This is an optimization exercise on Yosys and OpenROAD, whose aim is small area, not a production implementation.
Where RTL was checked, it was by simulation tests only, not by an equivalence proof against the original.
The series may have gaps, and a smaller design here may also do less where the tests do not look.
Only the layout flow was run in runs 2 and 3; the RTL was not checked for function there.
No activity file was given, so power comes from the tool's default toggle rates.

### constraint.sdc
create_clock -name core_clock -period 5.0 [get_ports {clk}]
set_input_delay 1.0000 -clock core_clock [delete_from_list [all_inputs] [get_ports {clk}]]
set_output_delay 1.0000 -clock core_clock [all_outputs]
set_load 0.01 [all_outputs]
### run.sh
#!/bin/bash
# synth_recipe.tcl (not shown) runs the flow's synth.tcl, then flattens the netlist and writes it again
# the make line also repeats each setting of config.mk as NAME=value (left out here)
make -C /OpenROAD-flow-scripts/flow DESIGN_CONFIG=/design/flow/config.mk WORK_HOME=/design/flow/orfs CLKGATE_MAP_FILE= SYNTH_SCRIPT=/design/flow/synth_recipe.tcl finish
### design.v
`timescale 1ns / 1ps
module mux_1 # (
   parameter TDATA_WIDTH = 8,
   parameter TKEEP_WIDTH = TDATA_WIDTH/8
) (
        input wire clk,
        input wire aresetn,
        input wire [TKEEP_WIDTH-1:0] input_keep,
        output logic [7:0] bytes_in_flit
    );
    always_ff @ (posedge clk) begin
        if (!aresetn)
            bytes_in_flit <= 0;
        else begin
            case (input_keep)
                1'b0: bytes_in_flit <= 0;
                1'b1: bytes_in_flit <= 1;
            endcase
        end 
    end
endmodule
`timescale 1ns / 1ps
module mux_2 # (
   parameter TDATA_WIDTH = 16,
   parameter TKEEP_WIDTH = TDATA_WIDTH/8
) (
        input wire clk,
        input wire aresetn,
        input wire [TKEEP_WIDTH-1:0] input_keep,
        output logic [7:0] bytes_in_flit
    );
    always_ff @ (posedge clk) begin
        if (!aresetn)
            bytes_in_flit <= 0;
        else begin
            case (input_keep)
                2'b00: bytes_in_flit <= 0;
                2'b01: bytes_in_flit <= 1;
                2'b11: bytes_in_flit <= 2;
                2'b10: bytes_in_flit <= 1;
            endcase
        end 
    end
endmodule
`timescale 1ns / 1ps
module mux_4 # (
   parameter TDATA_WIDTH = 32,
   parameter TKEEP_WIDTH = TDATA_WIDTH/8
) (
        input wire clk,
        input wire aresetn,
        input wire [TKEEP_WIDTH-1:0] input_keep,
        output logic [7:0] bytes_in_flit
    );
    always_ff @ (posedge clk) begin
        if (!aresetn)
            bytes_in_flit <= 0;
        else begin
            case (input_keep)
                4'h0: bytes_in_flit <= 0;
                4'h1: bytes_in_flit <= 1;
                4'h3: bytes_in_flit <= 2;
                4'h7: bytes_in_flit <= 3;
                4'hF: bytes_in_flit <= 4;
                4'hE: bytes_in_flit <= 3;
                4'hC: bytes_in_flit <= 2;
                4'h8: bytes_in_flit <= 1;
            endcase
        end 
    end
endmodule
`timescale 1ns / 1ps
module mux_8 # (
  parameter TDATA_WIDTH = 64,
  parameter TKEEP_WIDTH = TDATA_WIDTH/8
) (
       input wire clk,
       input wire aresetn,
       input wire [TKEEP_WIDTH-1:0] input_keep,
       output logic [7:0] bytes_in_flit
   );
   always_ff @ (posedge clk) begin
       if (!aresetn)
           bytes_in_flit <= 0;
       else begin
           case (input_keep)
               8'h0: bytes_in_flit <= 0;
               8'h1: bytes_in_flit <= 1;
               8'h3: bytes_in_flit <= 2;
               8'h7: bytes_in_flit <= 3;
               8'hF: bytes_in_flit <= 4;
               8'h1F: bytes_in_flit <= 5;
               8'h3F: bytes_in_flit <= 6;
               8'h7F: bytes_in_flit <= 7;
               8'hFF: bytes_in_flit <= 8;
               8'hFE: bytes_in_flit <= 7;
               8'hFC: bytes_in_flit <= 6;
               8'hF8: bytes_in_flit <= 5;
               8'hF0: bytes_in_flit <= 4;
               8'hE0: bytes_in_flit <= 3;
               8'hC0: bytes_in_flit <= 2;
               8'h80: bytes_in_flit <= 1;
           endcase
       end 
   end
endmodule
`timescale 1ns / 1ps
module mux_16 # (
   parameter TDATA_WIDTH = 128,
   parameter TKEEP_WIDTH = TDATA_WIDTH/8
) (
        input wire clk,
        input wire aresetn,
        input wire [TKEEP_WIDTH-1:0] input_keep,
        output logic [7:0] bytes_in_flit
    );
    always_ff @ (posedge clk) begin
        if (!aresetn)
            bytes_in_flit <= 0;
        else begin
            case (input_keep)
                16'h0: bytes_in_flit <= 0;
                16'h1: bytes_in_flit <= 1;
                16'h3: bytes_in_flit <= 2;
                16'h7: bytes_in_flit <= 3;
                16'hF: bytes_in_flit <= 4;
                16'h1F: bytes_in_flit <= 5;
                16'h3F: bytes_in_flit <= 6;
                16'h7F: bytes_in_flit <= 7;
                16'hFF: bytes_in_flit <= 8;
                16'h1FF: bytes_in_flit <= 9;
                16'h3FF: bytes_in_flit <= 10;
                16'h7FF: bytes_in_flit <= 11;
                16'hFFF: bytes_in_flit <= 12;
                16'h1FFF: bytes_in_flit <= 13;
                16'h3FFF: bytes_in_flit <= 14;
                16'h7FFF: bytes_in_flit <= 15;
                16'hFFFF: bytes_in_flit <= 16;
                16'hFFFE: bytes_in_flit <= 15;
                16'hFFFC: bytes_in_flit <= 14;
                16'hFFF8: bytes_in_flit <= 13;
                16'hFFF0: bytes_in_flit <= 12;
                16'hFFE0: bytes_in_flit <= 11;
                16'hFFC0: bytes_in_flit <= 10;
                16'hFF80: bytes_in_flit <= 9;
                16'hFF00: bytes_in_flit <= 8;
                16'hFE00: bytes_in_flit <= 7;
                16'hFC00: bytes_in_flit <= 6;
                16'hF800: bytes_in_flit <= 5;
                16'hF000: bytes_in_flit <= 4;
                16'hE000: bytes_in_flit <= 3;
                16'hC000: bytes_in_flit <= 2;
                16'h8000: bytes_in_flit <= 1;
            endcase
        end 
    end
endmodule
`timescale 1ns / 1ps
module mux_32 # (
   parameter TDATA_WIDTH = 256,
   parameter TKEEP_WIDTH = TDATA_WIDTH/8
) (
        input wire clk,
        input wire aresetn,
        input wire [TKEEP_WIDTH-1:0] input_keep,
        output logic [7:0] bytes_in_flit
    );
    always_ff @ (posedge clk) begin
        if (!aresetn)
            bytes_in_flit <= 0;
        else begin
            case (input_keep)
                32'h0: bytes_in_flit <= 0;
                32'h1: bytes_in_flit <= 1;
                32'h3: bytes_in_flit <= 2;
                32'h7: bytes_in_flit <= 3;
                32'hF: bytes_in_flit <= 4;
                32'h1F: bytes_in_flit <= 5;
                32'h3F: bytes_in_flit <= 6;
                32'h7F: bytes_in_flit <= 7;
                32'hFF: bytes_in_flit <= 8;
                32'h1FF: bytes_in_flit <= 9;
                32'h3FF: bytes_in_flit <= 10;
                32'h7FF: bytes_in_flit <= 11;
                32'hFFF: bytes_in_flit <= 12;
                32'h1FFF: bytes_in_flit <= 13;
                32'h3FFF: bytes_in_flit <= 14;
                32'h7FFF: bytes_in_flit <= 15;
                32'hFFFF: bytes_in_flit <= 16;
                32'h1FFFF: bytes_in_flit <= 17;
                32'h3FFFF: bytes_in_flit <= 18;
                32'h7FFFF: bytes_in_flit <= 19;
                32'hFFFFF: bytes_in_flit <= 20;
                32'h1FFFFF: bytes_in_flit <= 21;
                32'h3FFFFF: bytes_in_flit <= 22;
                32'h7FFFFF: bytes_in_flit <= 23;
                32'hFFFFFF: bytes_in_flit <= 24;
                32'h1FFFFFF: bytes_in_flit <= 25;
                32'h3FFFFFF: bytes_in_flit <= 26;
                32'h7FFFFFF: bytes_in_flit <= 27;
                32'hFFFFFFF: bytes_in_flit <= 28;
                32'h1FFFFFFF: bytes_in_flit <= 29;
                32'h3FFFFFFF: bytes_in_flit <= 30;
                32'h7FFFFFFF: bytes_in_flit <= 31;
                32'hFFFFFFFF: bytes_in_flit <= 32;
                32'hFFFFFFFE: bytes_in_flit <= 31;
                32'hFFFFFFFC: bytes_in_flit <= 30;
                32'hFFFFFFF8: bytes_in_flit <= 29;
                32'hFFFFFFF0: bytes_in_flit <= 28;
                32'hFFFFFFE0: bytes_in_flit <= 27;
                32'hFFFFFFC0: bytes_in_flit <= 26;
                32'hFFFFFF80: bytes_in_flit <= 25;
                32'hFFFFFF00: bytes_in_flit <= 24;
                32'hFFFFFE00: bytes_in_flit <= 23;
                32'hFFFFFC00: bytes_in_flit <= 22;
                32'hFFFFF800: bytes_in_flit <= 21;
                32'hFFFFF000: bytes_in_flit <= 20;
                32'hFFFFE000: bytes_in_flit <= 19;
                32'hFFFFC000: bytes_in_flit <= 18;
                32'hFFFF8000: bytes_in_flit <= 17;
                32'hFFFF0000: bytes_in_flit <= 16;
                32'hFFFE0000: bytes_in_flit <= 15;
                32'hFFFC0000: bytes_in_flit <= 14;
                32'hFFF80000: bytes_in_flit <= 13;
                32'hFFF00000: bytes_in_flit <= 12;
                32'hFFE00000: bytes_in_flit <= 11;
                32'hFFC00000: bytes_in_flit <= 10;
                32'hFF800000: bytes_in_flit <= 9;
                32'hFF000000: bytes_in_flit <= 8;
                32'hFE000000: bytes_in_flit <= 7;
                32'hFC000000: bytes_in_flit <= 6;
                32'hF8000000: bytes_in_flit <= 5;
                32'hF0000000: bytes_in_flit <= 4;
                32'hE0000000: bytes_in_flit <= 3;
                32'hC0000000: bytes_in_flit <= 2;
                32'h80000000: bytes_in_flit <= 1;
            endcase
        end 
    end
endmodule
`timescale 1ns / 1ps
module mux_64 # (
   parameter TDATA_WIDTH = 512,
   parameter TKEEP_WIDTH = TDATA_WIDTH/8
) (
        input wire clk,
        input wire aresetn,
        input wire [TKEEP_WIDTH-1:0] input_keep,
        output logic [7:0] bytes_in_flit
    );
    always_ff @ (posedge clk) begin
        if (!aresetn)
            bytes_in_flit <= 0;
        else begin
            case (input_keep)
                64'h0: bytes_in_flit <= 0;
                64'h1: bytes_in_flit <= 1;
                64'h3: bytes_in_flit <= 2;
                64'h7: bytes_in_flit <= 3;
                64'hF: bytes_in_flit <= 4;
                64'h1F: bytes_in_flit <= 5;
                64'h3F: bytes_in_flit <= 6;
                64'h7F: bytes_in_flit <= 7;
                64'hFF: bytes_in_flit <= 8;
                64'h1FF: bytes_in_flit <= 9;
                64'h3FF: bytes_in_flit <= 10;
                64'h7FF: bytes_in_flit <= 11;
                64'hFFF: bytes_in_flit <= 12;
                64'h1FFF: bytes_in_flit <= 13;
                64'h3FFF: bytes_in_flit <= 14;
                64'h7FFF: bytes_in_flit <= 15;
                64'hFFFF: bytes_in_flit <= 16;
                64'h1FFFF: bytes_in_flit <= 17;
                64'h3FFFF: bytes_in_flit <= 18;
                64'h7FFFF: bytes_in_flit <= 19;
                64'hFFFFF: bytes_in_flit <= 20;
                64'h1FFFFF: bytes_in_flit <= 21;
                64'h3FFFFF: bytes_in_flit <= 22;
                64'h7FFFFF: bytes_in_flit <= 23;
                64'hFFFFFF: bytes_in_flit <= 24;
                64'h1FFFFFF: bytes_in_flit <= 25;
                64'h3FFFFFF: bytes_in_flit <= 26;
                64'h7FFFFFF: bytes_in_flit <= 27;
                64'hFFFFFFF: bytes_in_flit <= 28;
                64'h1FFFFFFF: bytes_in_flit <= 29;
                64'h3FFFFFFF: bytes_in_flit <= 30;
                64'h7FFFFFFF: bytes_in_flit <= 31;
                64'hFFFFFFFF: bytes_in_flit <= 32;
                64'h1FFFFFFFF: bytes_in_flit <= 33;
                64'h3FFFFFFFF: bytes_in_flit <= 34;
                64'h7FFFFFFFF: bytes_in_flit <= 35;
                64'hFFFFFFFFF: bytes_in_flit <= 36;
                64'h1FFFFFFFFF: bytes_in_flit <= 37;
                64'h3FFFFFFFFF: bytes_in_flit <= 38;
                64'h7FFFFFFFFF: bytes_in_flit <= 39;
                64'hFFFFFFFFFF: bytes_in_flit <= 40;
                64'h1FFFFFFFFFF: bytes_in_flit <= 41;
                64'h3FFFFFFFFFF: bytes_in_flit <= 42;
                64'h7FFFFFFFFFF: bytes_in_flit <= 43;
                64'hFFFFFFFFFFF: bytes_in_flit <= 44;
                64'h1FFFFFFFFFFF: bytes_in_flit <= 45;
                64'h3FFFFFFFFFFF: bytes_in_flit <= 46;
                64'h7FFFFFFFFFFF: bytes_in_flit <= 47;
                64'hFFFFFFFFFFFF: bytes_in_flit <= 48;
                64'h1FFFFFFFFFFFF: bytes_in_flit <= 49;
                64'h3FFFFFFFFFFFF: bytes_in_flit <= 50;
                64'h7FFFFFFFFFFFF: bytes_in_flit <= 51;
                64'hFFFFFFFFFFFFF: bytes_in_flit <= 52;
                64'h1FFFFFFFFFFFFF: bytes_in_flit <= 53;
                64'h3FFFFFFFFFFFFF: bytes_in_flit <= 54;
                64'h7FFFFFFFFFFFFF: bytes_in_flit <= 55;
                64'hFFFFFFFFFFFFFF: bytes_in_flit <= 56;
                64'h1FFFFFFFFFFFFFF: bytes_in_flit <= 57;
                64'h3FFFFFFFFFFFFFF: bytes_in_flit <= 58;
                64'h7FFFFFFFFFFFFFF: bytes_in_flit <= 59;
                64'hFFFFFFFFFFFFFFF: bytes_in_flit <= 60;
                64'h1FFFFFFFFFFFFFFF: bytes_in_flit <= 61;
                64'h3FFFFFFFFFFFFFFF: bytes_in_flit <= 62;
                64'h7FFFFFFFFFFFFFFF: bytes_in_flit <= 63;
                64'hFFFFFFFFFFFFFFFF: bytes_in_flit <= 64;
                64'hFFFFFFFFFFFFFFFE: bytes_in_flit <= 63;
                64'hFFFFFFFFFFFFFFFC: bytes_in_flit <= 62;
                64'hFFFFFFFFFFFFFFF8: bytes_in_flit <= 61;
                64'hFFFFFFFFFFFFFFF0: bytes_in_flit <= 60;
                64'hFFFFFFFFFFFFFFE0: bytes_in_flit <= 59;
                64'hFFFFFFFFFFFFFFC0: bytes_in_flit <= 58;
                64'hFFFFFFFFFFFFFF80: bytes_in_flit <= 57;
                64'hFFFFFFFFFFFFFF00: bytes_in_flit <= 56;
                64'hFFFFFFFFFFFFFE00: bytes_in_flit <= 55;
                64'hFFFFFFFFFFFFFC00: bytes_in_flit <= 54;
                64'hFFFFFFFFFFFFF800: bytes_in_flit <= 53;
                64'hFFFFFFFFFFFFF000: bytes_in_flit <= 52;
                64'hFFFFFFFFFFFFE000: bytes_in_flit <= 51;
                64'hFFFFFFFFFFFFC000: bytes_in_flit <= 50;
                64'hFFFFFFFFFFFF8000: bytes_in_flit <= 49;
                64'hFFFFFFFFFFFF0000: bytes_in_flit <= 48;
                64'hFFFFFFFFFFFE0000: bytes_in_flit <= 47;
                64'hFFFFFFFFFFFC0000: bytes_in_flit <= 46;
                64'hFFFFFFFFFFF80000: bytes_in_flit <= 45;
                64'hFFFFFFFFFFF00000: bytes_in_flit <= 44;
                64'hFFFFFFFFFFE00000: bytes_in_flit <= 43;
                64'hFFFFFFFFFFC00000: bytes_in_flit <= 42;
                64'hFFFFFFFFFF800000: bytes_in_flit <= 41;
                64'hFFFFFFFFFF000000: bytes_in_flit <= 40;
                64'hFFFFFFFFFE000000: bytes_in_flit <= 39;
                64'hFFFFFFFFFC000000: bytes_in_flit <= 38;
                64'hFFFFFFFFF8000000: bytes_in_flit <= 37;
                64'hFFFFFFFFF0000000: bytes_in_flit <= 36;
                64'hFFFFFFFFE0000000: bytes_in_flit <= 35;
                64'hFFFFFFFFC0000000: bytes_in_flit <= 34;
                64'hFFFFFFFF80000000: bytes_in_flit <= 33;
                64'hFFFFFFFF00000000: bytes_in_flit <= 32;
                64'hFFFFFFFE00000000: bytes_in_flit <= 31;
                64'hFFFFFFFC00000000: bytes_in_flit <= 30;
                64'hFFFFFFF800000000: bytes_in_flit <= 29;
                64'hFFFFFFF000000000: bytes_in_flit <= 28;
                64'hFFFFFFE000000000: bytes_in_flit <= 27;
                64'hFFFFFFC000000000: bytes_in_flit <= 26;
                64'hFFFFFF8000000000: bytes_in_flit <= 25;
                64'hFFFFFF0000000000: bytes_in_flit <= 24;
                64'hFFFFFE0000000000: bytes_in_flit <= 23;
                64'hFFFFFC0000000000: bytes_in_flit <= 22;
                64'hFFFFF80000000000: bytes_in_flit <= 21;
                64'hFFFFF00000000000: bytes_in_flit <= 20;
                64'hFFFFE00000000000: bytes_in_flit <= 19;
                64'hFFFFC00000000000: bytes_in_flit <= 18;
                64'hFFFF800000000000: bytes_in_flit <= 17;
                64'hFFFF000000000000: bytes_in_flit <= 16;
                64'hFFFE000000000000: bytes_in_flit <= 15;
                64'hFFFC000000000000: bytes_in_flit <= 14;
                64'hFFF8000000000000: bytes_in_flit <= 13;
                64'hFFF0000000000000: bytes_in_flit <= 12;
                64'hFFE0000000000000: bytes_in_flit <= 11;
                64'hFFC0000000000000: bytes_in_flit <= 10;
                64'hFF80000000000000: bytes_in_flit <= 9;
                64'hFF00000000000000: bytes_in_flit <= 8;
                64'hFE00000000000000: bytes_in_flit <= 7;
                64'hFC00000000000000: bytes_in_flit <= 6;
                64'hF800000000000000: bytes_in_flit <= 5;
                64'hF000000000000000: bytes_in_flit <= 4;
                64'hE000000000000000: bytes_in_flit <= 3;
                64'hC000000000000000: bytes_in_flit <= 2;
                64'h8000000000000000: bytes_in_flit <= 1;
            endcase
        end 
    end
endmodule
`timescale 1ns / 1ps
module packet_snooper # (
   parameter TDATA_WIDTH = 512,
   parameter TKEEP_WIDTH = TDATA_WIDTH/8
) (
   input wire clk,
   input wire aresetn,
   input wire [TDATA_WIDTH-1:0] in_stream_TDATA,
   input wire [TKEEP_WIDTH-1:0] in_stream_TKEEP,
   input wire in_stream_TREADY,
   input wire in_stream_TVALID,
   input wire in_stream_TLAST,
   output logic [63:0] flit_count_TDATA,
   output logic [7:0] flit_count_TKEEP,
   input  logic flit_count_TREADY,
   output logic flit_count_TVALID,
   output logic flit_count_TLAST,
   output logic [63:0] packet_count_TDATA,
   output logic [7:0] packet_count_TKEEP,
   input  logic packet_count_TREADY,
   output logic packet_count_TVALID,
   output logic packet_count_TLAST,
   output logic [63:0] cycle_count_TDATA,
   output logic [7:0] cycle_count_TKEEP,
   input  logic cycle_count_TREADY,
   output logic cycle_count_TVALID,
   output logic cycle_count_TLAST,
   input measure,
   output logic [63:0] packet_size,
   output logic packet_size_valid,
   output logic measure_sync_out
);
   logic read_enable;
   logic fc_write_enable;
   logic pc_write_enable;
   logic cc_write_enable;
   logic [TKEEP_WIDTH-1:0] input_keep;
   logic input_last;
   logic [7:0] bytes_in_flit;
   logic [63:0] byte_sum;
   logic [63:0] flit_counter;  
   logic [63:0] packet_counter;  
   logic [63:0] cycle_counter;  
   assign read_enable = in_stream_TVALID & in_stream_TREADY;
   assign fc_write_enable = flit_count_TREADY;
   assign pc_write_enable = packet_count_TREADY;
   assign cc_write_enable = cycle_count_TREADY;
   assign input_keep = in_stream_TKEEP;
   assign input_last = in_stream_TLAST;
   enum int unsigned {IDLE, MEASURE, DONE} state, next_state;
   always_comb begin
       case (state)
           IDLE: begin
               if (measure)
                   next_state <= MEASURE;
               else
                   next_state <= IDLE;
           end
           MEASURE: begin
               if (!measure)
                   next_state <= DONE;
               else
                   next_state <= MEASURE;
           end
           DONE: begin
               next_state <= IDLE;
           end
           default: next_state <= IDLE;
       endcase
   end
   always_ff @ (posedge clk) begin
       if (!aresetn) begin
           state <= IDLE;
       end
       else begin
           state <= next_state;
       end
   end
   generate
       if (TKEEP_WIDTH == 1) begin
           mux_1 # (.TDATA_WIDTH (TDATA_WIDTH),.TKEEP_WIDTH (TKEEP_WIDTH)) inst1 
                (.clk(clk),
                 .aresetn(aresetn),
                 .input_keep(input_keep),
                 .bytes_in_flit(bytes_in_flit)
                 );
       end
       else if (TKEEP_WIDTH == 2) begin
           mux_2 # (.TDATA_WIDTH (TDATA_WIDTH),.TKEEP_WIDTH (TKEEP_WIDTH)) inst1 
                (.clk(clk),
                 .aresetn(aresetn),
                 .input_keep(input_keep),
                 .bytes_in_flit(bytes_in_flit)
                 );
       end
       else if (TKEEP_WIDTH == 4) begin
           mux_4 # (.TDATA_WIDTH (TDATA_WIDTH),.TKEEP_WIDTH (TKEEP_WIDTH)) inst1 
                (.clk(clk),
                 .aresetn(aresetn),
                 .input_keep(input_keep),
                 .bytes_in_flit(bytes_in_flit)
                 );
       end
       else if (TKEEP_WIDTH == 8) begin
           mux_8 # (.TDATA_WIDTH (TDATA_WIDTH),.TKEEP_WIDTH (TKEEP_WIDTH)) inst1 
                (.clk(clk),
                 .aresetn(aresetn),
                 .input_keep(input_keep),
                 .bytes_in_flit(bytes_in_flit)
                 );
       end
       else if (TKEEP_WIDTH == 16) begin
           mux_16 # (.TDATA_WIDTH (TDATA_WIDTH),.TKEEP_WIDTH (TKEEP_WIDTH)) inst1 
                (.clk(clk),
                 .aresetn(aresetn),
                 .input_keep(input_keep),
                 .bytes_in_flit(bytes_in_flit)
                 );
       end
       else if (TKEEP_WIDTH == 32) begin
           mux_32 # (.TDATA_WIDTH (TDATA_WIDTH),.TKEEP_WIDTH (TKEEP_WIDTH)) inst1 
                (.clk(clk),
                 .aresetn(aresetn),
                 .input_keep(input_keep),
                 .bytes_in_flit(bytes_in_flit)
                 );
       end
       else if (TKEEP_WIDTH == 64) begin
           mux_64 # (.TDATA_WIDTH (TDATA_WIDTH),.TKEEP_WIDTH (TKEEP_WIDTH)) inst1 
                (.clk(clk),
                 .aresetn(aresetn),
                 .input_keep(input_keep),
                 .bytes_in_flit(bytes_in_flit)
                 );
       end
   endgenerate
   always_ff @ (posedge clk) begin
       measure_sync_out <= measure;
       case (state)
           IDLE: begin
               cycle_counter <= 0;
               flit_counter <= 0;
               packet_counter <= 0;
               byte_sum <= 0;
               packet_size_valid <= 0;
           end
           MEASURE: begin
               cycle_counter <= cycle_counter + 1;
               if (read_enable) begin
                   flit_counter <= flit_counter + 1;                                  
                   if (input_last) begin
                       packet_counter = packet_counter + 1;
                       byte_sum = byte_sum + bytes_in_flit;
                       packet_size = byte_sum;
                       packet_size_valid = 1;
                       byte_sum = 0;
                   end
                   else begin
                       byte_sum <= byte_sum + bytes_in_flit;
                       packet_size_valid <= 0;
                   end
               end
           end
           DONE: begin
               if (cc_write_enable) begin
                  cycle_count_TDATA <= cycle_counter;
                  cycle_count_TKEEP <= 8'hFF;
                  cycle_count_TLAST <= 1'b1;
                  cycle_count_TVALID <= 1'b1;
               end
               else begin
                   cycle_count_TVALID <= 1'b0;
               end
               if (pc_write_enable) begin
                  packet_count_TDATA <= packet_counter;
                  packet_count_TKEEP <= 8'hFF;
                  packet_count_TLAST <= 1'b1;
                  packet_count_TVALID <= 1'b1;
               end
               else begin
                   packet_count_TVALID <= 1'b0;
               end
               if (fc_write_enable) begin
                  flit_count_TDATA <= flit_counter;
                  flit_count_TKEEP <= 8'hFF;
                  flit_count_TLAST <= 1'b1;
                  flit_count_TVALID <= 1'b1;
               end
               else begin
                   flit_count_TVALID <= 1'b0;
               end
           end
       endcase
  end
endmodule
### config.mk
export PLATFORM = sky130hd
export DESIGN_NAME = packet_snooper
export DESIGN_NICKNAME = packet_snooper
export VERILOG_FILES = /design/flow/design.v
export SDC_FILE = /design/flow/constraint.sdc
export NUM_CORES = 4
export LEC_CHECK = 0
export CAP_MARGIN = 20
export CORE_MARGIN = 2
export CORE_UTILIZATION = 30
export SLEW_MARGIN = 20
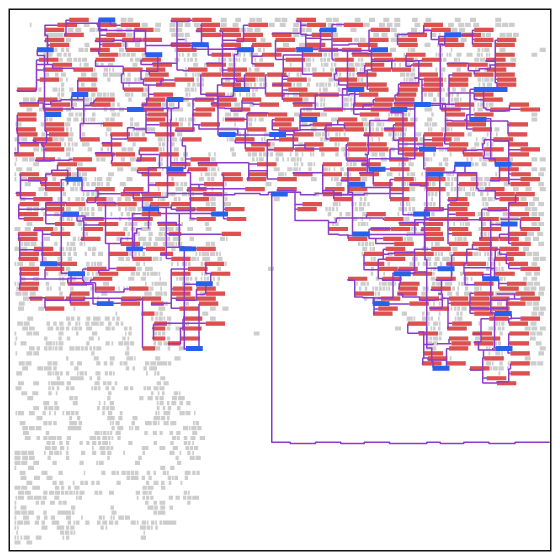
run_1/clock_map.png
- blue: cells driving clock nets (count 52)
- purple: clock wires (length 6760 um)
- red: flip-flops (count 526)
- routed clock nets: 53
Setup Skew: 0.0227 ns
Clock Power: 4.06 mW

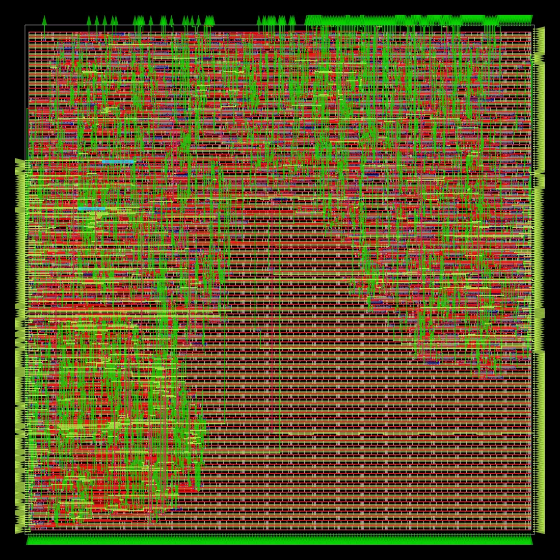
run_1/final_routing.png
final wirelength: 75600 um
total track usage: 16.9%

==> flow_metrics.env, run 1 <==
export IMPL_ioPinCount=873
export IMPL_start_util_pct=30.3
export IMPL_p_total_mw=9.83
export IMPL_power_density_nw_per_um2=306
export IMPL_nWellTaps=1134
export IMPL_p_switching_mw=2.21
export IMPL_outcome="finished clean"
export IMPL_min_path_type="reg -> reg"
export IMPL_post_cts_setup_buffer_count=0
export IMPL_synth_top_cells_by_count="edfxtp_1, nor2_1, nand2_1"
export IMPL_numCtsBuffers=52
export IMPL_ys_async_sr_fraction_pct=0
export IMPL_synth_fa_ha_area_share_pct=0.571
export IMPL_synth_top_family_by_area="simple AND/OR/NAND/NOR gates"
export IMPL_hold_violations=0
export IMPL_reg2reg_from="flit_counter[2]"
export IMPL_clock_power_share_pct=41.3
export IMPL_top_power_group="registers"
export IMPL_nets=3079
export IMPL_num_multi_input_gates=1460
export IMPL_route_vias_total=18600
export IMPL_ant_nets=0
export IMPL_period_needed_ns=4.29
export IMPL_utilization_pct=38.3
export IMPL_yosys_area_share_simple_pct=22.5
export IMPL_detail_route_wl_per_cell_um=20.7
export IMPL_synth_ff_type="edfxtp_1"
export IMPL_setup_viol=0
export IMPL_rsz0062_at_grt="no"
export IMPL_crit_top_cell="nand4_2"
export IMPL_crit_path_max_incr_delay_ns=0.98
export IMPL_insertion_delay_ns=0.59
export IMPL_area_growth_pct=26.2
export IMPL_clock_area_share_pct=5.49
export IMPL_synth_compound_area_share_pct=5.17
export IMPL_core_area_sq_um=83800
export IMPL_htree_levels=2
export IMPL_postLayoutCellArea_sq_um=32100
export IMPL_cts_resized=0
export IMPL_die_area_sq_um=87100
export IMPL_cts_tree="yes"
export IMPL_synth_seq_area_share_pct=61.7
export IMPL_cts_sinks=526
export IMPL_cts_root_buf="clkbuf_16"
export IMPL_drv_cap=0
export IMPL_worstSetupPathType="in -> reg"
export IMPL_synth_top_cells_by_area="edfxtp_1, xor2_1, nor2_1"
export IMPL_cts_hold_fix_buffers=0
export IMPL_drt_iter0_drc=1632
export IMPL_p_leak_nw=10.5
export IMPL_place_area_sq_um=30300
export IMPL_yosys_area_top_type="edfxtp_1"
export IMPL_register_area_sq_um=15700
export IMPL_grt_pass1_wl_um=113000
export IMPL_nonClockBufferCount=398
export IMPL_drive_gt1_share_pct=7.84
export IMPL_synth_most_common_cell="edfxtp_1"
export IMPL_clockBufferDepth=3
export IMPL_yosysWarnings=2
export IMPL_syn_avg_cell_area_sq_um=12.1
export IMPL_dr_pass1_iters=5
export IMPL_yosysTopAreaCellShare_pct=60.9
export IMPL_crit_chain="clkdlybuf4s50_1 > nor4_1 > nand4_2 > nor3_1 > buf_4 > a32o_1 > a221oi_1 > and3_1 > nand4_2 > o21bai_1"
export IMPL_p_seq_share_pct=53.1
export IMPL_worst_pin_slew_ns=1.07
export IMPL_post_drt_via_cell_ratio=5.08
export IMPL_drc=0
export IMPL_relSlewSlack_pct=27.9
export IMPL_min_period_over_period_pct=85.9
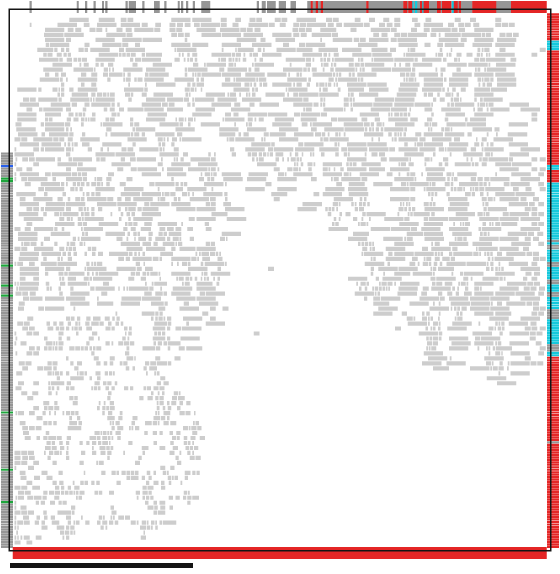
run_1/pins.png
Bar = 100 um. Pins as bars across the die edge, other pins in gray.
- green: `packet_count_TKEEP` (pins 8; direction output; edge left)
- cyan: `cycle_count_TDATA` (pins 64; direction output; edge 60 right, 4 top)
- blue: `in_stream_TREADY` (pins 1; direction input; edge left)
- red: `in_stream_TDATA` (pins 512; direction input; edge 317 bottom, 138 right, 57 top)
- all pins by edge: 317 bottom, 215 right, 182 top, 159 left
PortBufs: 333
chip width: 295 um
die height: 295 um

## run 1: layer usage
metal,GRT usage [%],vias up,wire length [um]
met5,0,-,30
met4,4.52,4,1780
met3,5.08,100,6850
met2,27.7,702,35600
met1,21.5,9103,31400
li1,-,8703,-
## run 1: final timing paths
path,cells past startpoint,to
max,10,register
min,0,flit_count_TDATA[63]
max reg2reg,8,flit_counter[63]
min reg2reg,0,flit_count_TDATA[63]
## run 1: critical path, delay by kind of cell
kind,cells,cell delay [ns]
AO/OA/AOI/OAI,3,0.51
AND/OR/NAND/NOR,5,2.41
buffers and inverters,2,0.81
## run 1: per-stage QoR
stage                     hold WS, ns  TNS, ns  cells
final                           0.479        0   3661
after detailed placement        0.466        0   3563
after global placement          0.461   -0.381   3563
after global routing            0.499        0   3661
after floorplan                 0.424        0   2131
after CTS                       0.480        0   3661
## run 1: flip-flops by register name, indices dropped and copies added (netlist names), named ones only
name                 flops
packet_counter          64
packet_count_TDATA      64
flit_count_TDATA        64
packet_size             64
state                    2
cycle_count_TVALID       1
cycle_count_TDATA       64
measure_sync_out         1
flit_count_TVALID        1
cycle_counter           64
byte_sum                64
packet_count_TVALID      1
flit_counter            64
packet_size_valid        1
## Run 2: files that changed since run 1, shown whole
removed: run.sh
==> design.v <==
`timescale 1ns / 1ps
module mux_1 # (
   parameter TDATA_WIDTH = 8,
   parameter TKEEP_WIDTH = TDATA_WIDTH/8
) (
        input wire clk,
        input wire aresetn,
        input wire [TKEEP_WIDTH-1:0] input_keep,
        output logic [7:0] bytes_in_flit
    );
    always_ff @ (posedge clk) begin
        if (!aresetn)
            bytes_in_flit <= 0;
        else begin
            case (input_keep)
                1'b0: bytes_in_flit <= 0;
                1'b1: bytes_in_flit <= 1;
            endcase
        end 
    end
endmodule
`timescale 1ns / 1ps
module mux_2 # (
   parameter TDATA_WIDTH = 16,
   parameter TKEEP_WIDTH = TDATA_WIDTH/8
) (
        input wire clk,
        input wire aresetn,
        input wire [TKEEP_WIDTH-1:0] input_keep,
        output logic [7:0] bytes_in_flit
    );
    always_ff @ (posedge clk) begin
        if (!aresetn)
            bytes_in_flit <= 0;
        else begin
            case (input_keep)
                2'b00: bytes_in_flit <= 0;
                2'b01: bytes_in_flit <= 1;
                2'b11: bytes_in_flit <= 2;
                2'b10: bytes_in_flit <= 1;
            endcase
        end 
    end
endmodule
`timescale 1ns / 1ps
module mux_4 # (
   parameter TDATA_WIDTH = 32,
   parameter TKEEP_WIDTH = TDATA_WIDTH/8
) (
        input wire clk,
        input wire aresetn,
        input wire [TKEEP_WIDTH-1:0] input_keep,
        output logic [7:0] bytes_in_flit
    );
    always_ff @ (posedge clk) begin
        if (!aresetn)
            bytes_in_flit <= 0;
        else begin
            case (input_keep)
                4'h0: bytes_in_flit <= 0;
                4'h1: bytes_in_flit <= 1;
                4'h3: bytes_in_flit <= 2;
                4'h7: bytes_in_flit <= 3;
                4'hF: bytes_in_flit <= 4;
                4'hE: bytes_in_flit <= 3;
                4'hC: bytes_in_flit <= 2;
                4'h8: bytes_in_flit <= 1;
            endcase
        end 
    end
endmodule
`timescale 1ns / 1ps
module mux_8 # (
  parameter TDATA_WIDTH = 64,
  parameter TKEEP_WIDTH = TDATA_WIDTH/8
) (
       input wire clk,
       input wire aresetn,
       input wire [TKEEP_WIDTH-1:0] input_keep,
       output logic [7:0] bytes_in_flit
   );
   always_ff @ (posedge clk) begin
       if (!aresetn)
           bytes_in_flit <= 0;
       else begin
           case (input_keep)
               8'h0: bytes_in_flit <= 0;
               8'h1: bytes_in_flit <= 1;
               8'h3: bytes_in_flit <= 2;
               8'h7: bytes_in_flit <= 3;
               8'hF: bytes_in_flit <= 4;
               8'h1F: bytes_in_flit <= 5;
               8'h3F: bytes_in_flit <= 6;
               8'h7F: bytes_in_flit <= 7;
               8'hFF: bytes_in_flit <= 8;
               8'hFE: bytes_in_flit <= 7;
               8'hFC: bytes_in_flit <= 6;
               8'hF8: bytes_in_flit <= 5;
               8'hF0: bytes_in_flit <= 4;
               8'hE0: bytes_in_flit <= 3;
               8'hC0: bytes_in_flit <= 2;
               8'h80: bytes_in_flit <= 1;
           endcase
       end 
   end
endmodule
`timescale 1ns / 1ps
module mux_16 # (
   parameter TDATA_WIDTH = 128,
   parameter TKEEP_WIDTH = TDATA_WIDTH/8
) (
        input wire clk,
        input wire aresetn,
        input wire [TKEEP_WIDTH-1:0] input_keep,
        output logic [7:0] bytes_in_flit
    );
    always_ff @ (posedge clk) begin
        if (!aresetn)
            bytes_in_flit <= 0;
        else begin
            case (input_keep)
                16'h0: bytes_in_flit <= 0;
                16'h1: bytes_in_flit <= 1;
                16'h3: bytes_in_flit <= 2;
                16'h7: bytes_in_flit <= 3;
                16'hF: bytes_in_flit <= 4;
                16'h1F: bytes_in_flit <= 5;
                16'h3F: bytes_in_flit <= 6;
                16'h7F: bytes_in_flit <= 7;
                16'hFF: bytes_in_flit <= 8;
                16'h1FF: bytes_in_flit <= 9;
                16'h3FF: bytes_in_flit <= 10;
                16'h7FF: bytes_in_flit <= 11;
                16'hFFF: bytes_in_flit <= 12;
                16'h1FFF: bytes_in_flit <= 13;
                16'h3FFF: bytes_in_flit <= 14;
                16'h7FFF: bytes_in_flit <= 15;
                16'hFFFF: bytes_in_flit <= 16;
                16'hFFFE: bytes_in_flit <= 15;
                16'hFFFC: bytes_in_flit <= 14;
                16'hFFF8: bytes_in_flit <= 13;
                16'hFFF0: bytes_in_flit <= 12;
                16'hFFE0: bytes_in_flit <= 11;
                16'hFFC0: bytes_in_flit <= 10;
                16'hFF80: bytes_in_flit <= 9;
                16'hFF00: bytes_in_flit <= 8;
                16'hFE00: bytes_in_flit <= 7;
                16'hFC00: bytes_in_flit <= 6;
                16'hF800: bytes_in_flit <= 5;
                16'hF000: bytes_in_flit <= 4;
                16'hE000: bytes_in_flit <= 3;
                16'hC000: bytes_in_flit <= 2;
                16'h8000: bytes_in_flit <= 1;
            endcase
        end 
    end
endmodule
`timescale 1ns / 1ps
module mux_32 # (
   parameter TDATA_WIDTH = 256,
   parameter TKEEP_WIDTH = TDATA_WIDTH/8
) (
        input wire clk,
        input wire aresetn,
        input wire [TKEEP_WIDTH-1:0] input_keep,
        output logic [7:0] bytes_in_flit
    );
    always_ff @ (posedge clk) begin
        if (!aresetn)
            bytes_in_flit <= 0;
        else begin
            case (input_keep)
                32'h0: bytes_in_flit <= 0;
                32'h1: bytes_in_flit <= 1;
                32'h3: bytes_in_flit <= 2;
                32'h7: bytes_in_flit <= 3;
                32'hF: bytes_in_flit <= 4;
                32'h1F: bytes_in_flit <= 5;
                32'h3F: bytes_in_flit <= 6;
                32'h7F: bytes_in_flit <= 7;
                32'hFF: bytes_in_flit <= 8;
                32'h1FF: bytes_in_flit <= 9;
                32'h3FF: bytes_in_flit <= 10;
                32'h7FF: bytes_in_flit <= 11;
                32'hFFF: bytes_in_flit <= 12;
                32'h1FFF: bytes_in_flit <= 13;
                32'h3FFF: bytes_in_flit <= 14;
                32'h7FFF: bytes_in_flit <= 15;
                32'hFFFF: bytes_in_flit <= 16;
                32'h1FFFF: bytes_in_flit <= 17;
                32'h3FFFF: bytes_in_flit <= 18;
                32'h7FFFF: bytes_in_flit <= 19;
                32'hFFFFF: bytes_in_flit <= 20;
                32'h1FFFFF: bytes_in_flit <= 21;
                32'h3FFFFF: bytes_in_flit <= 22;
                32'h7FFFFF: bytes_in_flit <= 23;
                32'hFFFFFF: bytes_in_flit <= 24;
                32'h1FFFFFF: bytes_in_flit <= 25;
                32'h3FFFFFF: bytes_in_flit <= 26;
                32'h7FFFFFF: bytes_in_flit <= 27;
                32'hFFFFFFF: bytes_in_flit <= 28;
                32'h1FFFFFFF: bytes_in_flit <= 29;
                32'h3FFFFFFF: bytes_in_flit <= 30;
                32'h7FFFFFFF: bytes_in_flit <= 31;
                32'hFFFFFFFF: bytes_in_flit <= 32;
                32'hFFFFFFFE: bytes_in_flit <= 31;
                32'hFFFFFFFC: bytes_in_flit <= 30;
                32'hFFFFFFF8: bytes_in_flit <= 29;
                32'hFFFFFFF0: bytes_in_flit <= 28;
                32'hFFFFFFE0: bytes_in_flit <= 27;
                32'hFFFFFFC0: bytes_in_flit <= 26;
                32'hFFFFFF80: bytes_in_flit <= 25;
                32'hFFFFFF00: bytes_in_flit <= 24;
                32'hFFFFFE00: bytes_in_flit <= 23;
                32'hFFFFFC00: bytes_in_flit <= 22;
                32'hFFFFF800: bytes_in_flit <= 21;
                32'hFFFFF000: bytes_in_flit <= 20;
                32'hFFFFE000: bytes_in_flit <= 19;
                32'hFFFFC000: bytes_in_flit <= 18;
                32'hFFFF8000: bytes_in_flit <= 17;
                32'hFFFF0000: bytes_in_flit <= 16;
                32'hFFFE0000: bytes_in_flit <= 15;
                32'hFFFC0000: bytes_in_flit <= 14;
                32'hFFF80000: bytes_in_flit <= 13;
                32'hFFF00000: bytes_in_flit <= 12;
                32'hFFE00000: bytes_in_flit <= 11;
                32'hFFC00000: bytes_in_flit <= 10;
                32'hFF800000: bytes_in_flit <= 9;
                32'hFF000000: bytes_in_flit <= 8;
                32'hFE000000: bytes_in_flit <= 7;
                32'hFC000000: bytes_in_flit <= 6;
                32'hF8000000: bytes_in_flit <= 5;
                32'hF0000000: bytes_in_flit <= 4;
                32'hE0000000: bytes_in_flit <= 3;
                32'hC0000000: bytes_in_flit <= 2;
                32'h80000000: bytes_in_flit <= 1;
            endcase
        end 
    end
endmodule
`timescale 1ns / 1ps
module mux_64 # (
   parameter TDATA_WIDTH = 512,
   parameter TKEEP_WIDTH = TDATA_WIDTH/8
) (
        input wire clk,
        input wire aresetn,
        input wire [TKEEP_WIDTH-1:0] input_keep,
        output logic [6:0] bytes_in_flit
    );
    wire [63:0] u = input_keep ^ {64{~input_keep[0]}};
    wire bad = |(~u[62:0] & u[63:1]);
    wire [6:0] m;
    assign m[6] = u[63];
    genvar j, r;
    generate
        for (j = 0; j < 6; j = j + 1) begin : g_bit
            wire [(32 >> j) - 1:0] t;
            for (r = 0; r < (32 >> j); r = r + 1) begin : g_term
                assign t[r] = u[((2*r+1) << j) - 1] & ~u[((2*r+2) << j) - 1];
            end
            assign m[j] = |t;
        end
    endgenerate
    wire [6:0] n = input_keep[0] ? m : {1'b0, 6'd0 - m[5:0]};
    always_ff @ (posedge clk) begin
        if (!aresetn)
            bytes_in_flit <= 0;
        else if (!bad)
            bytes_in_flit <= n;
    end
endmodule
`timescale 1ns / 1ps
module packet_snooper # (
   parameter TDATA_WIDTH = 512,
   parameter TKEEP_WIDTH = TDATA_WIDTH/8
) (
   input wire clk,
   input wire aresetn,
   input wire [TDATA_WIDTH-1:0] in_stream_TDATA,
   input wire [TKEEP_WIDTH-1:0] in_stream_TKEEP,
   input wire in_stream_TREADY,
   input wire in_stream_TVALID,
   input wire in_stream_TLAST,
   output logic [63:0] flit_count_TDATA,
   output logic [7:0] flit_count_TKEEP,
   input  logic flit_count_TREADY,
   output logic flit_count_TVALID,
   output logic flit_count_TLAST,
   output logic [63:0] packet_count_TDATA,
   output logic [7:0] packet_count_TKEEP,
   input  logic packet_count_TREADY,
   output logic packet_count_TVALID,
   output logic packet_count_TLAST,
   output logic [63:0] cycle_count_TDATA,
   output logic [7:0] cycle_count_TKEEP,
   input  logic cycle_count_TREADY,
   output logic cycle_count_TVALID,
   output logic cycle_count_TLAST,
   input measure,
   output logic [63:0] packet_size,
   output logic packet_size_valid,
   output logic measure_sync_out
);
   logic active, first, sum_zero;
   logic [6:0] bytes_in_flit;
   logic [63:0] flit_counter, packet_counter, cycle_counter;
   wire st_meas = active & measure_sync_out;
   wire st_done = active & ~measure_sync_out;
   wire hs      = st_meas & in_stream_TVALID & in_stream_TREADY;
   assign flit_count_TKEEP   = 8'hFF;
   assign flit_count_TLAST   = 1'b1;
   assign packet_count_TKEEP = 8'hFF;
   assign packet_count_TLAST = 1'b1;
   assign cycle_count_TKEEP  = 8'hFF;
   assign cycle_count_TLAST  = 1'b1;
   always_ff @ (posedge clk) begin
      measure_sync_out <= measure;
      active <= aresetn & (active ? measure_sync_out : measure);
      first  <= ~active;
   end
   mux_64 # (.TDATA_WIDTH (TDATA_WIDTH),.TKEEP_WIDTH (TKEEP_WIDTH)) inst1
        (.clk(clk),
         .aresetn(aresetn),
         .input_keep(in_stream_TKEEP),
         .bytes_in_flit(bytes_in_flit)
         );
   wire [63:0] cyc_n, flt_n, pkt_n, psz_n;
   wire        pkt_inc = hs & in_stream_TLAST;
   wire        psz_clr = hs & sum_zero;
   wire [6:0]  add_b   = hs ? bytes_in_flit : 7'd0;
   inc64 u_cyc (.q(cycle_counter),  .clr(first), .inc(1'b1),    .n(cyc_n));
   inc64 u_flt (.q(flit_counter),   .clr(first), .inc(hs),      .n(flt_n));
   inc64 u_pkt (.q(packet_counter), .clr(first), .inc(pkt_inc), .n(pkt_n));
   wire [6:0] psz_lm = packet_size[6:0] & {7{~psz_clr}};
   wire [7:0] psz_lo = {1'b0, psz_lm} + {1'b0, add_b};
   wire [63:0] psz_hi;
   inc64 u_psz (.q({7'd0, packet_size[63:7]}), .clr(psz_clr), .inc(psz_lo[7]), .n(psz_hi));
   assign psz_n = {psz_hi[56:0], psz_lo[6:0]};
   always_ff @ (posedge clk) begin
      cycle_counter  <= cyc_n;
      flit_counter   <= flt_n;
      packet_counter <= pkt_n;
   end
   always_ff @ (posedge clk) begin
      packet_size <= psz_n;
      if (~active) begin
         sum_zero <= 1'b1;
         packet_size_valid <= 1'b0;
      end
      else if (hs) begin
         sum_zero <= in_stream_TLAST;
         packet_size_valid <= in_stream_TLAST;
      end
   end
   always_ff @ (posedge clk) begin
      if (st_done) begin
         cycle_count_TVALID  <= cycle_count_TREADY;
         packet_count_TVALID <= packet_count_TREADY;
         flit_count_TVALID   <= flit_count_TREADY;
         if (cycle_count_TREADY)  cycle_count_TDATA  <= cycle_counter;
         if (packet_count_TREADY) packet_count_TDATA <= packet_counter;
         if (flit_count_TREADY)   flit_count_TDATA   <= flit_counter;
      end
   end
endmodule
module inc64 (
   input  wire [63:0] q,
   input  wire        clr,
   input  wire        inc,
   output wire [63:0] n
);
   wire [63:0] l;      
   wire [8:0]  pre;    
   wire [63:0] c;      
   assign pre[0] = 1'b1;
   genvar b, k;
   generate
      for (b = 0; b < 8; b = b + 1) begin : g_blk
         assign pre[b+1] = pre[b] & l[b*8 + 7];
         for (k = 0; k < 8; k = k + 1) begin : g_bit
            if (k == 0) begin : g_first
               assign l[b*8] = q[b*8];
               assign c[b*8] = inc & pre[b];
            end else begin : g_rest
               assign l[b*8 + k] = l[b*8 + k - 1] & q[b*8 + k];
               assign c[b*8 + k] = inc & pre[b] & l[b*8 + k - 1];
            end
            if (b == 0 && k == 0) begin : g_lsb
               assign n[0] = (q[0] & ~clr) ^ inc;
            end else begin : g_up
               assign n[b*8 + k] = ~clr & (q[b*8 + k] ^ c[b*8 + k]);
            end
         end
      end
   endgenerate
endmodule
==> flow/run.sh <==
#!/bin/bash
# Layout flow: the standard flow (standard synthesis unchanged), with the
# port buffers made from the smallest buffer cell and a clock tree built
# from small clock buffers without dummy loads.
set -euo pipefail
export BUFFER_PORTS_ARGS="-buffer_cell sky130_fd_sc_hd__buf_1"
export CTS_ARGS="-sink_clustering_enable -repair_clock_nets -dont_use_dummy_load -buf_list sky130_fd_sc_hd__clkbuf_4"
bash standard.sh > flow_standard.log 2>&1
==> standard.sh <==
#!/bin/bash
# synth_recipe.tcl (not shown) runs the flow's synth.tcl, then flattens the netlist and writes it again
# the make line also repeats each setting of config.mk as NAME=value (left out here)
make -C /OpenROAD-flow-scripts/flow DESIGN_CONFIG=/design/flow/config.mk WORK_HOME=/design/flow/orfs CLKGATE_MAP_FILE= SYNTH_SCRIPT=/design/flow/synth_recipe.tcl "${@:-finish}"
==> run 2 against run 1 <==
Against the previous run: critical path depth increased by 5; combinational power decreased by 46%; still clean; cell count decreased by 19%; synthesized cell count decreased by 19%; highest routed layer unchanged.
==> flow_metrics.env, run 2 <==
export IMPL_drive_gt1_share_pct=7.59
export IMPL_final_cells=2973
export IMPL_syn_avg_cell_area_sq_um=11.0
export IMPL_wl_met1_um=21000
export IMPL_p_leak_nw=7.92
export IMPL_fin_skew_ns=0.133
export IMPL_crit_buf_inv=0
export IMPL_crit_top_cell="ha_1"
export IMPL_cp_depth=15
export IMPL_wl_met3_um=5620
export IMPL_fin_tns_setup_ns=0
export IMPL_crit_chain="ha_1 > ha_1 > ha_1 > ha_1 > ha_1 > ha_1 > ha_1 > and4_1 > nand3_1 > or4_1 > nor3_1 > nand3_1 > nor2_1 > ha_1 > nor2b_1"
export IMPL_yosys_area_top_type="edfxtp_1"
export IMPL_insertion_delay_ns=0.86
export IMPL_dp_cells=2851
export IMPL_cts_resized=0
export IMPL_min_path_type="in -> reg"
export IMPL_antenna_found_initial=3
export IMPL_cts_sinks=463
export IMPL_synth_ff_type="dfxtp_1"
export IMPL_area_growth_pct=16.5
export IMPL_r2r_slack_ns=1.11
export IMPL_place_port_buffers=333
export IMPL_grtUsageMet1_pct=18.4
export IMPL_p_total_mw=6.64
export IMPL_outcome="finished clean"
export IMPL_fin_hold_ws_ns=0.322
export IMPL_ys_async_sr_fraction_pct=0
export IMPL_drt_iter0_drc=986
export IMPL_gr_usage_met2_pct=24.7
export IMPL_power_density_nw_per_um2=303
export IMPL_drc=0
export IMPL_place_area_sq_um=21000
export IMPL_cts_hold_fix_buffers=0
export IMPL_dr_pass1_iters=6
export IMPL_grt_pass1_wl_um=78100
export IMPL_utilization_pct=35.4
export IMPL_cts_root_buf="clkbuf_4"
export IMPL_period_needed_ns=3.89
export IMPL_post_drt_via_cell_ratio=4.72
export IMPL_postLayoutCellArea_sq_um=21900
export IMPL_cpMaxStageDelayCell="or4_1"
export IMPL_core_area_sq_um=61800
export IMPL_hold_violations=0
export IMPL_crit_path_max_incr_delay_ns=0.68
export IMPL_numCtsBuffers=119
export IMPL_min_to="measure_sync_out"
export IMPL_die_y_um=254
export IMPL_worstSetupPathType="reg -> reg"
export IMPL_cts_tree="yes"
export IMPL_yosysTopAreaCellShare_pct=31.1
export IMPL_relSlewSlack_pct=37.5
export IMPL_synth_most_common_cell="dfxtp_1"
export IMPL_drv_cap=0
export IMPL_post_cts_setup_buffer_count=0
export IMPL_min_delay_path_depth=1
export IMPL_nets=2765
export IMPL_grt_busiest_layer="met2"
export IMPL_setup_viol=0
export IMPL_reg2reg_from="cycle_counter[0]"
export IMPL_rsz0062_at_grt="no"
export IMPL_ioPinCount=873
export IMPL_synth_seq_area_share_pct=59.6
export IMPL_r2r_cells=15
export IMPL_fp_dieW_um=254
export IMPL_grt_pass1_vias=14000
export IMPL_min_period_over_period_pct=77.9
export IMPL_wl_met2_um=23500
export IMPL_ant_nets=0
export IMPL_crit_family="simple AND/OR/NAND/NOR gates"
export IMPL_htree_levels=3
export IMPL_yosysWarnings=2
[run 2: cell count changes after synthesis, moves of 28 or more]
| cell | delta |
|---|---|
| nand3_1 | -37 |
| and4_1 | -31 |
| dfxtp_1 | +258 |
| o21ai_0 | -28 |
| nand4_1 | -57 |
| ha_1 | +33 |
| nand2b_1 | +43 |
| edfxtp_1 | -321 |
| nor4_1 | -43 |
[run 2: cell families after synthesis]
| logic type | after synthesis | share of synthesized area, % |
|---|---|---|
| simple gates | 714 | 19.2 |
| flops | 463 | 59.6 |
| xor+xnor | 207 | 9.64 |
| buf+inv | 141 | 3.38 |
| compound gates | 128 | 4.74 |
| fa+ha+maj | 44 | 2.97 |
| mux | 8 | 0.446 |
| other cells | 1 | 0.0199 |
[run 2: cell type report]
class | instances | area (sq um)
diodes | 2 | 5.00
clock buffers | 119 | 893
fillers | 6284 | 39900
inverters | 73 | 274
multi-input cells | 1128 | 7060
flip-flops and latches | 463 | 11200
well taps | 837 | 1050
repair buffers | 351 | 1410
[run 2: report_power, final]
| group | internal [mW] | switching (mW) |
|---|---|---|
| sequential | 3.94 | 0.0181 |
| combinational | 0.0857 | 0.213 |
| clock | 1.07 | 1.31 |
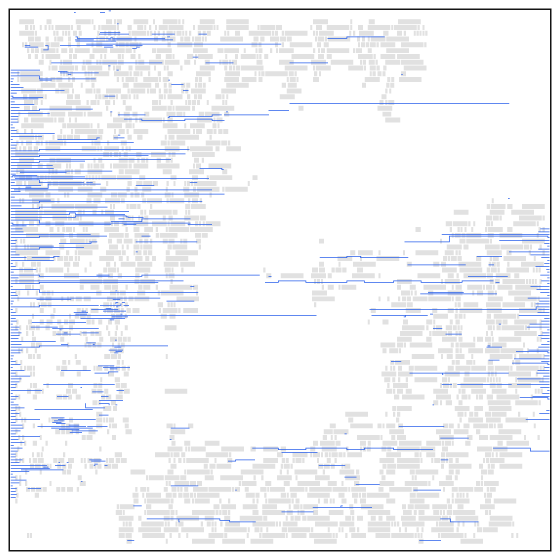
run_2/met3.png
Cells faint in the background.
- share of all routed wire: 11%
- nets with wire on the layer: 317
via count: 14000
final wirelength: 51400 um
GR Util met3: 7.15%

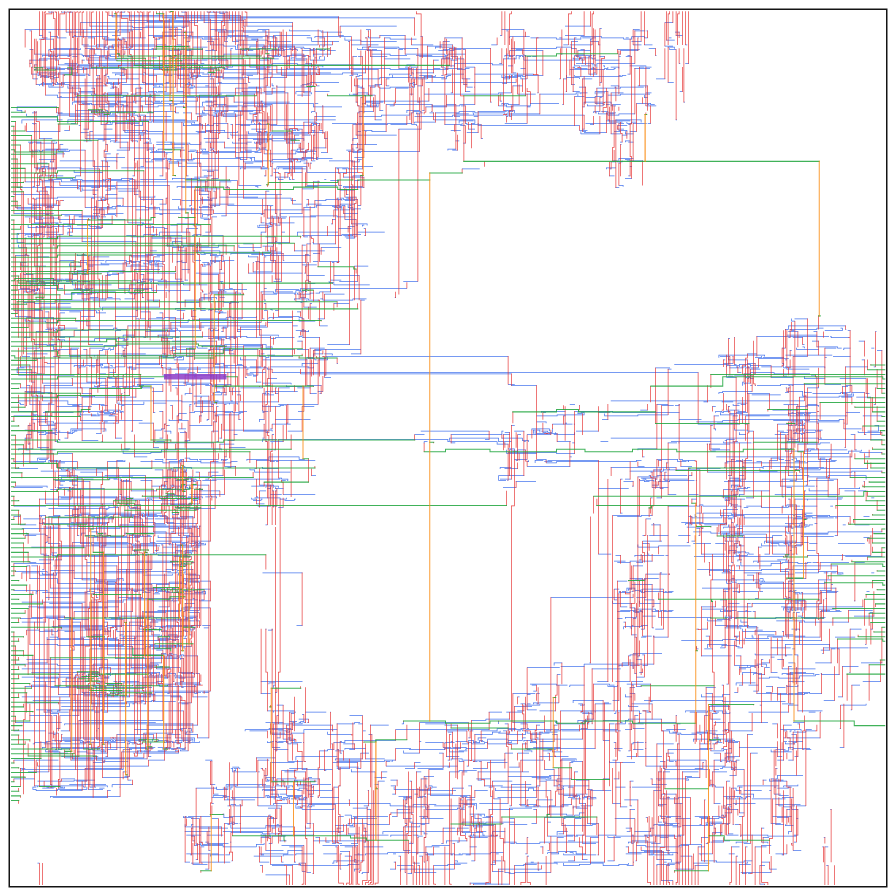
run_2/metal_stack.png
- purple: met5 (wire length 16.6 um)
- green: met3 (wire length 5620 um)
- blue: met1 (wire length 21.0 mm)
- orange: met4 (wire length 1280 um)
- red: met2 (wire length 23.5 mm)
total track usage: 15.6%
per-cell routed wire length: 17.3 um

==> run 3, diff against run 2 <==
==> run.sh (new file) <==
#!/bin/bash
# synth_recipe.tcl (not shown) runs the flow's synth.tcl, then flattens the netlist and writes it again
# the make line also repeats each setting of config.mk as NAME=value (left out here)
make -C /OpenROAD-flow-scripts/flow DESIGN_CONFIG=/design/flow/config.mk WORK_HOME=/design/flow/orfs CLKGATE_MAP_FILE= SYNTH_SCRIPT=/design/flow/synth_recipe.tcl finish
--- a/config.mk
+++ b/config.mk
@@ -9,3 +9,4 @@
 export CORE_MARGIN = 2
 export CORE_UTILIZATION = 30
+export CTS_BUF_LIST = sky130_fd_sc_hd__clkbuf_4
 export SLEW_MARGIN = 20
removed: flow/run.sh
removed: standard.sh
==> run 3 against run 2 <==
Against the previous run: critical path depth is the same; clock power grew 42%; die area is the same; sequential share of layout area shrank 5.9 points; register-to-register slack lost 0.11 ns; sequential power is essentially flat; worst setup slack lost 0.11 ns; synthesized cell count is the same; count of clock-buffer cells in the layout grew 75; flip-flop and latch count is the same; area after synthesis is the same; maximum frequency shrank 2.8%; critical endpoint unchanged; largest cell class unchanged; largest power group unchanged; highest routed layer unchanged.
==> flow_metrics.env, run 3 <==
export IMPL_postLayoutCellArea_sq_um=24700
export IMPL_area_growth_pct=31.6
export IMPL_crit_chain="ha_1 > ha_1 > ha_1 > ha_1 > ha_1 > ha_1 > ha_1 > and4_1 > nand3_1 > or4_1 > nor3_1 > nand3_1 > nor2_1 > ha_1 > nor2b_1"
export IMPL_fin_hold_ws_ns=0.418
export IMPL_synth_xor_area_share_pct=9.64
export IMPL_cts_sinks=463
export IMPL_period_needed_ns=4.01
export IMPL_fp_dieW_um=254
export IMPL_drive_gt1_share_pct=11.4
export IMPL_grt_pass1_vias=14200
export IMPL_die_y_um=254
export IMPL_p_leak_nw=9.19
export IMPL_yosys_area_share_simple_pct=19.2
export IMPL_synth_ff_type="dfxtp_1"
export IMPL_htree_levels=3
export IMPL_r2r_end="cycle_counter[40]"
export IMPL_cp_depth=15
export IMPL_dp_cells=2859
export IMPL_hold_violations=0
export IMPL_grt_max_degree=77
export IMPL_worstSetupPathType="reg -> reg"
export IMPL_synth_fa_ha_area_share_pct=2.97
export IMPL_rows=91
export IMPL_p_total_mw=7.69
export IMPL_synth_seq_area_share_pct=59.6
export IMPL_drc=0
export IMPL_ant_nets=0
export IMPL_final_common_cell="clkdlybuf4s50_1"
export IMPL_synth_top_cells_by_count="dfxtp_1, nor2_1, edfxtp_1"
export IMPL_synth_compound_area_share_pct=4.74
export IMPL_startpoint_type="register"
export IMPL_fin_tns_setup_ns=0
export IMPL_post_drt_via_cell_ratio=4.57
export IMPL_die_area_sq_um=64700
export IMPL_place_port_buffers=333
export IMPL_yosysTopAreaCellShare_pct=31.1
export IMPL_clockBufferDepth=3
export IMPL_crit_family="simple AND/OR/NAND/NOR gates"
export IMPL_synth_edf_count=195
export IMPL_routed_wl_um=53500
export IMPL_antenna_found_initial=4
export IMPL_setup_ws_ns=0.994
export IMPL_rsz0062_at_grt="no"
export IMPL_syn_avg_cell_area_sq_um=11.0
export IMPL_post_cts_setup_buffer_count=0
export IMPL_ys_types=65
export IMPL_outcome="finished clean"
export IMPL_grt_pass1_wl_um=80700
export IMPL_cpMaxStageDelayCell="or4_1"
export IMPL_crit_top_cell="ha_1"
export IMPL_ir_drop_mv=0.196
export IMPL_setup_viol=0
export IMPL_core_area_sq_um=61800
export IMPL_overflow=0
export IMPL_cts_tree="yes"
export IMPL_relSlewSlack_pct=38.2
export IMPL_reg2reg_from="cycle_counter[0]"
export IMPL_final_cells=3084
export IMPL_cts_root_buf="clkbuf_4"
export IMPL_synth_most_common_cell="dfxtp_1"
export IMPL_nets=2772
export IMPL_drv_cap=0
export IMPL_synth_mux_area_share_pct=0.446
export IMPL_crit_path_max_incr_delay_ns=0.68
export IMPL_power_density_nw_per_um2=311
export IMPL_synth_top_family_by_area="simple AND/OR/NAND/NOR gates"
export IMPL_r2r_slack_ns=0.99
export IMPL_min_period_over_period_pct=80.1
export IMPL_r2r_cells=15
export IMPL_yosys_area_top_type="edfxtp_1"
export IMPL_ys_seq_elements=463
export IMPL_ys_async_sr_fraction_pct=0
export IMPL_numCtsBuffers=119
export IMPL_crit_buf_inv=0
export IMPL_place_area_sq_um=23100
export IMPL_yosysWarnings=2
export IMPL_cts_hold_fix_buffers=0
export IMPL_synth_top_cells_by_area="edfxtp_1, dfxtp_1, xor2_1"
export IMPL_utilization_pct=40.0
export IMPL_ioPinCount=873
export IMPL_min_path_type="reg -> reg"
export IMPL_clk_pin_slew_worst_paths_ns=0.07
export IMPL_worst_pin_slew_ns=0.927
export IMPL_cts_resized=0
export IMPL_place_ws_ns=0.256
export IMPL_hold_start="cycle_counter[0]"
export IMPL_drt_iter0_drc=693
export IMPL_dr_pass1_iters=6
run 3: cell counts after synthesis:
Identical to the previous run, type by type.
run 3: area by class of cell:
type / count / area (sq um)
diodes: 3 / 7.51
inverters: 73 / 274
clock inverters: 28 / 159
fillers: 5970 / 37100
repair buffers: 358 / 3520
flip-flops and latches: 463 / 11200
clock buffers: 194 / 1460
multi-input cells: 1128 / 7060
well taps: 837 / 1050
run 3: power breakdown:
part / total (mW) / switching, mW / internal [mW]
clock network: 3.37 / 1.57 / 1.81
registers: 3.96 / 0.0247 / 3.94
logic: 0.354 / 0.207 / 0.147
total: 7.69 / 1.80 / 5.89
run 3: metal layers:
layer  global-route usage (%)  part of all wire [%]
met3                     8.15                    11
met5                        0                 0.045
met4                     6.03                   2.4
met2                     25.8                    45
met1                     19.0                    41
run 3: worst min path at each step:
| stage | to | slack (ns) | cells after the start |
|---|---|---|---|
| final | cycle_counter[0] | 0.42 | 1 |
| after global routing | cycle_count_TDATA[8] | 0.42 | 0 |
| after CTS | cycle_counter[0] | 0.42 | 1 |
| after detailed placement | cycle_counter[0] | 0.40 | 1 |
| after global placement | cycle_counter[0] | 0.39 | 1 |
| after floorplan | cycle_counter[0] | 0.38 | 1 |
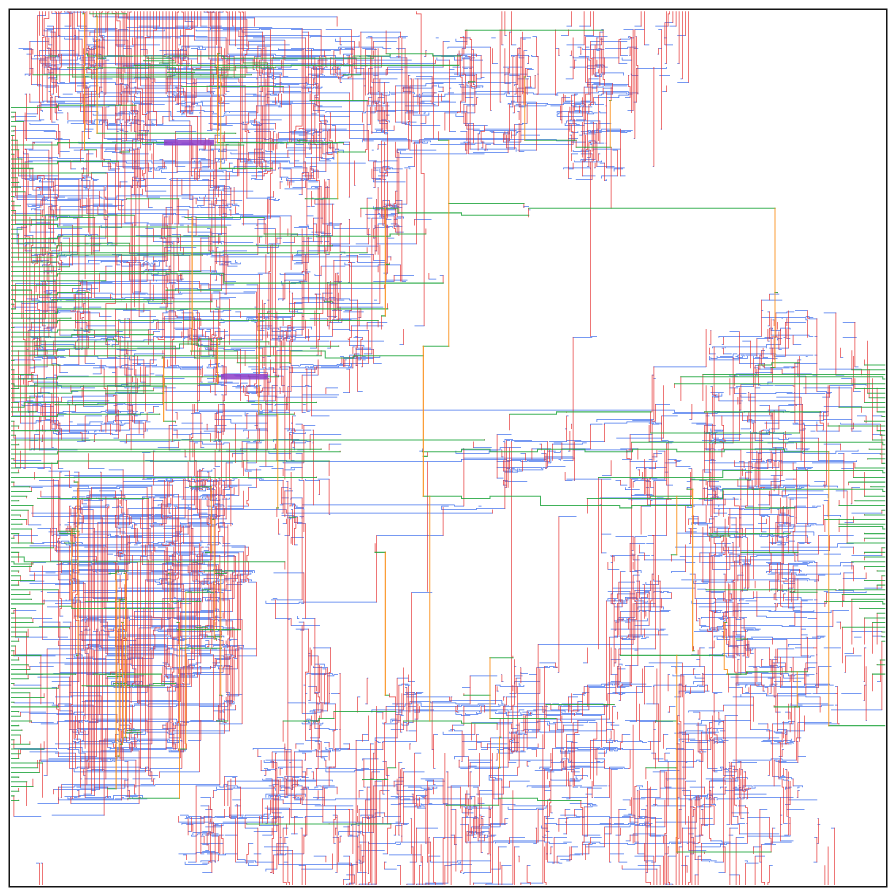
run_3/metal_stack.png
- blue: met1 (wire length 21.9 mm)
- red: met2 (wire length 24.2 mm)
- green: met3 (wire length 6010 um)
- orange: met4 (wire length 1300 um)
- purple: met5 (wire length 24.8 um)
total track usage: 16.3%
via count: 14100
per-cell routed wire length: 17.3 um

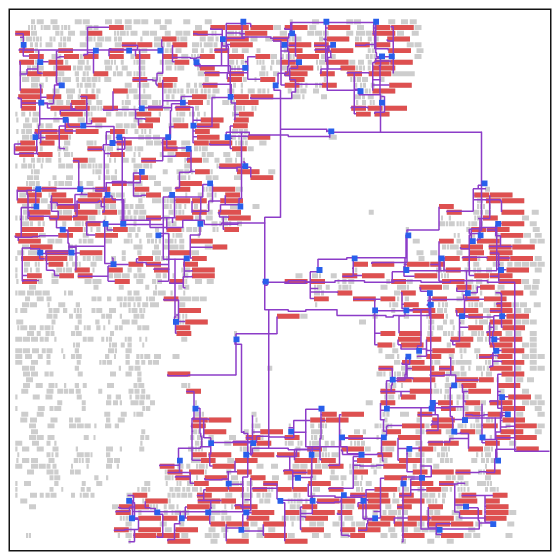
run_3/clock_map.png
- blue: cells driving clock nets (count 119)
- purple: clock wires (length 6720 um)
- red: flip-flops (count 463)
- routed clock nets: 120
clock share of power: 43.9%
Setup Skew: 0.0882 ns
Clock Power: 3.37 mW
Clock Latency Late Sink: 0.88 ns

==> run 4, diff against run 3 <==
--- a/design.v
+++ b/design.v
@@ -249,19 +249,16 @@
         output logic [6:0] bytes_in_flit
     );
-    wire [63:0] u = input_keep ^ {64{~input_keep[0]}};
-    wire bad = |(~u[62:0] & u[63:1]);
-    wire [6:0] m;
-    assign m[6] = u[63];
-    genvar j, r;
-    generate
-        for (j = 0; j < 6; j = j + 1) begin : g_bit
-            wire [(32 >> j) - 1:0] t;
-            for (r = 0; r < (32 >> j); r = r + 1) begin : g_term
-                assign t[r] = u[((2*r+1) << j) - 1] & ~u[((2*r+2) << j) - 1];
-            end
-            assign m[j] = |t;
+    wire [63:0] u = input_keep[0] ? input_keep : ~input_keep;
+    logic bad;
+    logic [5:0] m;    
+    always_comb begin
+        bad = 1'b0;
+        m = 6'd0;
+        for (int i = 0; i < 63; i++) begin
+            bad = bad | (~u[i] & u[i+1]);
+            if (u[i] & ~u[i+1]) m = m | 6'(i + 1);
         end
-    endgenerate
-    wire [6:0] n = input_keep[0] ? m : {1'b0, 6'd0 - m[5:0]};
+    end
+    wire [6:0] n = input_keep[0] ? {input_keep[63], m} : {1'b0, 6'd0 - m};
     always_ff @ (posedge clk) begin
         if (!aresetn)
--- a/config.mk
+++ b/config.mk
@@ -9,4 +9,3 @@
 export CORE_MARGIN = 2
 export CORE_UTILIZATION = 30
-export CTS_BUF_LIST = sky130_fd_sc_hd__clkbuf_4
 export SLEW_MARGIN = 20
==> run 4 against run 3 <==
Against the previous run: combinational power increased by 9.3%; wire length increased by 2.4%; clock skew decreased by 0.063 ns; die area increased by 2.6%; sequential power about the same; via count increased by 1.6%; maximum frequency decreased by 2.0%.
==> flow_metrics.env, run 4 <==
export IMPL_insertion_delay_ns=0.59
export IMPL_cts_hold_fix_buffers=0
export IMPL_post_drt_via_cell_ratio=4.68
export IMPL_drc=0
export IMPL_synth_top_cells_by_area="edfxtp_1, dfxtp_1, xor2_1"
export IMPL_setup_viol=0
export IMPL_cts_sinks=463
export IMPL_min_delay_path_depth=1
export IMPL_grt_max_degree=114
export IMPL_min_path_type="reg -> reg"
export IMPL_gr_usage_met2_pct=24.8
export IMPL_syn_avg_cell_area_sq_um=10.7
export IMPL_yosys_area_share_simple_pct=23.1
export IMPL_grt_pass1_wl_um=81600
export IMPL_ys_seq_elements=463
export IMPL_synth_seq_area_share_pct=58.1
export IMPL_ys_types=66
export IMPL_r2r_cells=15
export IMPL_crit_family="simple AND/OR/NAND/NOR gates"
export IMPL_clk_pin_slew_worst_paths_ns=0.06
export IMPL_ir_drop_mv=0.244
export IMPL_synth_most_common_cell="dfxtp_1"
export IMPL_drv_cap=0
export IMPL_crit_chain="clkdlybuf4s50_1 > and4_1 > nand2_1 > buf_4 > and2_1 > ha_1 > inv_1 > o21ai_0 > nand3_1 > or3_1 > nor4_1 > xnor2_1 > nor2_1"
export IMPL_wl_met2_um=23900
export IMPL_wl_met1_um=24400
export IMPL_fin_tns_setup_ns=0
export IMPL_highest_layer="met5"
export IMPL_grt_util_met3_pct=5.81
export IMPL_min_period_over_period_pct=81.8
export IMPL_relSlewSlack_pct=38.6
export IMPL_r2r_end="cycle_counter[63]"
export IMPL_register_area_sq_um=11200
export IMPL_ys_async_sr_fraction_pct=0
export IMPL_cpMaxStageDelayCell="clkdlybuf4s50_1"
export IMPL_hold_violations=0
export IMPL_r2r_slack_ns=0.97
export IMPL_cts_tree="yes"
export IMPL_min_to="cycle_counter[0]"
export IMPL_p_leak_nw=9.18
export IMPL_rsz0062_at_grt="no"
export IMPL_drt_iter0_drc=1016
export IMPL_worst_pin_slew_ns=0.921
export IMPL_grtUsageMet1_pct=20.4
export IMPL_overflow=0
export IMPL_startpoint_type="input pin"
export IMPL_area_growth_pct=31.3
export IMPL_synth_ff_type="dfxtp_1"
export IMPL_wl_met3_um=4920
export IMPL_synth_fa_ha_area_share_pct=2.89
export IMPL_clockBufferDepth=3
export IMPL_dr_pass1_iters=5
export IMPL_numCtsBuffers=51
export IMPL_synth_top_cells_by_count="dfxtp_1, nor2_1, edfxtp_1"
export IMPL_cp_depth=13
export IMPL_rows=93
export IMPL_setup_ws_ns=0.911
export IMPL_crit_path_max_incr_delay_ns=0.59
export IMPL_yosysWarnings=2
export IMPL_postLayoutCellArea_sq_um=25400
export IMPL_nets=2791
export IMPL_synth_edf_count=195
export IMPL_synth_top_family_by_area="simple AND/OR/NAND/NOR gates"
export IMPL_die_area_sq_um=66400
export IMPL_synth_mux_area_share_pct=0.363
export IMPL_yosys_area_top_type="edfxtp_1"
export IMPL_synth_xor_area_share_pct=9.52
export IMPL_crit_buf_inv=3
export IMPL_multi_input_area_sq_um=7670
export IMPL_outcome="finished clean"
export IMPL_post_cts_setup_buffer_count=0
export IMPL_ioPinCount=873
export IMPL_synth_compound_area_share_pct=3.28
export IMPL_htree_levels=2
export IMPL_worstSetupPathType="in -> reg"
export IMPL_utilization_pct=39.6
export IMPL_final_common_cell="clkdlybuf4s50_1"
export IMPL_hold_start="cycle_counter[0]"
export IMPL_ant_nets=0
-- run 4: changes by cell type in the layout (fill, tap and decap cells not counted), sizes merged, moves of 13 or more --
cell | before | now
o2111ai | 17 | 3
inv | 76 | 45
nand2 | 104 | 117
nor2b | 43 | 78
o22ai | 18 | 3
nand3 | 71 | 98
clkbuf | 194 | 71
nand4 | 49 | 69
nor2 | 246 | 261
nand2b | 51 | 67
nor3 | 21 | 36
-- run 4: per-stage QoR --
step / hold WS [ns] / power (mW) / cells
finish: 0.428 / 8.19 / 3061
detailed placement: 0.420 / 4.43 / 2964
global route: 0.447 / 8.49 / 3060
floorplan: 0.385 / 4.24 / 1829
global placement: 0.397 / 4.43 / 2964
CTS: 0.434 / 8.31 / 3060
-- run 4: area by class of cell --
class	count	share of cell area, %
Antenna cell	1	0.00987
Sequential cell	463	44.3
Clock buffer	71	5.76
Inverter	41	0.607
Clock inverter	25	1.14
Multi-Input combinational cell	1253	30.2
Tap cell	855	4.22
Timing Repair Buffer	352	13.8
-- run 4: where the power goes --
group | total [mW] | internal [mW] | switching (mW)
clock network | 3.84 | 2.27 | 1.57
registers | 3.96 | 3.94 | 0.0252
logic | 0.387 | 0.152 | 0.235
total | 8.19 | 6.36 | 1.83
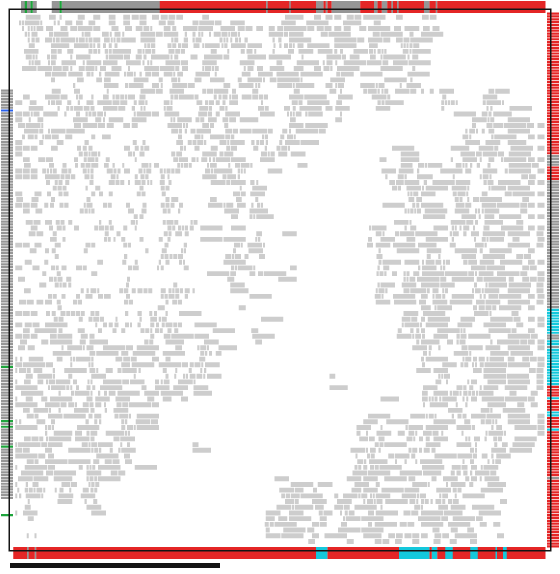
run_4/pins.png
Bar = 100 um. Pins as bars across the die edge, other pins in gray.
- blue: `in_stream_TREADY` (pins 1; direction input; edge left)
- green: `packet_count_TKEEP` (pins 8; direction output; edge 5 left, 3 top)
- cyan: `cycle_count_TDATA` (pins 64; direction output; edge 36 bottom, 28 right)
- red: `in_stream_TDATA` (pins 512; direction input; edge 238 bottom, 167 top, 107 right)
- all pins by edge: 276 bottom, 264 top, 188 right, 145 left
die height: 258 um
chip width: 258 um

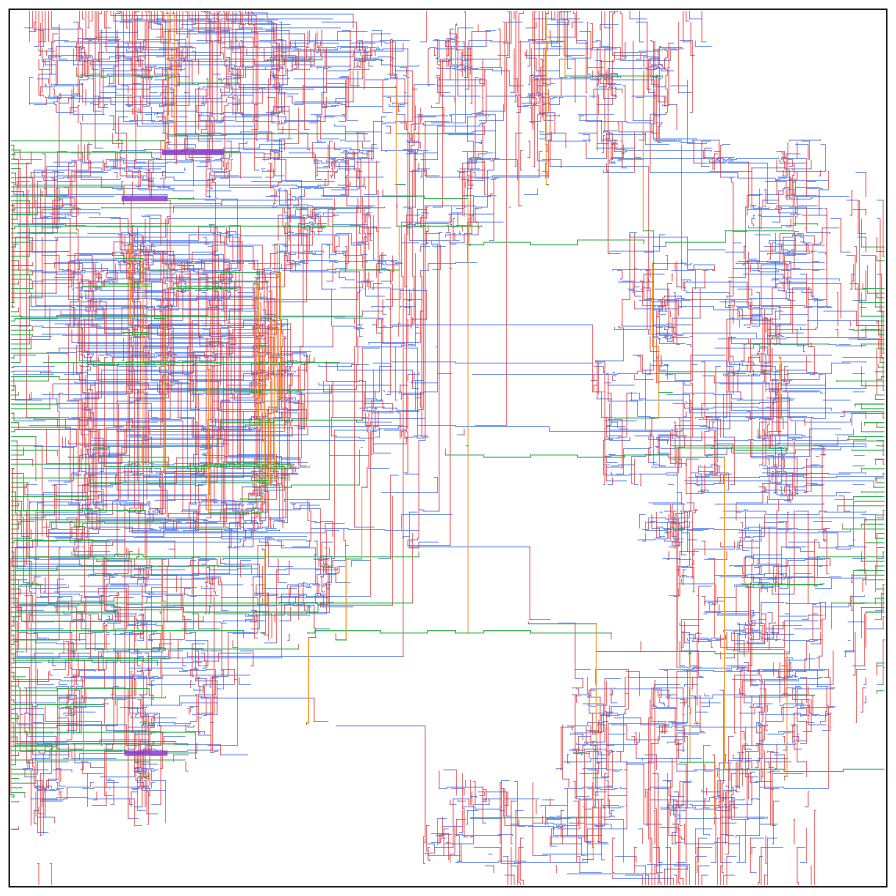
run_4/metal_stack.png
- green: met3 (wire length 4920 um)
- blue: met1 (wire length 24.4 mm)
- purple: met5 (wire length 39.6 um)
- orange: met4 (wire length 1490 um)
- red: met2 (wire length 23.9 mm)
per-cell routed wire length: 17.9 um
final wirelength: 54700 um
total track usage: 15.9%
via count: 14300

==> run 5, diff against run 4 <==
--- a/design.v
+++ b/design.v
@@ -249,16 +249,19 @@
         output logic [6:0] bytes_in_flit
     );
-    wire [63:0] u = input_keep[0] ? input_keep : ~input_keep;
-    logic bad;
-    logic [5:0] m;    
-    always_comb begin
-        bad = 1'b0;
-        m = 6'd0;
-        for (int i = 0; i < 63; i++) begin
-            bad = bad | (~u[i] & u[i+1]);
-            if (u[i] & ~u[i+1]) m = m | 6'(i + 1);
+    wire [63:0] u = input_keep ^ {64{~input_keep[0]}};
+    wire bad = |(~u[62:0] & u[63:1]);
+    wire [6:0] m;
+    assign m[6] = u[63];
+    genvar j, r;
+    generate
+        for (j = 0; j < 6; j = j + 1) begin : g_bit
+            wire [(32 >> j) - 1:0] t;
+            for (r = 0; r < (32 >> j); r = r + 1) begin : g_term
+                assign t[r] = u[((2*r+1) << j) - 1] & ~u[((2*r+2) << j) - 1];
+            end
+            assign m[j] = |t;
         end
-    end
-    wire [6:0] n = input_keep[0] ? {input_keep[63], m} : {1'b0, 6'd0 - m};
+    endgenerate
+    wire [6:0] n = input_keep[0] ? m : {1'b0, 6'd0 - m[5:0]};
     always_ff @ (posedge clk) begin
         if (!aresetn)
@@ -368,25 +371,19 @@
    output wire [63:0] n
 );
-   wire [63:0] l;      
-   wire [8:0]  pre;    
-   wire [63:0] c;      
-   assign pre[0] = 1'b1;
+   wire [64:0] c;
+   wire [8:0]  bc;
+   assign bc[0] = inc;
    genvar b, k;
    generate
       for (b = 0; b < 8; b = b + 1) begin : g_blk
-         assign pre[b+1] = pre[b] & l[b*8 + 7];
+         assign bc[b+1] = bc[b] & ~clr & (&q[b*8 +: 8]);
          for (k = 0; k < 8; k = k + 1) begin : g_bit
-            if (k == 0) begin : g_first
-               assign l[b*8] = q[b*8];
-               assign c[b*8] = inc & pre[b];
-            end else begin : g_rest
-               assign l[b*8 + k] = l[b*8 + k - 1] & q[b*8 + k];
-               assign c[b*8 + k] = inc & pre[b] & l[b*8 + k - 1];
-            end
+            wire ci = (k == 0) ? bc[b] : c[b*8 + k];
             if (b == 0 && k == 0) begin : g_lsb
-               assign n[0] = (q[0] & ~clr) ^ inc;
+               assign n[0] = (q[0] & ~clr) ^ ci;
             end else begin : g_up
-               assign n[b*8 + k] = ~clr & (q[b*8 + k] ^ c[b*8 + k]);
+               assign n[b*8 + k] = ~clr & (q[b*8 + k] ^ ci);
             end
+            assign c[b*8 + k + 1] = q[b*8 + k] & ci;
          end
       end
==> flow/run.sh (new file) <==
#!/bin/bash
set -euo pipefail
export BUFFER_PORTS_ARGS="-buffer_cell sky130_fd_sc_hd__buf_1"
export CTS_ARGS="-sink_clustering_enable -repair_clock_nets -dont_use_dummy_load -buf_list sky130_fd_sc_hd__clkbuf_8 -sink_clustering_size 16 -sink_clustering_max_diameter 50"
bash standard.sh > flow_standard.log 2>&1
==> standard.sh (new file) <==
#!/bin/bash
# synth_recipe.tcl (not shown) runs the flow's synth.tcl, then flattens the netlist and writes it again
# the make line also repeats each setting of config.mk as NAME=value (left out here)
make -C /OpenROAD-flow-scripts/flow DESIGN_CONFIG=/design/flow/config.mk WORK_HOME=/design/flow/orfs CLKGATE_MAP_FILE= SYNTH_SCRIPT=/design/flow/synth_recipe.tcl "${@:-finish}"
removed: run.sh
==> run 5 against run 4 <==
Against the previous run: worst hold slack got worse by 0.058 ns; still clean on timing, DRC and antenna; sequential power barely moved; largest cell class unchanged; global-route usage barely moved; largest power group unchanged; area after synthesis down 3.0%; critical path type unchanged; critical path depth increased by 6; worst setup slack worse by 0.25 ns; first-iteration DRC count down 34%.
==> flow_metrics.env, run 5 <==
export IMPL_p_int_mw=4.85
export IMPL_ir_drop_mv=0.171
export IMPL_cpMaxStageDelayCell="or4_1"
export IMPL_synth_edf_count=195
export IMPL_overflow=0
export IMPL_crit_chain="buf_1 > nand4_2 > nor4_2 > nand2_1 > or4_1 > buf_4 > nor3_2 > inv_1 > nor4_1 > buf_4 > ha_1 > ha_1 > ha_1 > buf_4 > ha_1 > ha_1 > ha_1 > ha_1 > nor2b_1"
export IMPL_hold_violations=0
export IMPL_rows=91
export IMPL_synth_top_cells_by_area="edfxtp_1, dfxtp_1, ha_1"
export IMPL_worst_pin_slew_ns=0.959
export IMPL_setup_viol=0
export IMPL_fin_hold_ws_ns=0.370
export IMPL_comb_power_share_pct=4.2
export IMPL_worstSetupPathType="in -> reg"
export IMPL_p_seq_share_pct=63.0
export IMPL_dp_cells=2598
export IMPL_synth_top_cells_by_count="dfxtp_1, ha_1, edfxtp_1"
export IMPL_power_clock_total_mw=2.05
export IMPL_yosys_area_top_type="edfxtp_1"
export IMPL_startpoint_type="input pin"
export IMPL_min_path_type="reg -> reg"
export IMPL_synth_ff_type="dfxtp_1"
export IMPL_fin_tns_setup_ns=0
export IMPL_ioPinCount=873
export IMPL_grt_use_total_pct=15.9
export IMPL_clock_power_share_pct=32.8
export IMPL_r2r_slack_ns=0.71
export IMPL_min_to="packet_count_TDATA[5]"
export IMPL_cts_tree="yes"
export IMPL_crit_buf_inv=5
export IMPL_cp_depth=19
export IMPL_die_area_sq_um=64400
export IMPL_yosysWarnings=2
export IMPL_drt_iter0_drc=666
export IMPL_htree_levels=2
export IMPL_drc=0
export IMPL_min_delay_path_depth=0
export IMPL_nets=2619
export IMPL_final_cells=2646
export IMPL_numCtsBuffers=48
export IMPL_dr_pass1_iters=6
export IMPL_crit_family="simple AND/OR/NAND/NOR gates"
export IMPL_min_period_over_period_pct=86.8
export IMPL_grtUsageMet1_pct=18.4
export IMPL_grt_max_degree=91
export IMPL_outcome="finished clean"
export IMPL_p_sw_share_pct=22.5
export IMPL_postLayoutCellArea_sq_um=21600
export IMPL_ys_async_sr_fraction_pct=0
export IMPL_grt_pass1_wl_um=75700
export IMPL_p_switching_mw=1.41
export IMPL_gr_usage_met2_pct=25.0
export IMPL_powerComb_mw=0.265
export IMPL_clockBufferDepth=3
export IMPL_clk_pin_slew_worst_paths_ns=0.10
export IMPL_post_cts_setup_buffer_count=0
export IMPL_syn_avg_cell_area_sq_um=13.0
export IMPL_synth_seq_area_share_pct=59.9
export IMPL_insertion_delay_ns=0.66
export IMPL_setup_ws_ns=0.660
export IMPL_crit_path_max_incr_delay_ns=0.55
export IMPL_place_ws_ns=-0.0438
export IMPL_area_growth_pct=15.4
export IMPL_ys_seq_elements=463
export IMPL_grt_util_met3_pct=6.76
export IMPL_utilization_pct=35.0
export IMPL_post_drt_via_cell_ratio=4.64
export IMPL_p_total_mw=6.25
export IMPL_relSlewSlack_pct=36.0
export IMPL_wl_met2_um=22900
export IMPL_antenna_cells=0
export IMPL_final_common_cell="buf_1"
export IMPL_rsz0062_at_grt="no"
export IMPL_ant_nets=0
export IMPL_hold_start="packet_counter[5]"
export IMPL_r2r_cells=18
==> run 5: cell count changes after synthesis, moves of 24 or more <==
| cell | before | now |
|---|---|---|
| nand3_1 | 96 | 7 |
| nor3_1 | 36 | 11 |
| and2_1 | 32 | 71 |
| nor2b_1 | 78 | 185 |
| nor2_1 | 261 | 57 |
| xor2_1 | 113 | 1 |
| nand2_1 | 117 | 18 |
| xnor2_1 | 97 | 41 |
| ha_1 | 43 | 222 |
| and3_1 | 26 | 1 |
| nand2b_1 | 67 | 43 |
==> run 5: area by class of cell <==
cell class                      count  area, sq um
Timing Repair Buffer              353         1410
Inverter                           55          206
Multi-Input combinational cell    890         7060
Clock buffer                       48          661
Tap cell                          837         1050
Sequential cell                   463        11200
Fill cell                        6224        40100
==> run 5: kinds of logic (layout without fill, tap and decap cells) <==
kind of cell	count (synthesis)	after routing	synth area share, %
buffers and inverters	118	456	2.97
muxes	5	5	0.274
xor gates and xnor gates	42	42	1.96
AOI/OAI and AO/OA	102	102	4.15
other	1	27	0.0200
and+or+nand+nor	491	491	15.8
adders and majority gates	223	223	14.9
DFF	463	463	59.9
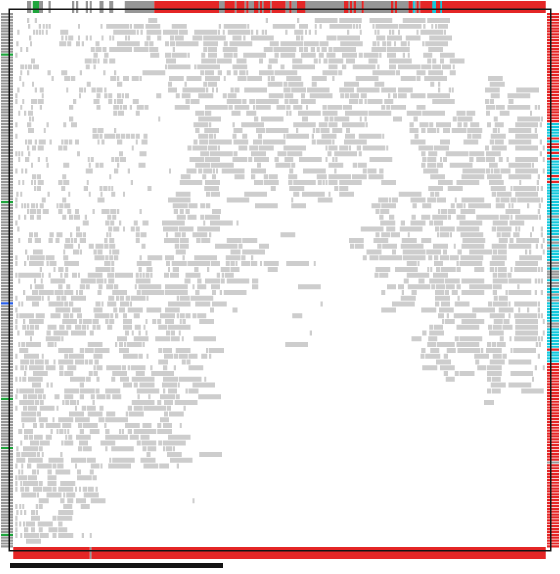
run_5/pins.png
Bar = 100 um. Pins as bars across the die edge, other pins in gray.
- red: `in_stream_TDATA` (pins 512; direction input; edge 271 bottom, 132 top, 109 right)
- green: `packet_count_TKEEP` (pins 8; direction output; edge 5 left, 3 top)
- cyan: `cycle_count_TDATA` (pins 64; direction output; edge 60 right, 4 top)
- blue: `in_stream_TREADY` (pins 1; direction input; edge left)
- all pins by edge: 272 bottom, 231 top, 185 left, 185 right
chip width: 254 um
die height: 254 um

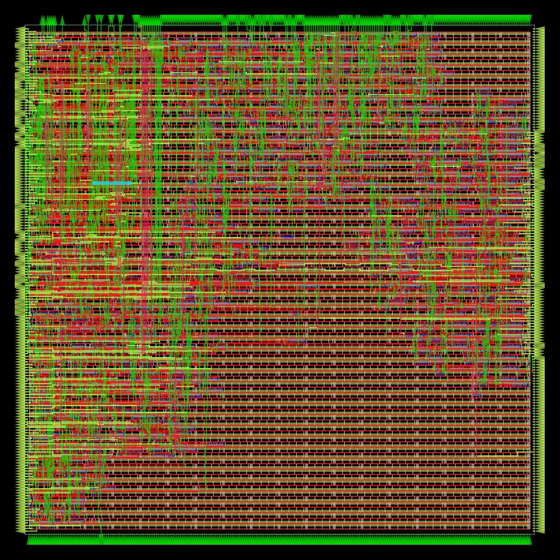
run_5/final_routing.png
M1 wire length: 20400 um
met3 WL: 5720 um
final wirelength: 51800 um
via count: 12300
highest routed metal layer: met5

==> run 6, diff against run 5 <==
==> flow/run.sh (replaced) <==
#!/bin/bash
set -euo pipefail
export BUFFER_PORTS_ARGS="-buffer_cell sky130_fd_sc_hd__buf_1"
export CTS_ARGS="-sink_clustering_enable -repair_clock_nets -dont_use_dummy_load -buf_list sky130_fd_sc_hd__clkbuf_4 -sink_clustering_size 14 -sink_clustering_max_diameter 50"
bash standard.sh > flow_standard.log 2>&1
--- a/config.mk
+++ b/config.mk
@@ -8,4 +8,4 @@
 export CAP_MARGIN = 20
 export CORE_MARGIN = 2
-export CORE_UTILIZATION = 30
+export CORE_UTILIZATION = 55
 export SLEW_MARGIN = 20
==> run 6 against run 5 <==
Against the previous run: the flow now stops in I/O pin placement; synthesized cell count unchanged; area after synthesis unchanged.
==> flow_metrics.env, run 6 <==
export IMPL_outcome="aborted with a tool error"
export IMPL_lastStage="I/O pin placement"
export IMPL_tool_error="[ERROR PPL-0024] Number of IO pins (873) exceeds maximum number of available positions (676). Increase the die perimeter from 754.14um to 1187.28um."
export IMPL_synth_mux_area_share_pct=0.274
export IMPL_synth_edf_count=195
export IMPL_rows=67
export IMPL_fp_dieW_um=189
export IMPL_synth_compound_area_share_pct=4.15
export IMPL_synth_ff_type="dfxtp_1"
export IMPL_netlist_instances=1445
export IMPL_yosysWarnings=2
export IMPL_ys_types=62
export IMPL_synth_top_family_by_area="simple AND/OR/NAND/NOR gates"
export IMPL_ys_seq_elements=463
export IMPL_netlist_area_sq_um=18700
export IMPL_synth_seq_area_share_pct=59.9
export IMPL_ys_async_sr_fraction_pct=0
export IMPL_die_y_um=189
export IMPL_synth_top_cells_by_area="edfxtp_1, dfxtp_1, ha_1"
export IMPL_yosysTopAreaCellShare_pct=31.3
export IMPL_start_util_pct=55.9
export IMPL_yosys_area_top_type="edfxtp_1"
export IMPL_synth_fa_ha_area_share_pct=14.9
export IMPL_syn_avg_cell_area_sq_um=13.0
export IMPL_synth_top_cells_by_count="dfxtp_1, ha_1, edfxtp_1"
export IMPL_yosys_area_share_simple_pct=15.8
export IMPL_synth_most_common_cell="dfxtp_1"
export IMPL_synth_xor_area_share_pct=1.96
run 6: cell families after synthesis:
family          Yosys count
mux                       5
fa+ha+maj               223
buf+inv                 118
flops                   463
compound gates          102
other cells               1
xor+xnor                 42
simple gates            491
==> run 7, diff against run 6 <==
==> flow/run.sh (replaced) <==
#!/bin/bash
set -euo pipefail
export BUFFER_PORTS_ARGS="-buffer_cell sky130_fd_sc_hd__buf_1"
export CTS_ARGS="-sink_clustering_enable -repair_clock_nets -dont_use_dummy_load -buf_list sky130_fd_sc_hd__clkbuf_4 -sink_clustering_size 10 -sink_clustering_max_diameter 50"
bash standard.sh > flow_standard.log 2>&1
==> run 7 against run 6 <==
Against the previous run: the flow again stops in I/O pin placement; area after synthesis unchanged; synthesized cell count unchanged.
==> flow_metrics.env, run 7 <==
export IMPL_ys_types=62
export IMPL_netlist_area_sq_um=18700
export IMPL_netlist_instances=1445
export IMPL_lastStage="I/O pin placement"
export IMPL_fp_dieW_um=189
export IMPL_yosysWarnings=2
export IMPL_synth_top_cells_by_area="edfxtp_1, dfxtp_1, ha_1"
export IMPL_synth_edf_count=195
export IMPL_synth_top_cells_by_count="dfxtp_1, ha_1, edfxtp_1"
export IMPL_ys_seq_elements=463
export IMPL_ys_async_sr_fraction_pct=0
export IMPL_synth_seq_area_share_pct=59.9
export IMPL_synth_most_common_cell="dfxtp_1"
export IMPL_start_util_pct=55.9
export IMPL_die_y_um=189
export IMPL_outcome="aborted with a tool error"
export IMPL_yosysTopAreaCellShare_pct=31.3
export IMPL_yosys_area_top_type="edfxtp_1"
export IMPL_syn_avg_cell_area_sq_um=13.0
export IMPL_rows=67
export IMPL_synth_ff_type="dfxtp_1"
export IMPL_tool_error="[ERROR PPL-0024] Number of IO pins (873) exceeds maximum number of available positions (676). Increase the die perimeter from 754.14um to 1187.28um."
run 7: kinds of logic after synthesis:
family	share of synthesized area, %
simple gates	15.8
flops	59.9
fa+ha+maj	14.9
buf+inv	2.97
compound gates	4.15
xor+xnor	1.96
mux	0.274
other cells	0.0200
==> run 8, diff against run 7 <==
--- a/config.mk
+++ b/config.mk
@@ -8,4 +8,4 @@
 export CAP_MARGIN = 20
 export CORE_MARGIN = 2
-export CORE_UTILIZATION = 55
+export CORE_UTILIZATION = 30
 export SLEW_MARGIN = 20
==> run 8 against run 7 <==
Against the previous run: the run now finishes clean; synthesized cell count is the same; area after synthesis is the same.
==> flow_metrics.env, run 8 <==
export IMPL_utilization_pct=34.7
export IMPL_synth_top_family_by_area="simple AND/OR/NAND/NOR gates"
export IMPL_yosysWarnings=2
export IMPL_place_port_buffers=333
export IMPL_netlist_area_sq_um=18700
export IMPL_hold_violations=0
export IMPL_max_freq_mhz=232
export IMPL_synth_top_cells_by_area="edfxtp_1, dfxtp_1, ha_1"
export IMPL_synth_compound_area_share_pct=4.15
export IMPL_ys_async_sr_fraction_pct=0
export IMPL_ir_drop_mv=0.137
export IMPL_power_density_nw_per_um2=276
export IMPL_synth_fa_ha_area_share_pct=14.9
export IMPL_synth_most_common_cell="dfxtp_1"
export IMPL_yosysTopAreaCellShare_pct=31.3
export IMPL_cpMaxStageDelayCell="or4_1"
export IMPL_cp_required_ns=5.69
export IMPL_min_period_over_period_pct=86.3
export IMPL_yosys_area_top_type="edfxtp_1"
export IMPL_fp_dieW_um=254
export IMPL_syn_avg_cell_area_sq_um=13.0
export IMPL_setup_ws_ns=0.687
export IMPL_crit_family="simple AND/OR/NAND/NOR gates"
export IMPL_fin_tns_setup_ns=0
export IMPL_outcome="finished clean"
export IMPL_yosys_area_share_simple_pct=15.8
export IMPL_synth_mux_area_share_pct=0.274
export IMPL_start_util_pct=30.3
export IMPL_die_y_um=254
export IMPL_synth_edf_count=195
export IMPL_p_leak_nw=9.12
export IMPL_place_ws_ns=-0.0438
export IMPL_postLayoutCellArea_sq_um=21400
export IMPL_drt_iter0_drc=647
export IMPL_post_cts_setup_buffer_count=0
export IMPL_clockBufferDepth=3
export IMPL_grt_pass1_vias=12600
export IMPL_drive_gt1_share_pct=5.33
export IMPL_fillers=6272
export IMPL_min_path_type="in -> reg"
export IMPL_period_needed_ns=4.31
export IMPL_netlist_instances=1445
export IMPL_ys_seq_elements=463
export IMPL_ys_types=62
export IMPL_synth_ff_type="dfxtp_1"
export IMPL_synth_top_cells_by_count="dfxtp_1, ha_1, edfxtp_1"
export IMPL_synth_xor_area_share_pct=1.96
export IMPL_cts_sinks=463
export IMPL_rows=91
export IMPL_final_common_cell="buf_1"
export IMPL_grt_pass1_wl_um=76500
export IMPL_synth_seq_area_share_pct=59.9
export IMPL_crit_arrival_ns=5.00
export IMPL_clk_pin_slew_worst_paths_ns=0.11
run 8: path summary, 6_finish.rpt:
path	cells after the start	from	to
worst max-delay path	18	measure_sync_out	packet_counter[62]
worst max register to register	18	measure_sync_out	packet_counter[62]
worst min-delay path	1	measure	measure_sync_out
worst min register to register	0	cycle_counter[4]	cycle_count_TDATA[4]
run 8: logic make-up after synthesis:
group	Yosys count
xor gates and xnor gates	42
and+or+nand+nor	491
muxes	5
buffers and inverters	118
other	1
adders and majority gates	223
AOI/OAI and AO/OA	102
DFF	463
run 8: per-layer routing:
layer	global-route usage [%]	vias up	routed length, um
li1	-	5864	-
met1	18.3	5912	20100
met2	25.9	491	23400
met3	7.18	108	6080
met4	6.18	2	2110
met5	0	-	20
run 8: layout make-up:
type	instances	area (sq um)	area share (%)
tap	837	1050	4.89
multi-input combinational	890	7060	33.0
sequential	463	11200	52.5
inverter	55	206	0.965
antenna	3	7.51	0.0351
clock buffer	59	443	2.07
timing repair buffer	353	1410	6.60
run 8: power by group:
group | switching [mW] | internal, mW
Combinational | 0.193 | 0.0713
Sequential | 0.0127 | 3.92
Clock | 1.18 | 0.537
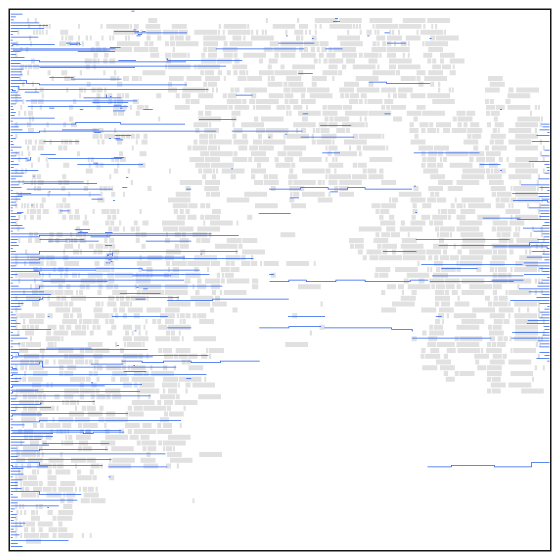
run_8/met3.png
Cells faint in the background.
- longest straight run: 101 um
- main direction: horizontal
GR Util met3: 7.18%
final wirelength: 51700 um

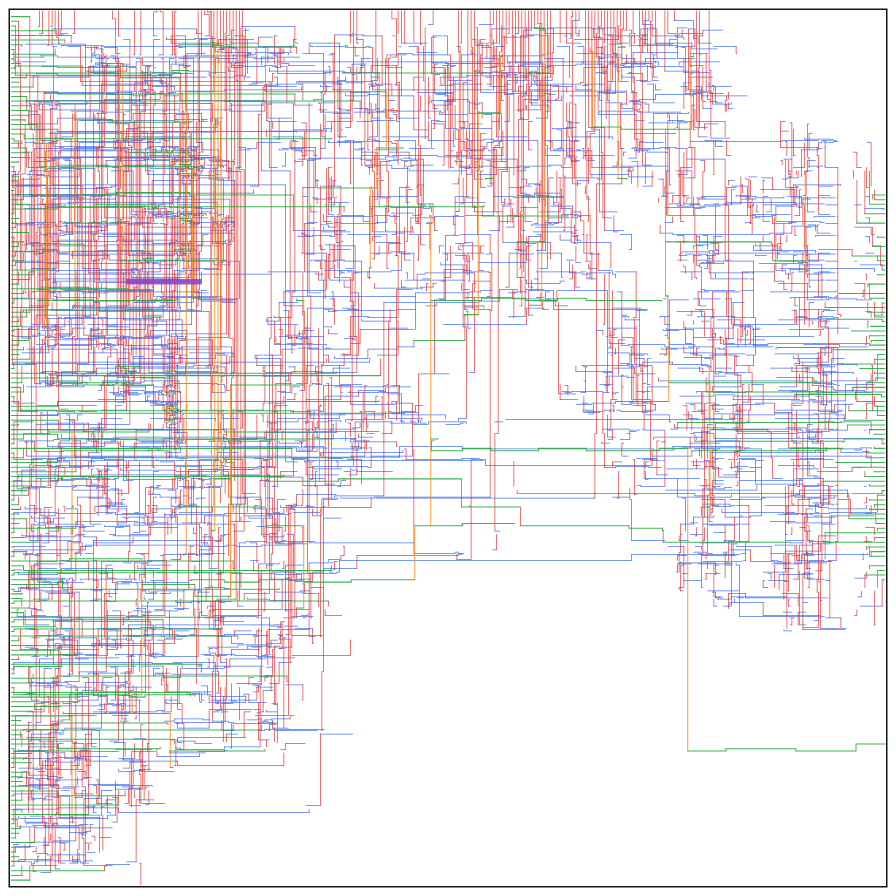
run_8/metal_stack.png
- red: met2 (wire length 23.4 mm)
- purple: met5 (wire length 20.2 um)
- orange: met4 (wire length 2110 um)
- blue: met1 (wire length 20.1 mm)
- green: met3 (wire length 6080 um)
via count: 12400
per-cell routed wire length: 19.4 um

==> run 9, diff against run 8 <==
--- a/design.v
+++ b/design.v
@@ -328,14 +328,11 @@
    wire [63:0] cyc_n, flt_n, pkt_n, psz_n;
    wire        pkt_inc = hs & in_stream_TLAST;
-   wire        psz_clr = hs & sum_zero;
-   wire [6:0]  add_b   = hs ? bytes_in_flit : 7'd0;
-   inc64 u_cyc (.q(cycle_counter),  .clr(first), .inc(1'b1),    .n(cyc_n));
-   inc64 u_flt (.q(flit_counter),   .clr(first), .inc(hs),      .n(flt_n));
-   inc64 u_pkt (.q(packet_counter), .clr(first), .inc(pkt_inc), .n(pkt_n));
-   wire [6:0] psz_lm = packet_size[6:0] & {7{~psz_clr}};
-   wire [7:0] psz_lo = {1'b0, psz_lm} + {1'b0, add_b};
-   wire [63:0] psz_hi;
-   inc64 u_psz (.q({7'd0, packet_size[63:7]}), .clr(psz_clr), .inc(psz_lo[7]), .n(psz_hi));
-   assign psz_n = {psz_hi[56:0], psz_lo[6:0]};
+   inc_n #(.W(64), .B(16)) u_cyc (.q(cycle_counter),  .clr(first), .inc(1'b1),    .n(cyc_n));
+   inc_n #(.W(64), .B(8)) u_flt (.q(flit_counter),   .clr(first), .inc(hs),      .n(flt_n));
+   inc_n #(.W(64), .B(8)) u_pkt (.q(packet_counter), .clr(first), .inc(pkt_inc), .n(pkt_n));
+   wire       psz_clr = hs & sum_zero;
+   wire [7:0] psz_lo  = {1'b0, packet_size[6:0] & {7{~sum_zero}}} + {1'b0, bytes_in_flit};
+   inc_n #(.W(57), .B(8)) u_psz (.q(packet_size[63:7]), .clr(psz_clr), .inc(hs & psz_lo[7]), .n(psz_n[63:7]));
+   assign psz_n[6:0] = hs ? psz_lo[6:0] : packet_size[6:0];
    always_ff @ (posedge clk) begin
       cycle_counter  <= cyc_n;
@@ -365,25 +362,35 @@
    end
 endmodule
-module inc64 (
-   input  wire [63:0] q,
-   input  wire        clr,
-   input  wire        inc,
-   output wire [63:0] n
+module inc_n #(
+   parameter W = 64,
+   parameter B = 8
+) (
+   input  wire [W-1:0] q,
+   input  wire         clr,
+   input  wire         inc,
+   output wire [W-1:0] n
 );
-   wire [64:0] c;
-   wire [8:0]  bc;
-   assign bc[0] = inc;
+   localparam NB = (W + B - 1) / B;
+   wire [W:0]  c;
+   wire [NB:0] pre;    
+   assign pre[0] = 1'b1;
    genvar b, k;
    generate
-      for (b = 0; b < 8; b = b + 1) begin : g_blk
-         assign bc[b+1] = bc[b] & ~clr & (&q[b*8 +: 8]);
-         for (k = 0; k < 8; k = k + 1) begin : g_bit
-            wire ci = (k == 0) ? bc[b] : c[b*8 + k];
-            if (b == 0 && k == 0) begin : g_lsb
+      for (b = 0; b < NB; b = b + 1) begin : g_blk
+         localparam LO = b * B;
+         localparam HI = (LO + B < W) ? LO + B : W;
+         if (b == 0) begin : g_p0
+            assign pre[1] = ~clr & (&q[HI-1:LO]);
+         end else begin : g_pn
+            assign pre[b+1] = pre[b] & (&q[HI-1:LO]);
+         end
+         for (k = LO; k < HI; k = k + 1) begin : g_bit
+            wire ci = (k == LO) ? (inc & pre[b]) : c[k];
+            if (k == 0) begin : g_lsb
                assign n[0] = (q[0] & ~clr) ^ ci;
             end else begin : g_up
-               assign n[b*8 + k] = ~clr & (q[b*8 + k] ^ ci);
+               assign n[k] = ~clr & (q[k] ^ ci);
             end
-            assign c[b*8 + k + 1] = q[b*8 + k] & ci;
+            assign c[k+1] = q[k] & ci;
          end
       end
==> flow/run.sh (replaced) <==
#!/bin/bash
set -euo pipefail
export BUFFER_PORTS_ARGS="-buffer_cell sky130_fd_sc_hd__buf_1"
export CTS_ARGS="-sink_clustering_enable -repair_clock_nets -dont_use_dummy_load -buf_list sky130_fd_sc_hd__clkbuf_4 -sink_clustering_size 12 -sink_clustering_max_diameter 40"
bash standard.sh > flow_standard.log 2>&1
==> run 9 against run 8 <==
Against the previous run: still clean on timing, DRC and antenna; cell count fell by 2.9%; synthesized cell count shrank 3.0%; maximum frequency down 1.1%.
==> flow_metrics.env, run 9 <==
export IMPL_drt_iter0_drc=610
export IMPL_max_freq_mhz=229
export IMPL_fin_tns_setup_ns=0
export IMPL_crit_family="adder cells"
export IMPL_insertion_delay_ns=0.80
export IMPL_dominant_cells="registers"
export IMPL_grtUsageMet1_pct=17.9
export IMPL_place_port_buffers=333
export IMPL_ys_seq_elements=463
export IMPL_postLayoutCellArea_sq_um=21200
export IMPL_reg2reg_from="cycle_counter[1]"
export IMPL_clock_area_share_pct=2.41
export IMPL_seq_cells=463
export IMPL_route_vias_total=12100
export IMPL_num_multi_input_gates=844
export IMPL_yosysWarnings=2
export IMPL_r2r_end="cycle_counter[46]"
export IMPL_nonClkBufAreaFrac_pct=6.56
export IMPL_hold_violations=0
export IMPL_numCtsBuffers=68
export IMPL_final_common_cell="buf_1"
export IMPL_crit_buf_inv=1
export IMPL_rows=91
export IMPL_utilization_pct=34.6
export IMPL_register_area_sq_um=11300
export IMPL_outcome="finished clean"
export IMPL_inv_count=63
export IMPL_grt_util_met3_pct=5.09
export IMPL_crit_end="cycle_counter[46]"
export IMPL_synth_top_cells_by_count="dfxtp_1, ha_1, edfxtp_1"
export IMPL_critPathLaunch="cycle_counter[1]"
export IMPL_netlist_area_sq_um=18500
export IMPL_r2r_cells=21
export IMPL_seq_share_pct=53.2
export IMPL_nClkBuffers=68
export IMPL_setup_ws_ns=0.641
export IMPL_netlist_instances=1402
export IMPL_grt_pass1_wl_um=70100
export IMPL_post_cts_setup_buffer_count=0
export IMPL_grt_max_degree=71
export IMPL_ys_types=55
export IMPL_ir_drop_mv=0.161
export IMPL_antenna_cells=3
export IMPL_synth_edf_count=202
export IMPL_synth_seq_area_share_pct=60.9
export IMPL_cp_depth=21
export IMPL_nonClockBufferCount=352
export IMPL_power_density_nw_per_um2=283
export IMPL_endpoint_kind="register"
export IMPL_cpMaxStageDelayCell="dfxtp_1"
export IMPL_routed_wl_um=46200
export IMPL_ys_async_sr_fraction_pct=0
export IMPL_yosysTopAreaCellShare_pct=32.7
export IMPL_cts_sinks=463
export IMPL_clockBufferDepth=3
export IMPL_start_util_pct=30.2
export IMPL_clk_pin_slew_worst_paths_ns=0.09
export IMPL_crit_arrival_ns=4.97
export IMPL_grt_pass1_vias=12200
export IMPL_period_needed_ns=4.36
export IMPL_grt_busiest_layer="met2"
export IMPL_wl_met3_um=4240
export IMPL_multi_input_area_sq_um=6790
export IMPL_highest_layer="met5"
export IMPL_drive_gt1_share_pct=5.98
export IMPL_detail_route_wl_per_cell_um=17.9
export IMPL_synth_top_cells_by_area="edfxtp_1, dfxtp_1, ha_1"
export IMPL_p_leak_nw=9.18
export IMPL_multi_input_area_share_pct=32.0
export IMPL_place_ws_ns=-0.0537
export IMPL_nWellTaps=790
export IMPL_yosys_area_top_type="edfxtp_1"
export IMPL_cp_required_ns=5.61
export IMPL_gr_usage_met2_pct=22.7
export IMPL_synth_ff_type="dfxtp_1"
export IMPL_syn_avg_cell_area_sq_um=13.2
export IMPL_synth_most_common_cell="dfxtp_1"
==> run 9: cells by family after synthesis <==
| group | Yosys count | share of synthesized area (%) |
|---|---|---|
| AOI/OAI and AO/OA | 116 | 4.56 |
| xor gates and xnor gates | 39 | 1.84 |
| and+or+nand+nor | 429 | 14.0 |
| muxes | 6 | 0.324 |
| DFF | 463 | 60.9 |
| buffers and inverters | 121 | 3.02 |
| adders and majority gates | 227 | 15.4 |
| other | 1 | 0.0202 |
==> run 9: how the worst min path moves through the flow <==
| stage | slack, ns | start | depth (start not counted) | to |
|---|---|---|---|---|
| 6_report | 0.34 | measure | 1 | measure_sync_out |
| 5_1_grt | 0.25 | measure | 1 | measure_sync_out |
| 4_1_cts | 0.23 | measure | 1 | measure_sync_out |
| 3_5_place_dp | 0.40 | cycle_counter[0] | 1 | cycle_counter[0] |
| 3_3_place_gp | 0.40 | cycle_counter[0] | 1 | cycle_counter[0] |
| 2_1_floorplan | 0.38 | cycle_counter[0] | 1 | cycle_counter[0] |
==> run 9: where the power goes <==
group	switching, mW	internal, mW
logic	0.193	0.0685
registers	0.00667	3.93
clock network	1.19	0.625
total	1.38	4.63
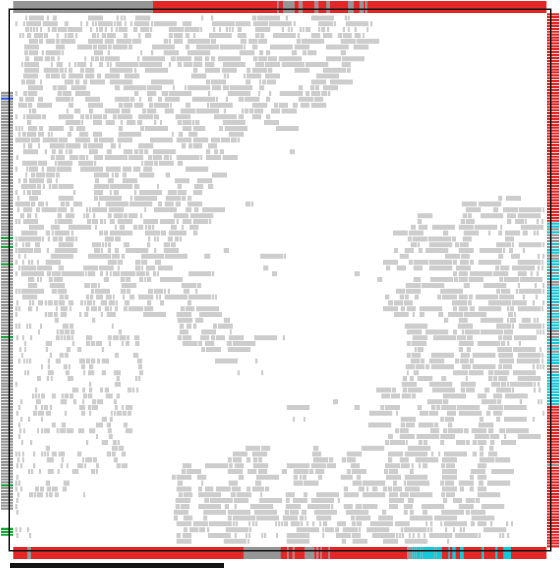
run_9/pins.png
Bar = 100 um. Pins as bars across the die edge, other pins in gray.
- blue: `in_stream_TREADY` (pins 1; direction input; edge left)
- green: `packet_count_TKEEP` (pins 8; direction output; edge left)
- cyan: `cycle_count_TDATA` (pins 64; direction output; edge 41 right, 23 bottom)
- red: `in_stream_TDATA` (pins 512; direction input; edge 211 bottom, 181 top, 120 right)
chip width: 253 um
die height: 253 um

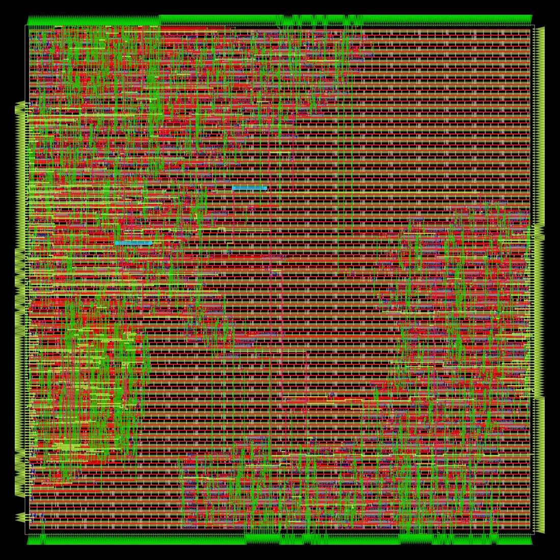
run_9/final_routing.png
WL met2: 20700 um
M1 wire length: 20000 um

==> run 10, diff against run 9 <==
==> flow/run.sh (replaced) <==
#!/bin/bash
set -euo pipefail
export BUFFER_PORTS_ARGS="-buffer_cell sky130_fd_sc_hd__buf_1"
export SKIP_REPAIR_TIE_FANOUT=1
export CTS_ARGS="-sink_clustering_enable -repair_clock_nets -dont_use_dummy_load -buf_list sky130_fd_sc_hd__clkbuf_4 -sink_clustering_size 10 -sink_clustering_max_diameter 50"
bash standard.sh > flow_standard.log 2>&1
==> run 10 against run 9 <==
Against the previous run: cell count down 1.3%; die area unchanged; still clean on timing, DRC and antenna; critical endpoint is now cycle_counter[63]; total power down 1.9%.
==> flow_metrics.env, run 10 <==
export IMPL_outcome="finished clean"
export IMPL_grt_pass1_wl_um=69900
export IMPL_cp_required_ns=5.66
export IMPL_clock_power_share_pct=28.8
export IMPL_die_y_um=253
export IMPL_p_sw_share_pct=23.0
export IMPL_register_area_sq_um=11300
export IMPL_min_delay_path_depth=1
export IMPL_grt_pass1_vias=12300
export IMPL_place_port_buffers=333
export IMPL_multi_input_area_share_pct=31.8
export IMPL_nonClockBufferCount=354
export IMPL_numCtsBuffers=59
export IMPL_dominant_cells="registers"
export IMPL_synth_ff_type="dfxtp_1"
export IMPL_hold_violations=0
export IMPL_gr_usage_met2_pct=23.3
export IMPL_rows=91
export IMPL_wl_met2_um=21300
export IMPL_yosysWarnings=2
export IMPL_grt_max_degree=79
export IMPL_nClkBuffers=59
export IMPL_crit_arrival_ns=4.95
export IMPL_p_int_mw=4.54
export IMPL_p_switching_mw=1.36
export IMPL_synth_xor_area_share_pct=1.84
export IMPL_cts_sinks=463
export IMPL_worstSetupPathType="reg -> reg"
export IMPL_insertion_delay_ns=0.83
export IMPL_multi_input_area_sq_um=6690
export IMPL_p_leak_nw=9.07
export IMPL_post_cts_setup_buffer_count=0
export IMPL_fin_tns_setup_ns=0
export IMPL_hpwl_um=35000
export IMPL_period_needed_ns=4.29
export IMPL_netlist_area_sq_um=18500
export IMPL_yosys_area_share_simple_pct=14.0
export IMPL_p_seq_share_pct=66.8
export IMPL_cpMaxStageDelayCell="dfxtp_4"
export IMPL_clockBufferDepth=3
export IMPL_comb_power_share_pct=4.4
export IMPL_nonClkBufAreaFrac_pct=6.68
export IMPL_syn_avg_cell_area_sq_um=13.2
export IMPL_seq_share_pct=53.6
export IMPL_max_freq_mhz=233
export IMPL_grtUsageMet1_pct=17.2
export IMPL_inv_count=63
export IMPL_reg2reg_from="first"
export IMPL_r2r_cells=21
export IMPL_final_common_cell="buf_1"
export IMPL_synth_mux_area_share_pct=0.324
export IMPL_ys_types=55
export IMPL_wl_met1_um=19300
export IMPL_clock_area_share_pct=2.10
export IMPL_min_to="measure_sync_out"
export IMPL_power_density_nw_per_um2=280
export IMPL_ys_seq_elements=463
export IMPL_ir_drop_mv=0.199
export IMPL_postLayoutCellArea_sq_um=21100
export IMPL_synth_edf_count=202
export IMPL_nWellTaps=790
export IMPL_synth_most_common_cell="dfxtp_1"
export IMPL_start_util_pct=30.2
export IMPL_synth_top_family_by_area="adder cells"
export IMPL_grt_busiest_layer="met2"
export IMPL_hold_start="measure"
export IMPL_antenna_cells=3
export IMPL_num_multi_input_gates=818
export IMPL_crit_buf_inv=1
export IMPL_yosys_area_top_type="edfxtp_1"
export IMPL_highest_layer="met4"
export IMPL_detail_route_wl_per_cell_um=18.1
export IMPL_crit_family="adder cells"
export IMPL_synth_fa_ha_area_share_pct=15.4
export IMPL_synth_seq_area_share_pct=60.9
export IMPL_r2r_end="cycle_counter[63]"
export IMPL_synth_top_cells_by_area="edfxtp_1, dfxtp_1, ha_1"
export IMPL_clk_pin_slew_worst_paths_ns=0.11
export IMPL_grt_util_met3_pct=4.82
export IMPL_endpoint_kind="register"
export IMPL_fp_dieW_um=253
export IMPL_seq_cells=463
run 10: cell counts after synthesis:
Identical to the previous run, type by type.
run 10: metrics by stage:
step	instances	total power, mW	setup slack (ns)	util, %
3_5_place_dp	2488	4.28	0.0513	33.6
5_1_grt	2550	6.15	0.389	34.3
4_1_cts	2547	6.01	0.603	34.3
3_3_place_gp	2488	4.29	0.0556	33.6
2_1_floorplan	1402	4.18	0.884	-
6_report	2550	5.90	0.711	34.3
run 10: worst max path at each step:
| stage | from | endpoint | depth (start not counted) |
|---|---|---|---|
| finish | first | cycle_counter[63] | 21 |
| global route | first | packet_counter[63] | 19 |
| CTS | first | packet_counter[63] | 19 |
| detailed placement | in_stream_TVALID | flit_counter[62] | 17 |
| global placement | in_stream_TVALID | flit_counter[62] | 17 |
| floorplan | in_stream_TREADY | flit_counter[62] | 16 |
run 10: power by group through the flow:
stage	Combinational, mW	Sequential (mW)	Clock (mW)
CTS	0.259	3.94	1.81
global route	0.283	3.94	1.93
global placement	0.261	4.03	0
detailed placement	0.258	4.03	0
finish	0.261	3.94	1.70
floorplan	0.153	4.03	0
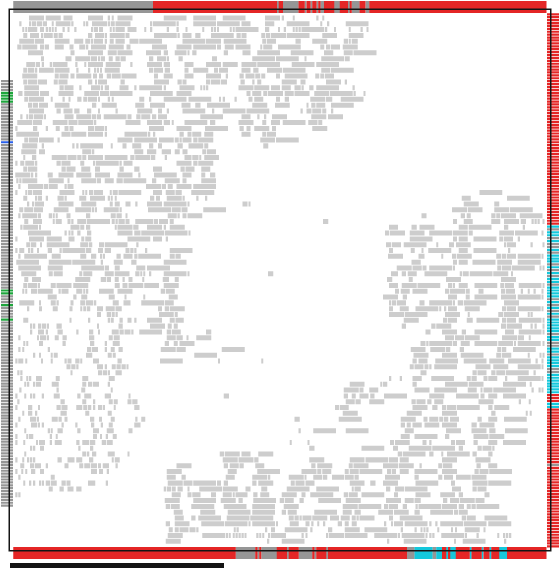
run_10/pins.png
Bar = 100 um. Pins as bars across the die edge, other pins in gray.
- cyan: `cycle_count_TDATA` (pins 64; direction output; edge 41 right, 23 bottom)
- red: `in_stream_TDATA` (pins 512; direction input; edge 213 bottom, 176 top, 123 right)
- green: `packet_count_TKEEP` (pins 8; direction output; edge left)
- blue: `in_stream_TREADY` (pins 1; direction input; edge left)

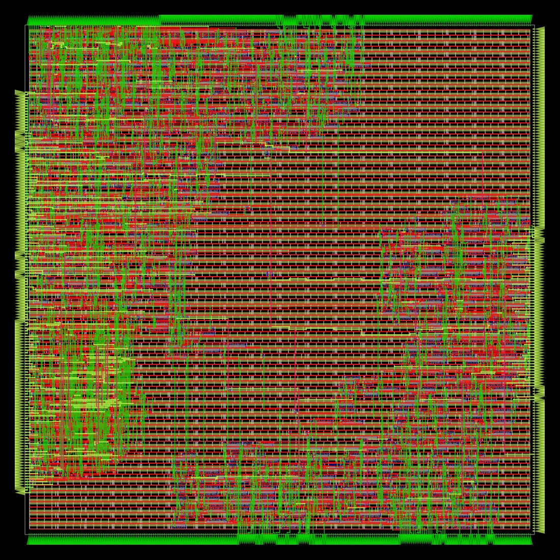
run_10/final_routing.png
met3 WL: 4180 um
final wirelength: 46200 um

==> run 11, diff against run 10 <==
==> flow/run.sh (replaced) <==
#!/bin/bash
set -euo pipefail
export BUFFER_PORTS_ARGS="-buffer_cell sky130_fd_sc_hd__buf_1"
export CTS_ARGS="-sink_clustering_enable -repair_clock_nets -dont_use_dummy_load -buf_list sky130_fd_sc_hd__clkbuf_4 -sink_clustering_size 10 -sink_clustering_max_diameter 50"
bash standard.sh > flow_standard.log 2>&1
==> run 11 against run 10 <==
Against the previous run: still clean; utilization rose by 0.13 points; wire length barely moved; total power rose by 0.20%; clock power barely moved; clock skew rose by 0.013 ns; combinational power barely moved; cell count rose by 0.94%; largest power group unchanged; highest routed layer is now met5.
==> flow_metrics.env, run 11 <==
export IMPL_critPathLaunch="measure_sync_out"
export IMPL_crit_family="simple AND/OR/NAND/NOR gates"
export IMPL_ys_seq_elements=463
export IMPL_grtUsageMet1_pct=17.9
export IMPL_top_power_group="registers"
export IMPL_hold_violations=0
export IMPL_post_cts_setup_buffer_count=0
export IMPL_period_needed_ns=4.33
export IMPL_die_area_sq_um=63800
export IMPL_power_density_nw_per_um2=279
export IMPL_outcome="finished clean"
export IMPL_wl_met1_um=20000
export IMPL_cp_depth=18
export IMPL_dp_cells=2512
export IMPL_synth_top_cells_by_area="edfxtp_1, dfxtp_1, ha_1"
export IMPL_final_cells=2574
export IMPL_r2r_cells=18
export IMPL_wl_met3_um=4180
export IMPL_grt_pass1_wl_um=70200
export IMPL_insertion_delay_ns=0.83
export IMPL_p_sw_share_pct=23.3
export IMPL_highest_layer="met5"
export IMPL_worstSetupPathType="reg -> reg"
export IMPL_ys_types=55
export IMPL_grt_busiest_layer="met2"
export IMPL_comb_power_share_pct=4.4
export IMPL_p_total_mw=5.91
export IMPL_hold_start="measure"
export IMPL_ir_drop_mv=0.165
export IMPL_synth_ff_type="dfxtp_1"
export IMPL_clock_power_share_pct=28.9
export IMPL_p_switching_mw=1.38
export IMPL_start_util_pct=30.2
export IMPL_yosysWarnings=2
export IMPL_ys_async_sr_fraction_pct=0
export IMPL_cts_sinks=463
export IMPL_cp_required_ns=5.65
export IMPL_numCtsBuffers=58
export IMPL_crit_end="packet_counter[62]"
export IMPL_powerComb_mw=0.261
export IMPL_max_freq_mhz=231
export IMPL_grt_max_degree=71
export IMPL_place_area_sq_um=20700
export IMPL_reg2reg_from="measure_sync_out"
export IMPL_synth_seq_area_share_pct=60.9
export IMPL_crit_arrival_ns=4.97
export IMPL_endpoint_kind="register"
export IMPL_crit_buf_inv=2
export IMPL_fp_dieW_um=253
export IMPL_grt_pass1_vias=12200
export IMPL_cpMaxStageDelayCell="dfxtp_1"
export IMPL_postLayoutCellArea_sq_um=21100
export IMPL_clk_pin_slew_worst_paths_ns=0.10
export IMPL_p_int_mw=4.53
export IMPL_syn_avg_cell_area_sq_um=13.2
export IMPL_netlist_area_sq_um=18500
export IMPL_place_ws_ns=-0.0537
export IMPL_crit_chain="nand4_4 > buf_4 > nor4_2 > buf_4 > nand2_1 > or3_1 > or3_4 > nor3_4 > nand2_2 > nor3_2 > ha_1 > ha_1 > ha_1 > ha_1 > ha_1 > ha_1 > ha_1 > nor2b_1"
export IMPL_rows=91
export IMPL_yosys_area_top_type="edfxtp_1"
export IMPL_seq_power_mw=3.94
export IMPL_critPathMaxFanout=5
export IMPL_setup_viol=0
export IMPL_die_y_um=253
export IMPL_final_common_cell="buf_1"
export IMPL_setup_ws_ns=0.674
export IMPL_hpwl_um=34900
export IMPL_r2r_end="packet_counter[62]"
export IMPL_startpoint_type="register"
export IMPL_synth_edf_count=202
export IMPL_fin_tns_setup_ns=0
export IMPL_place_port_buffers=333
export IMPL_p_leak_nw=9.14
export IMPL_gr_usage_met2_pct=22.8
export IMPL_clockBufferDepth=3
export IMPL_min_to="measure_sync_out"
export IMPL_utilization_pct=34.5
export IMPL_power_clock_total_mw=1.71
export IMPL_min_delay_path_depth=1
run 11: final cells by class:
class                      instances  area (sq um)  share of cell area (%)
antenna                            4          10.0                  0.0473
inverter                          63           236                    1.12
sequential                       463         11300                    53.4
multi-input combinational        844          6790                    32.1
tap                              790           988                    4.67
timing repair buffer             352          1390                    6.58
clock buffer                      58           435                    2.06
run 11: cell families after synthesis:
| group | count (synthesis) | synth area share [%] |
|---|---|---|
| XOR/XNOR | 39 | 1.84 |
| flip-flops | 463 | 60.9 |
| AO/OA/AOI/OAI | 116 | 4.56 |
| multiplexers | 6 | 0.324 |
| buffers and inverters | 121 | 3.02 |
| AND/OR/NAND/NOR | 429 | 14.0 |
| other | 1 | 0.0202 |
| adder cells (fa/ha/maj) | 227 | 15.4 |
run 11: worst register-to-register path: stages (launching register included):
cell and delay (ns):
dfxtp_1 0.47, nand4_4 0.18, buf_4 0.20, nor4_2 0.31
buf_4 0.18, nand2_1 0.06, or3_1 0.43, or3_4 0.44
nor3_4 0.23, nand2_2 0.09, nor3_2 0.21, ha_1 0.18
ha_1 0.18, ha_1 0.17, ha_1 0.17, ha_1 0.15
ha_1 0.15, ha_1 0.23, nor2b_1 0.13
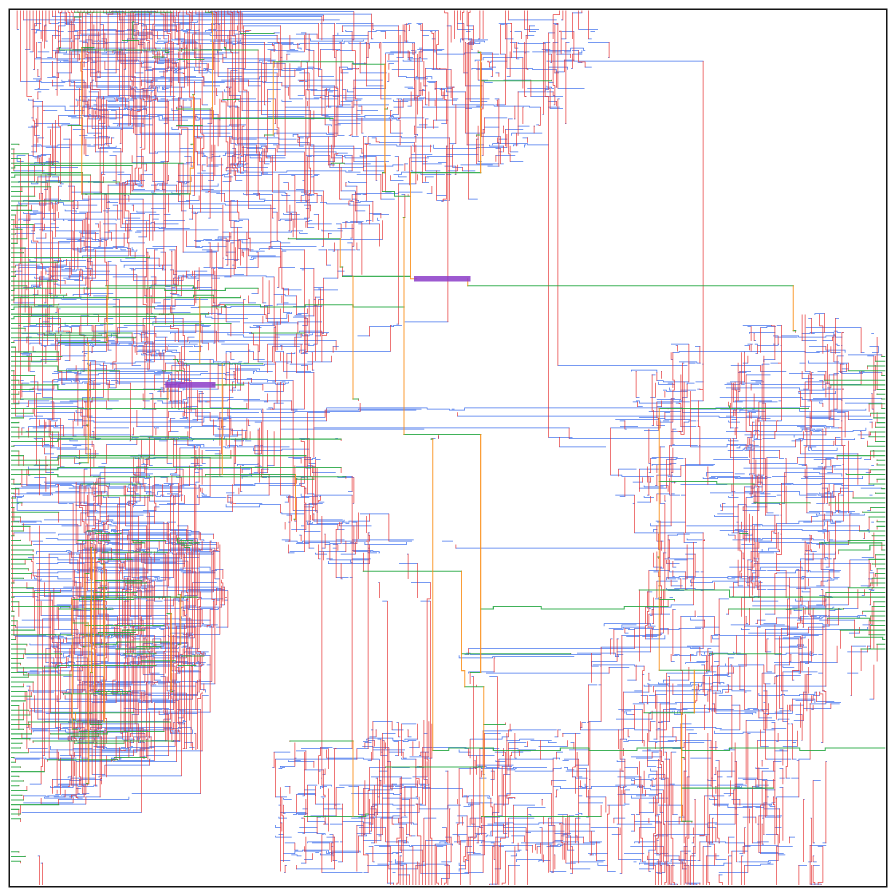
run_11/metal_stack.png
- purple: met5 (wire length 27.6 um)
- green: met3 (wire length 4180 um)
- blue: met1 (wire length 20.0 mm)
- red: met2 (wire length 20.9 mm)
- orange: met4 (wire length 1100 um)
via count: 12000
per-cell routed wire length: 18.0 um
final wirelength: 46200 um
total track usage: 14.2%

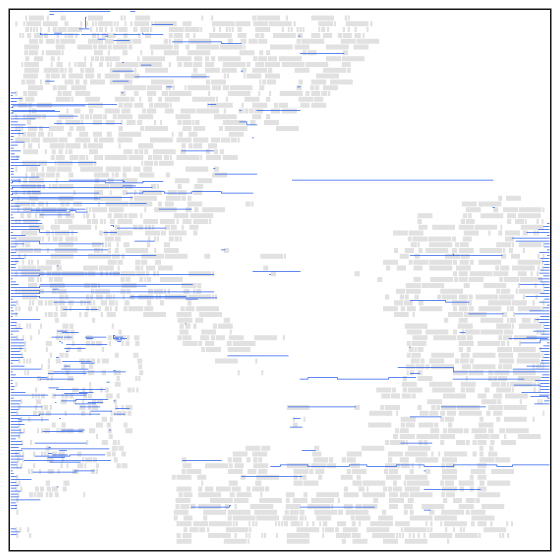
run_11/met3.png
Cells faint in the background.
- longest straight run: 93.8 um
- share of all routed wire: 9.0%
GR Util met3: 4.86%

==> run 12, diff against run 11 <==
==> flow/run.sh (replaced) <==
#!/bin/bash
# Layout flow: the standard flow (standard synthesis unchanged), with
#  - the port buffers made from the smallest buffer cell,
#  - one tie cell for the constant outputs (no tie fanout repair),
#  - a clock tree of small clock buffers, clustered, without dummy loads.
# ORFS writes each step's full log under orfs/logs; make's own output goes
# to flow_standard.log.
set -euo pipefail
export BUFFER_PORTS_ARGS="-buffer_cell sky130_fd_sc_hd__buf_1"
export SKIP_REPAIR_TIE_FANOUT=1
export CTS_ARGS="-sink_clustering_enable -repair_clock_nets -dont_use_dummy_load -buf_list sky130_fd_sc_hd__clkbuf_4 -sink_clustering_size 10 -sink_clustering_max_diameter 50"
bash standard.sh > flow_standard.log 2>&1
--- a/config.mk
+++ b/config.mk
@@ -9,3 +9,4 @@
 export CORE_MARGIN = 2
 export CORE_UTILIZATION = 30
+export PLACE_DENSITY = 0.9
 export SLEW_MARGIN = 20
==> run 12 against run 11 <==
Against the previous run: count of clock-buffer cells in the layout is 2 lower; clock power down 4%; area after synthesis is the same; worst setup slack worse by 0.26 ns; combinational power fell by 3%; critical path type is now in -> reg; global-route usage shrank 0.37 points; final area shrank 0.64%; flip-flop and latch count unchanged; wire length fell by 2.5%; non-clock buffer count decreased by 2.
==> flow_metrics.env, run 12 <==
export IMPL_outcome="finished clean"
export IMPL_crit_family="simple AND/OR/NAND/NOR gates"
export IMPL_clock_area_share_pct=2.00
export IMPL_cpMaxStageDelayCell="or3_4"
export IMPL_ant_nets=0
export IMPL_place_area_sq_um=20600
export IMPL_power_clock_total_mw=1.65
export IMPL_seq_cells=463
export IMPL_num_multi_input_gates=818
export IMPL_fp_dieW_um=253
export IMPL_cts_root_buf="clkbuf_4"
export IMPL_startpoint_type="input pin"
export IMPL_utilization_pct=34.2
export IMPL_p_sw_share_pct=22.8
export IMPL_relSlewSlack_pct=27.0
export IMPL_grt_use_total_pct=13.8
export IMPL_nClkBuffers=56
export IMPL_dominant_cells="registers"
export IMPL_hpwl_um=34300
export IMPL_place_port_buffers=333
export IMPL_dp_cells=2484
export IMPL_yosysTopAreaCellShare_pct=32.7
export IMPL_ys_types=55
export IMPL_yosysWarnings=2
export IMPL_syn_avg_cell_area_sq_um=13.2
export IMPL_hold_violations=0
export IMPL_dr_pass1_iters=7
export IMPL_fillers=5913
export IMPL_overflow=0
export IMPL_inv_count=63
export IMPL_crit_top_cell="ha_1"
export IMPL_post_cts_setup_buffer_count=0
export IMPL_rows=91
export IMPL_multi_input_area_share_pct=31.9
export IMPL_p_total_mw=5.84
export IMPL_cts_tree="yes"
export IMPL_setup_ws_ns=0.417
export IMPL_grt_pass1_wl_um=68300
export IMPL_clockBufferDepth=3
export IMPL_synth_seq_area_share_pct=60.9
export IMPL_comb_power_share_pct=4.4
export IMPL_cts_hold_fix_buffers=0
export IMPL_p_int_mw=4.51
export IMPL_ys_seq_elements=463
export IMPL_htree_levels=2
export IMPL_drive_gt1_share_pct=5.31
export IMPL_critPathMaxFanout=5
export IMPL_endpoint_kind="register"
export IMPL_register_area_sq_um=11300
export IMPL_seq_power_mw=3.94
export IMPL_p_seq_share_pct=67.5
export IMPL_synth_top_cells_by_area="edfxtp_1, dfxtp_1, ha_1"
export IMPL_die_y_um=253
export IMPL_numCtsBuffers=56
export IMPL_yosys_area_top_type="edfxtp_1"
export IMPL_crit_arrival_ns=5.21
export IMPL_grt_pass1_vias=12200
export IMPL_period_needed_ns=4.58
export IMPL_ys_async_sr_fraction_pct=0
export IMPL_crit_chain="buf_1 > nand4_4 > buf_4 > nor4_2 > buf_4 > nand2_1 > or3_1 > or3_4 > nor3_4 > nand2_2 > nor3_2 > ha_1 > ha_1 > ha_1 > ha_1 > ha_1 > ha_1 > ha_1 > xnor2_1 > nor2_1"
export IMPL_route_vias_total=12100
export IMPL_insertion_delay_ns=0.78
export IMPL_powerComb_mw=0.254
export IMPL_final_cells=2541
export IMPL_netlist_instances=1402
export IMPL_seq_share_pct=53.7
export IMPL_nonClkBufAreaFrac_pct=6.56
export IMPL_synth_top_cells_by_count="dfxtp_1, ha_1, edfxtp_1"
export IMPL_setup_viol=0
export IMPL_crit_buf_inv=3
export IMPL_cts_sinks=463
export IMPL_nonClockBufferCount=350
export IMPL_p_leak_nw=9.03
export IMPL_drt_iter0_drc=551
export IMPL_die_area_sq_um=63800
export IMPL_worst_pin_slew_ns=1.09
export IMPL_power_density_nw_per_um2=278
export IMPL_place_ws_ns=-0.374
export IMPL_ir_drop_mv=0.216
export IMPL_grt_max_degree=96
export IMPL_synth_ff_type="dfxtp_1"
export IMPL_synth_edf_count=202
export IMPL_rsz0062_at_grt="no"
export IMPL_fin_tns_setup_ns=0
export IMPL_worstSetupPathType="in -> reg"
export IMPL_drv_cap=0
export IMPL_netlist_area_sq_um=18500
export IMPL_clock_power_share_pct=28.2
export IMPL_max_freq_mhz=218
export IMPL_postLayoutCellArea_sq_um=21000
export IMPL_final_common_cell="buf_1"
export IMPL_min_path_type="reg -> reg"
export IMPL_top_power_group="registers"
export IMPL_antenna_cells=1
export IMPL_layout_common_cells="buf_1, dfxtp_1, ha_1"
export IMPL_gp_congestion=0.975
export IMPL_p_switching_mw=1.33
export IMPL_multi_input_area_sq_um=6690
export IMPL_min_period_over_period_pct=91.7
export IMPL_cp_required_ns=5.62
export IMPL_area_growth_pct=13.3
export IMPL_start_util_pct=30.2
export IMPL_nWellTaps=790
export IMPL_post_drt_via_cell_ratio=4.77
export IMPL_clk_pin_slew_worst_paths_ns=0.10
==> run 12: cell count changes in the layout (fill, tap and decap cells not counted), sizes merged <==
cell	previous run	this run
conb	27	1
diode	4	1
buf	352	350
clkbuf	58	56
==> run 12: final timing paths <==
kind,startpoint,to,cells past startpoint
setup reg to reg,measure_sync_out,packet_counter[63],19
hold / removal,flit_counter[61],flit_count_TDATA[61],0
setup / recovery,in_stream_TREADY,packet_counter[63],20
hold reg to reg,flit_counter[61],flit_count_TDATA[61],0
==> run 12: metal layers <==
metal,GRT usage (%),vias to the layer above,share of wire [%]
met3,4.18,112,8.6
met5,0,-,0
met4,5.75,0,3.9
met2,23.5,535,47
li1,-,5708,-
met1,16.1,5766,40
==> run 12: cell families (layout without fill, tap and decap cells) <==
kind of cell / count (synthesis) / in the layout / synth area share, %
buffers and inverters: 121 / 469 / 3.02
AOI/OAI and AO/OA: 116 / 116 / 4.56
xor gates and xnor gates: 39 / 39 / 1.84
other: 1 / 2 / 0.0202
DFF: 463 / 463 / 60.9
muxes: 6 / 6 / 0.324
adders and majority gates: 227 / 227 / 15.4
and+or+nand+nor: 429 / 429 / 14.0
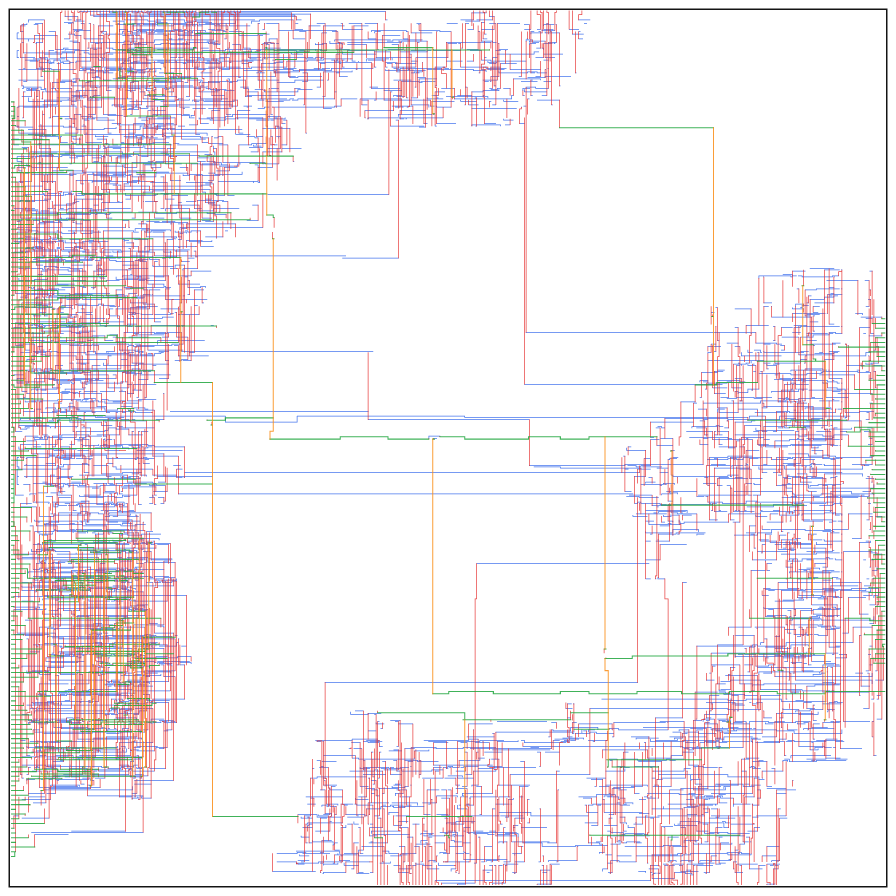
run_12/metal_stack.png
- blue: met1 (wire length 18100 um)
- green: met3 (wire length 3890 um)
- red: met2 (wire length 21.4 mm)
- orange: met4 (wire length 1740 um)
final wirelength: 45100 um
per-cell routed wire length: 17.7 um

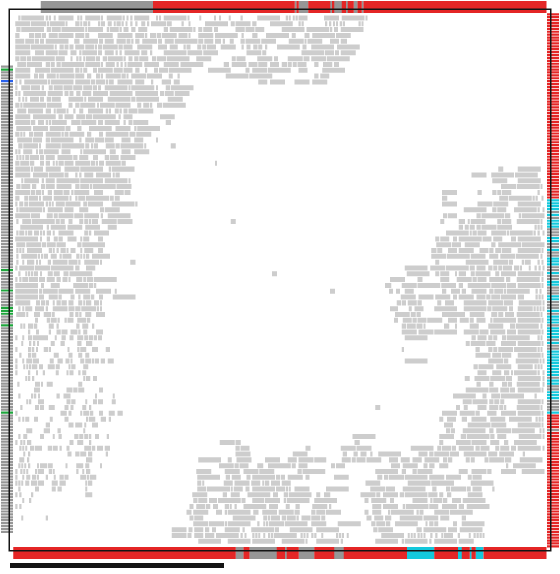
run_12/pins.png
Bar = 100 um. Pins as bars across the die edge, other pins in gray.
- red: `in_stream_TDATA` (pins 512; direction input; edge 218 bottom, 185 top, 109 right)
- cyan: `cycle_count_TDATA` (pins 64; direction output; edge 43 right, 21 bottom)
- green: `packet_count_TKEEP` (pins 8; direction output; edge left)
- blue: `in_stream_TREADY` (pins 1; direction input; edge left)
- all pins by edge: 271 bottom, 257 top, 184 right, 161 left

==> afterwards: timing with drivers on the ports <==
Ports are ideal in the flow. The routed layouts listed here were re-timed in OpenROAD. Step 1, drivers: a clkbuf_16 drives clk and a buf_2 each remaining input, both assumed. Step 2, shift: input delay + t, output delay - t, t = (earliest + latest rising clock arrival at the registers) / 2. This alone moves slack from input paths to output paths. a / b / c = ideal ports / drivers / drivers and shift; a / b = the first two.
| run | shift t [ns] | setup slack, ns |
|---|---|---|
| run 1 | 0.645 | 0.705 / 0.743 / 0.098 |
| run 2 | 0.841 | 1.106 / 1.106 / 0.515 |
| run 3 | 0.895 | 0.994 / 0.994 / 0.148 |
| run 4 | 0.639 | 0.911 / 0.937 / 0.298 |
| run 5 | 0.647 | 0.660 / 0.685 / 0.038 |
| run 8 | 0.783 | 0.687 / 0.687 / 0.057 |
| run 9 | 0.799 | 0.641 / 0.641 / -0.003 |
| run 10 | 0.806 | 0.711 / 0.711 / 0.135 |
| run 11 | 0.797 | 0.674 / 0.674 / 0.065 |
| run 12 | 0.772 | 0.417 / 0.444 / -0.328 |
With both steps, setup timing fails in run 9 and run 12, where it was met with ideal ports.
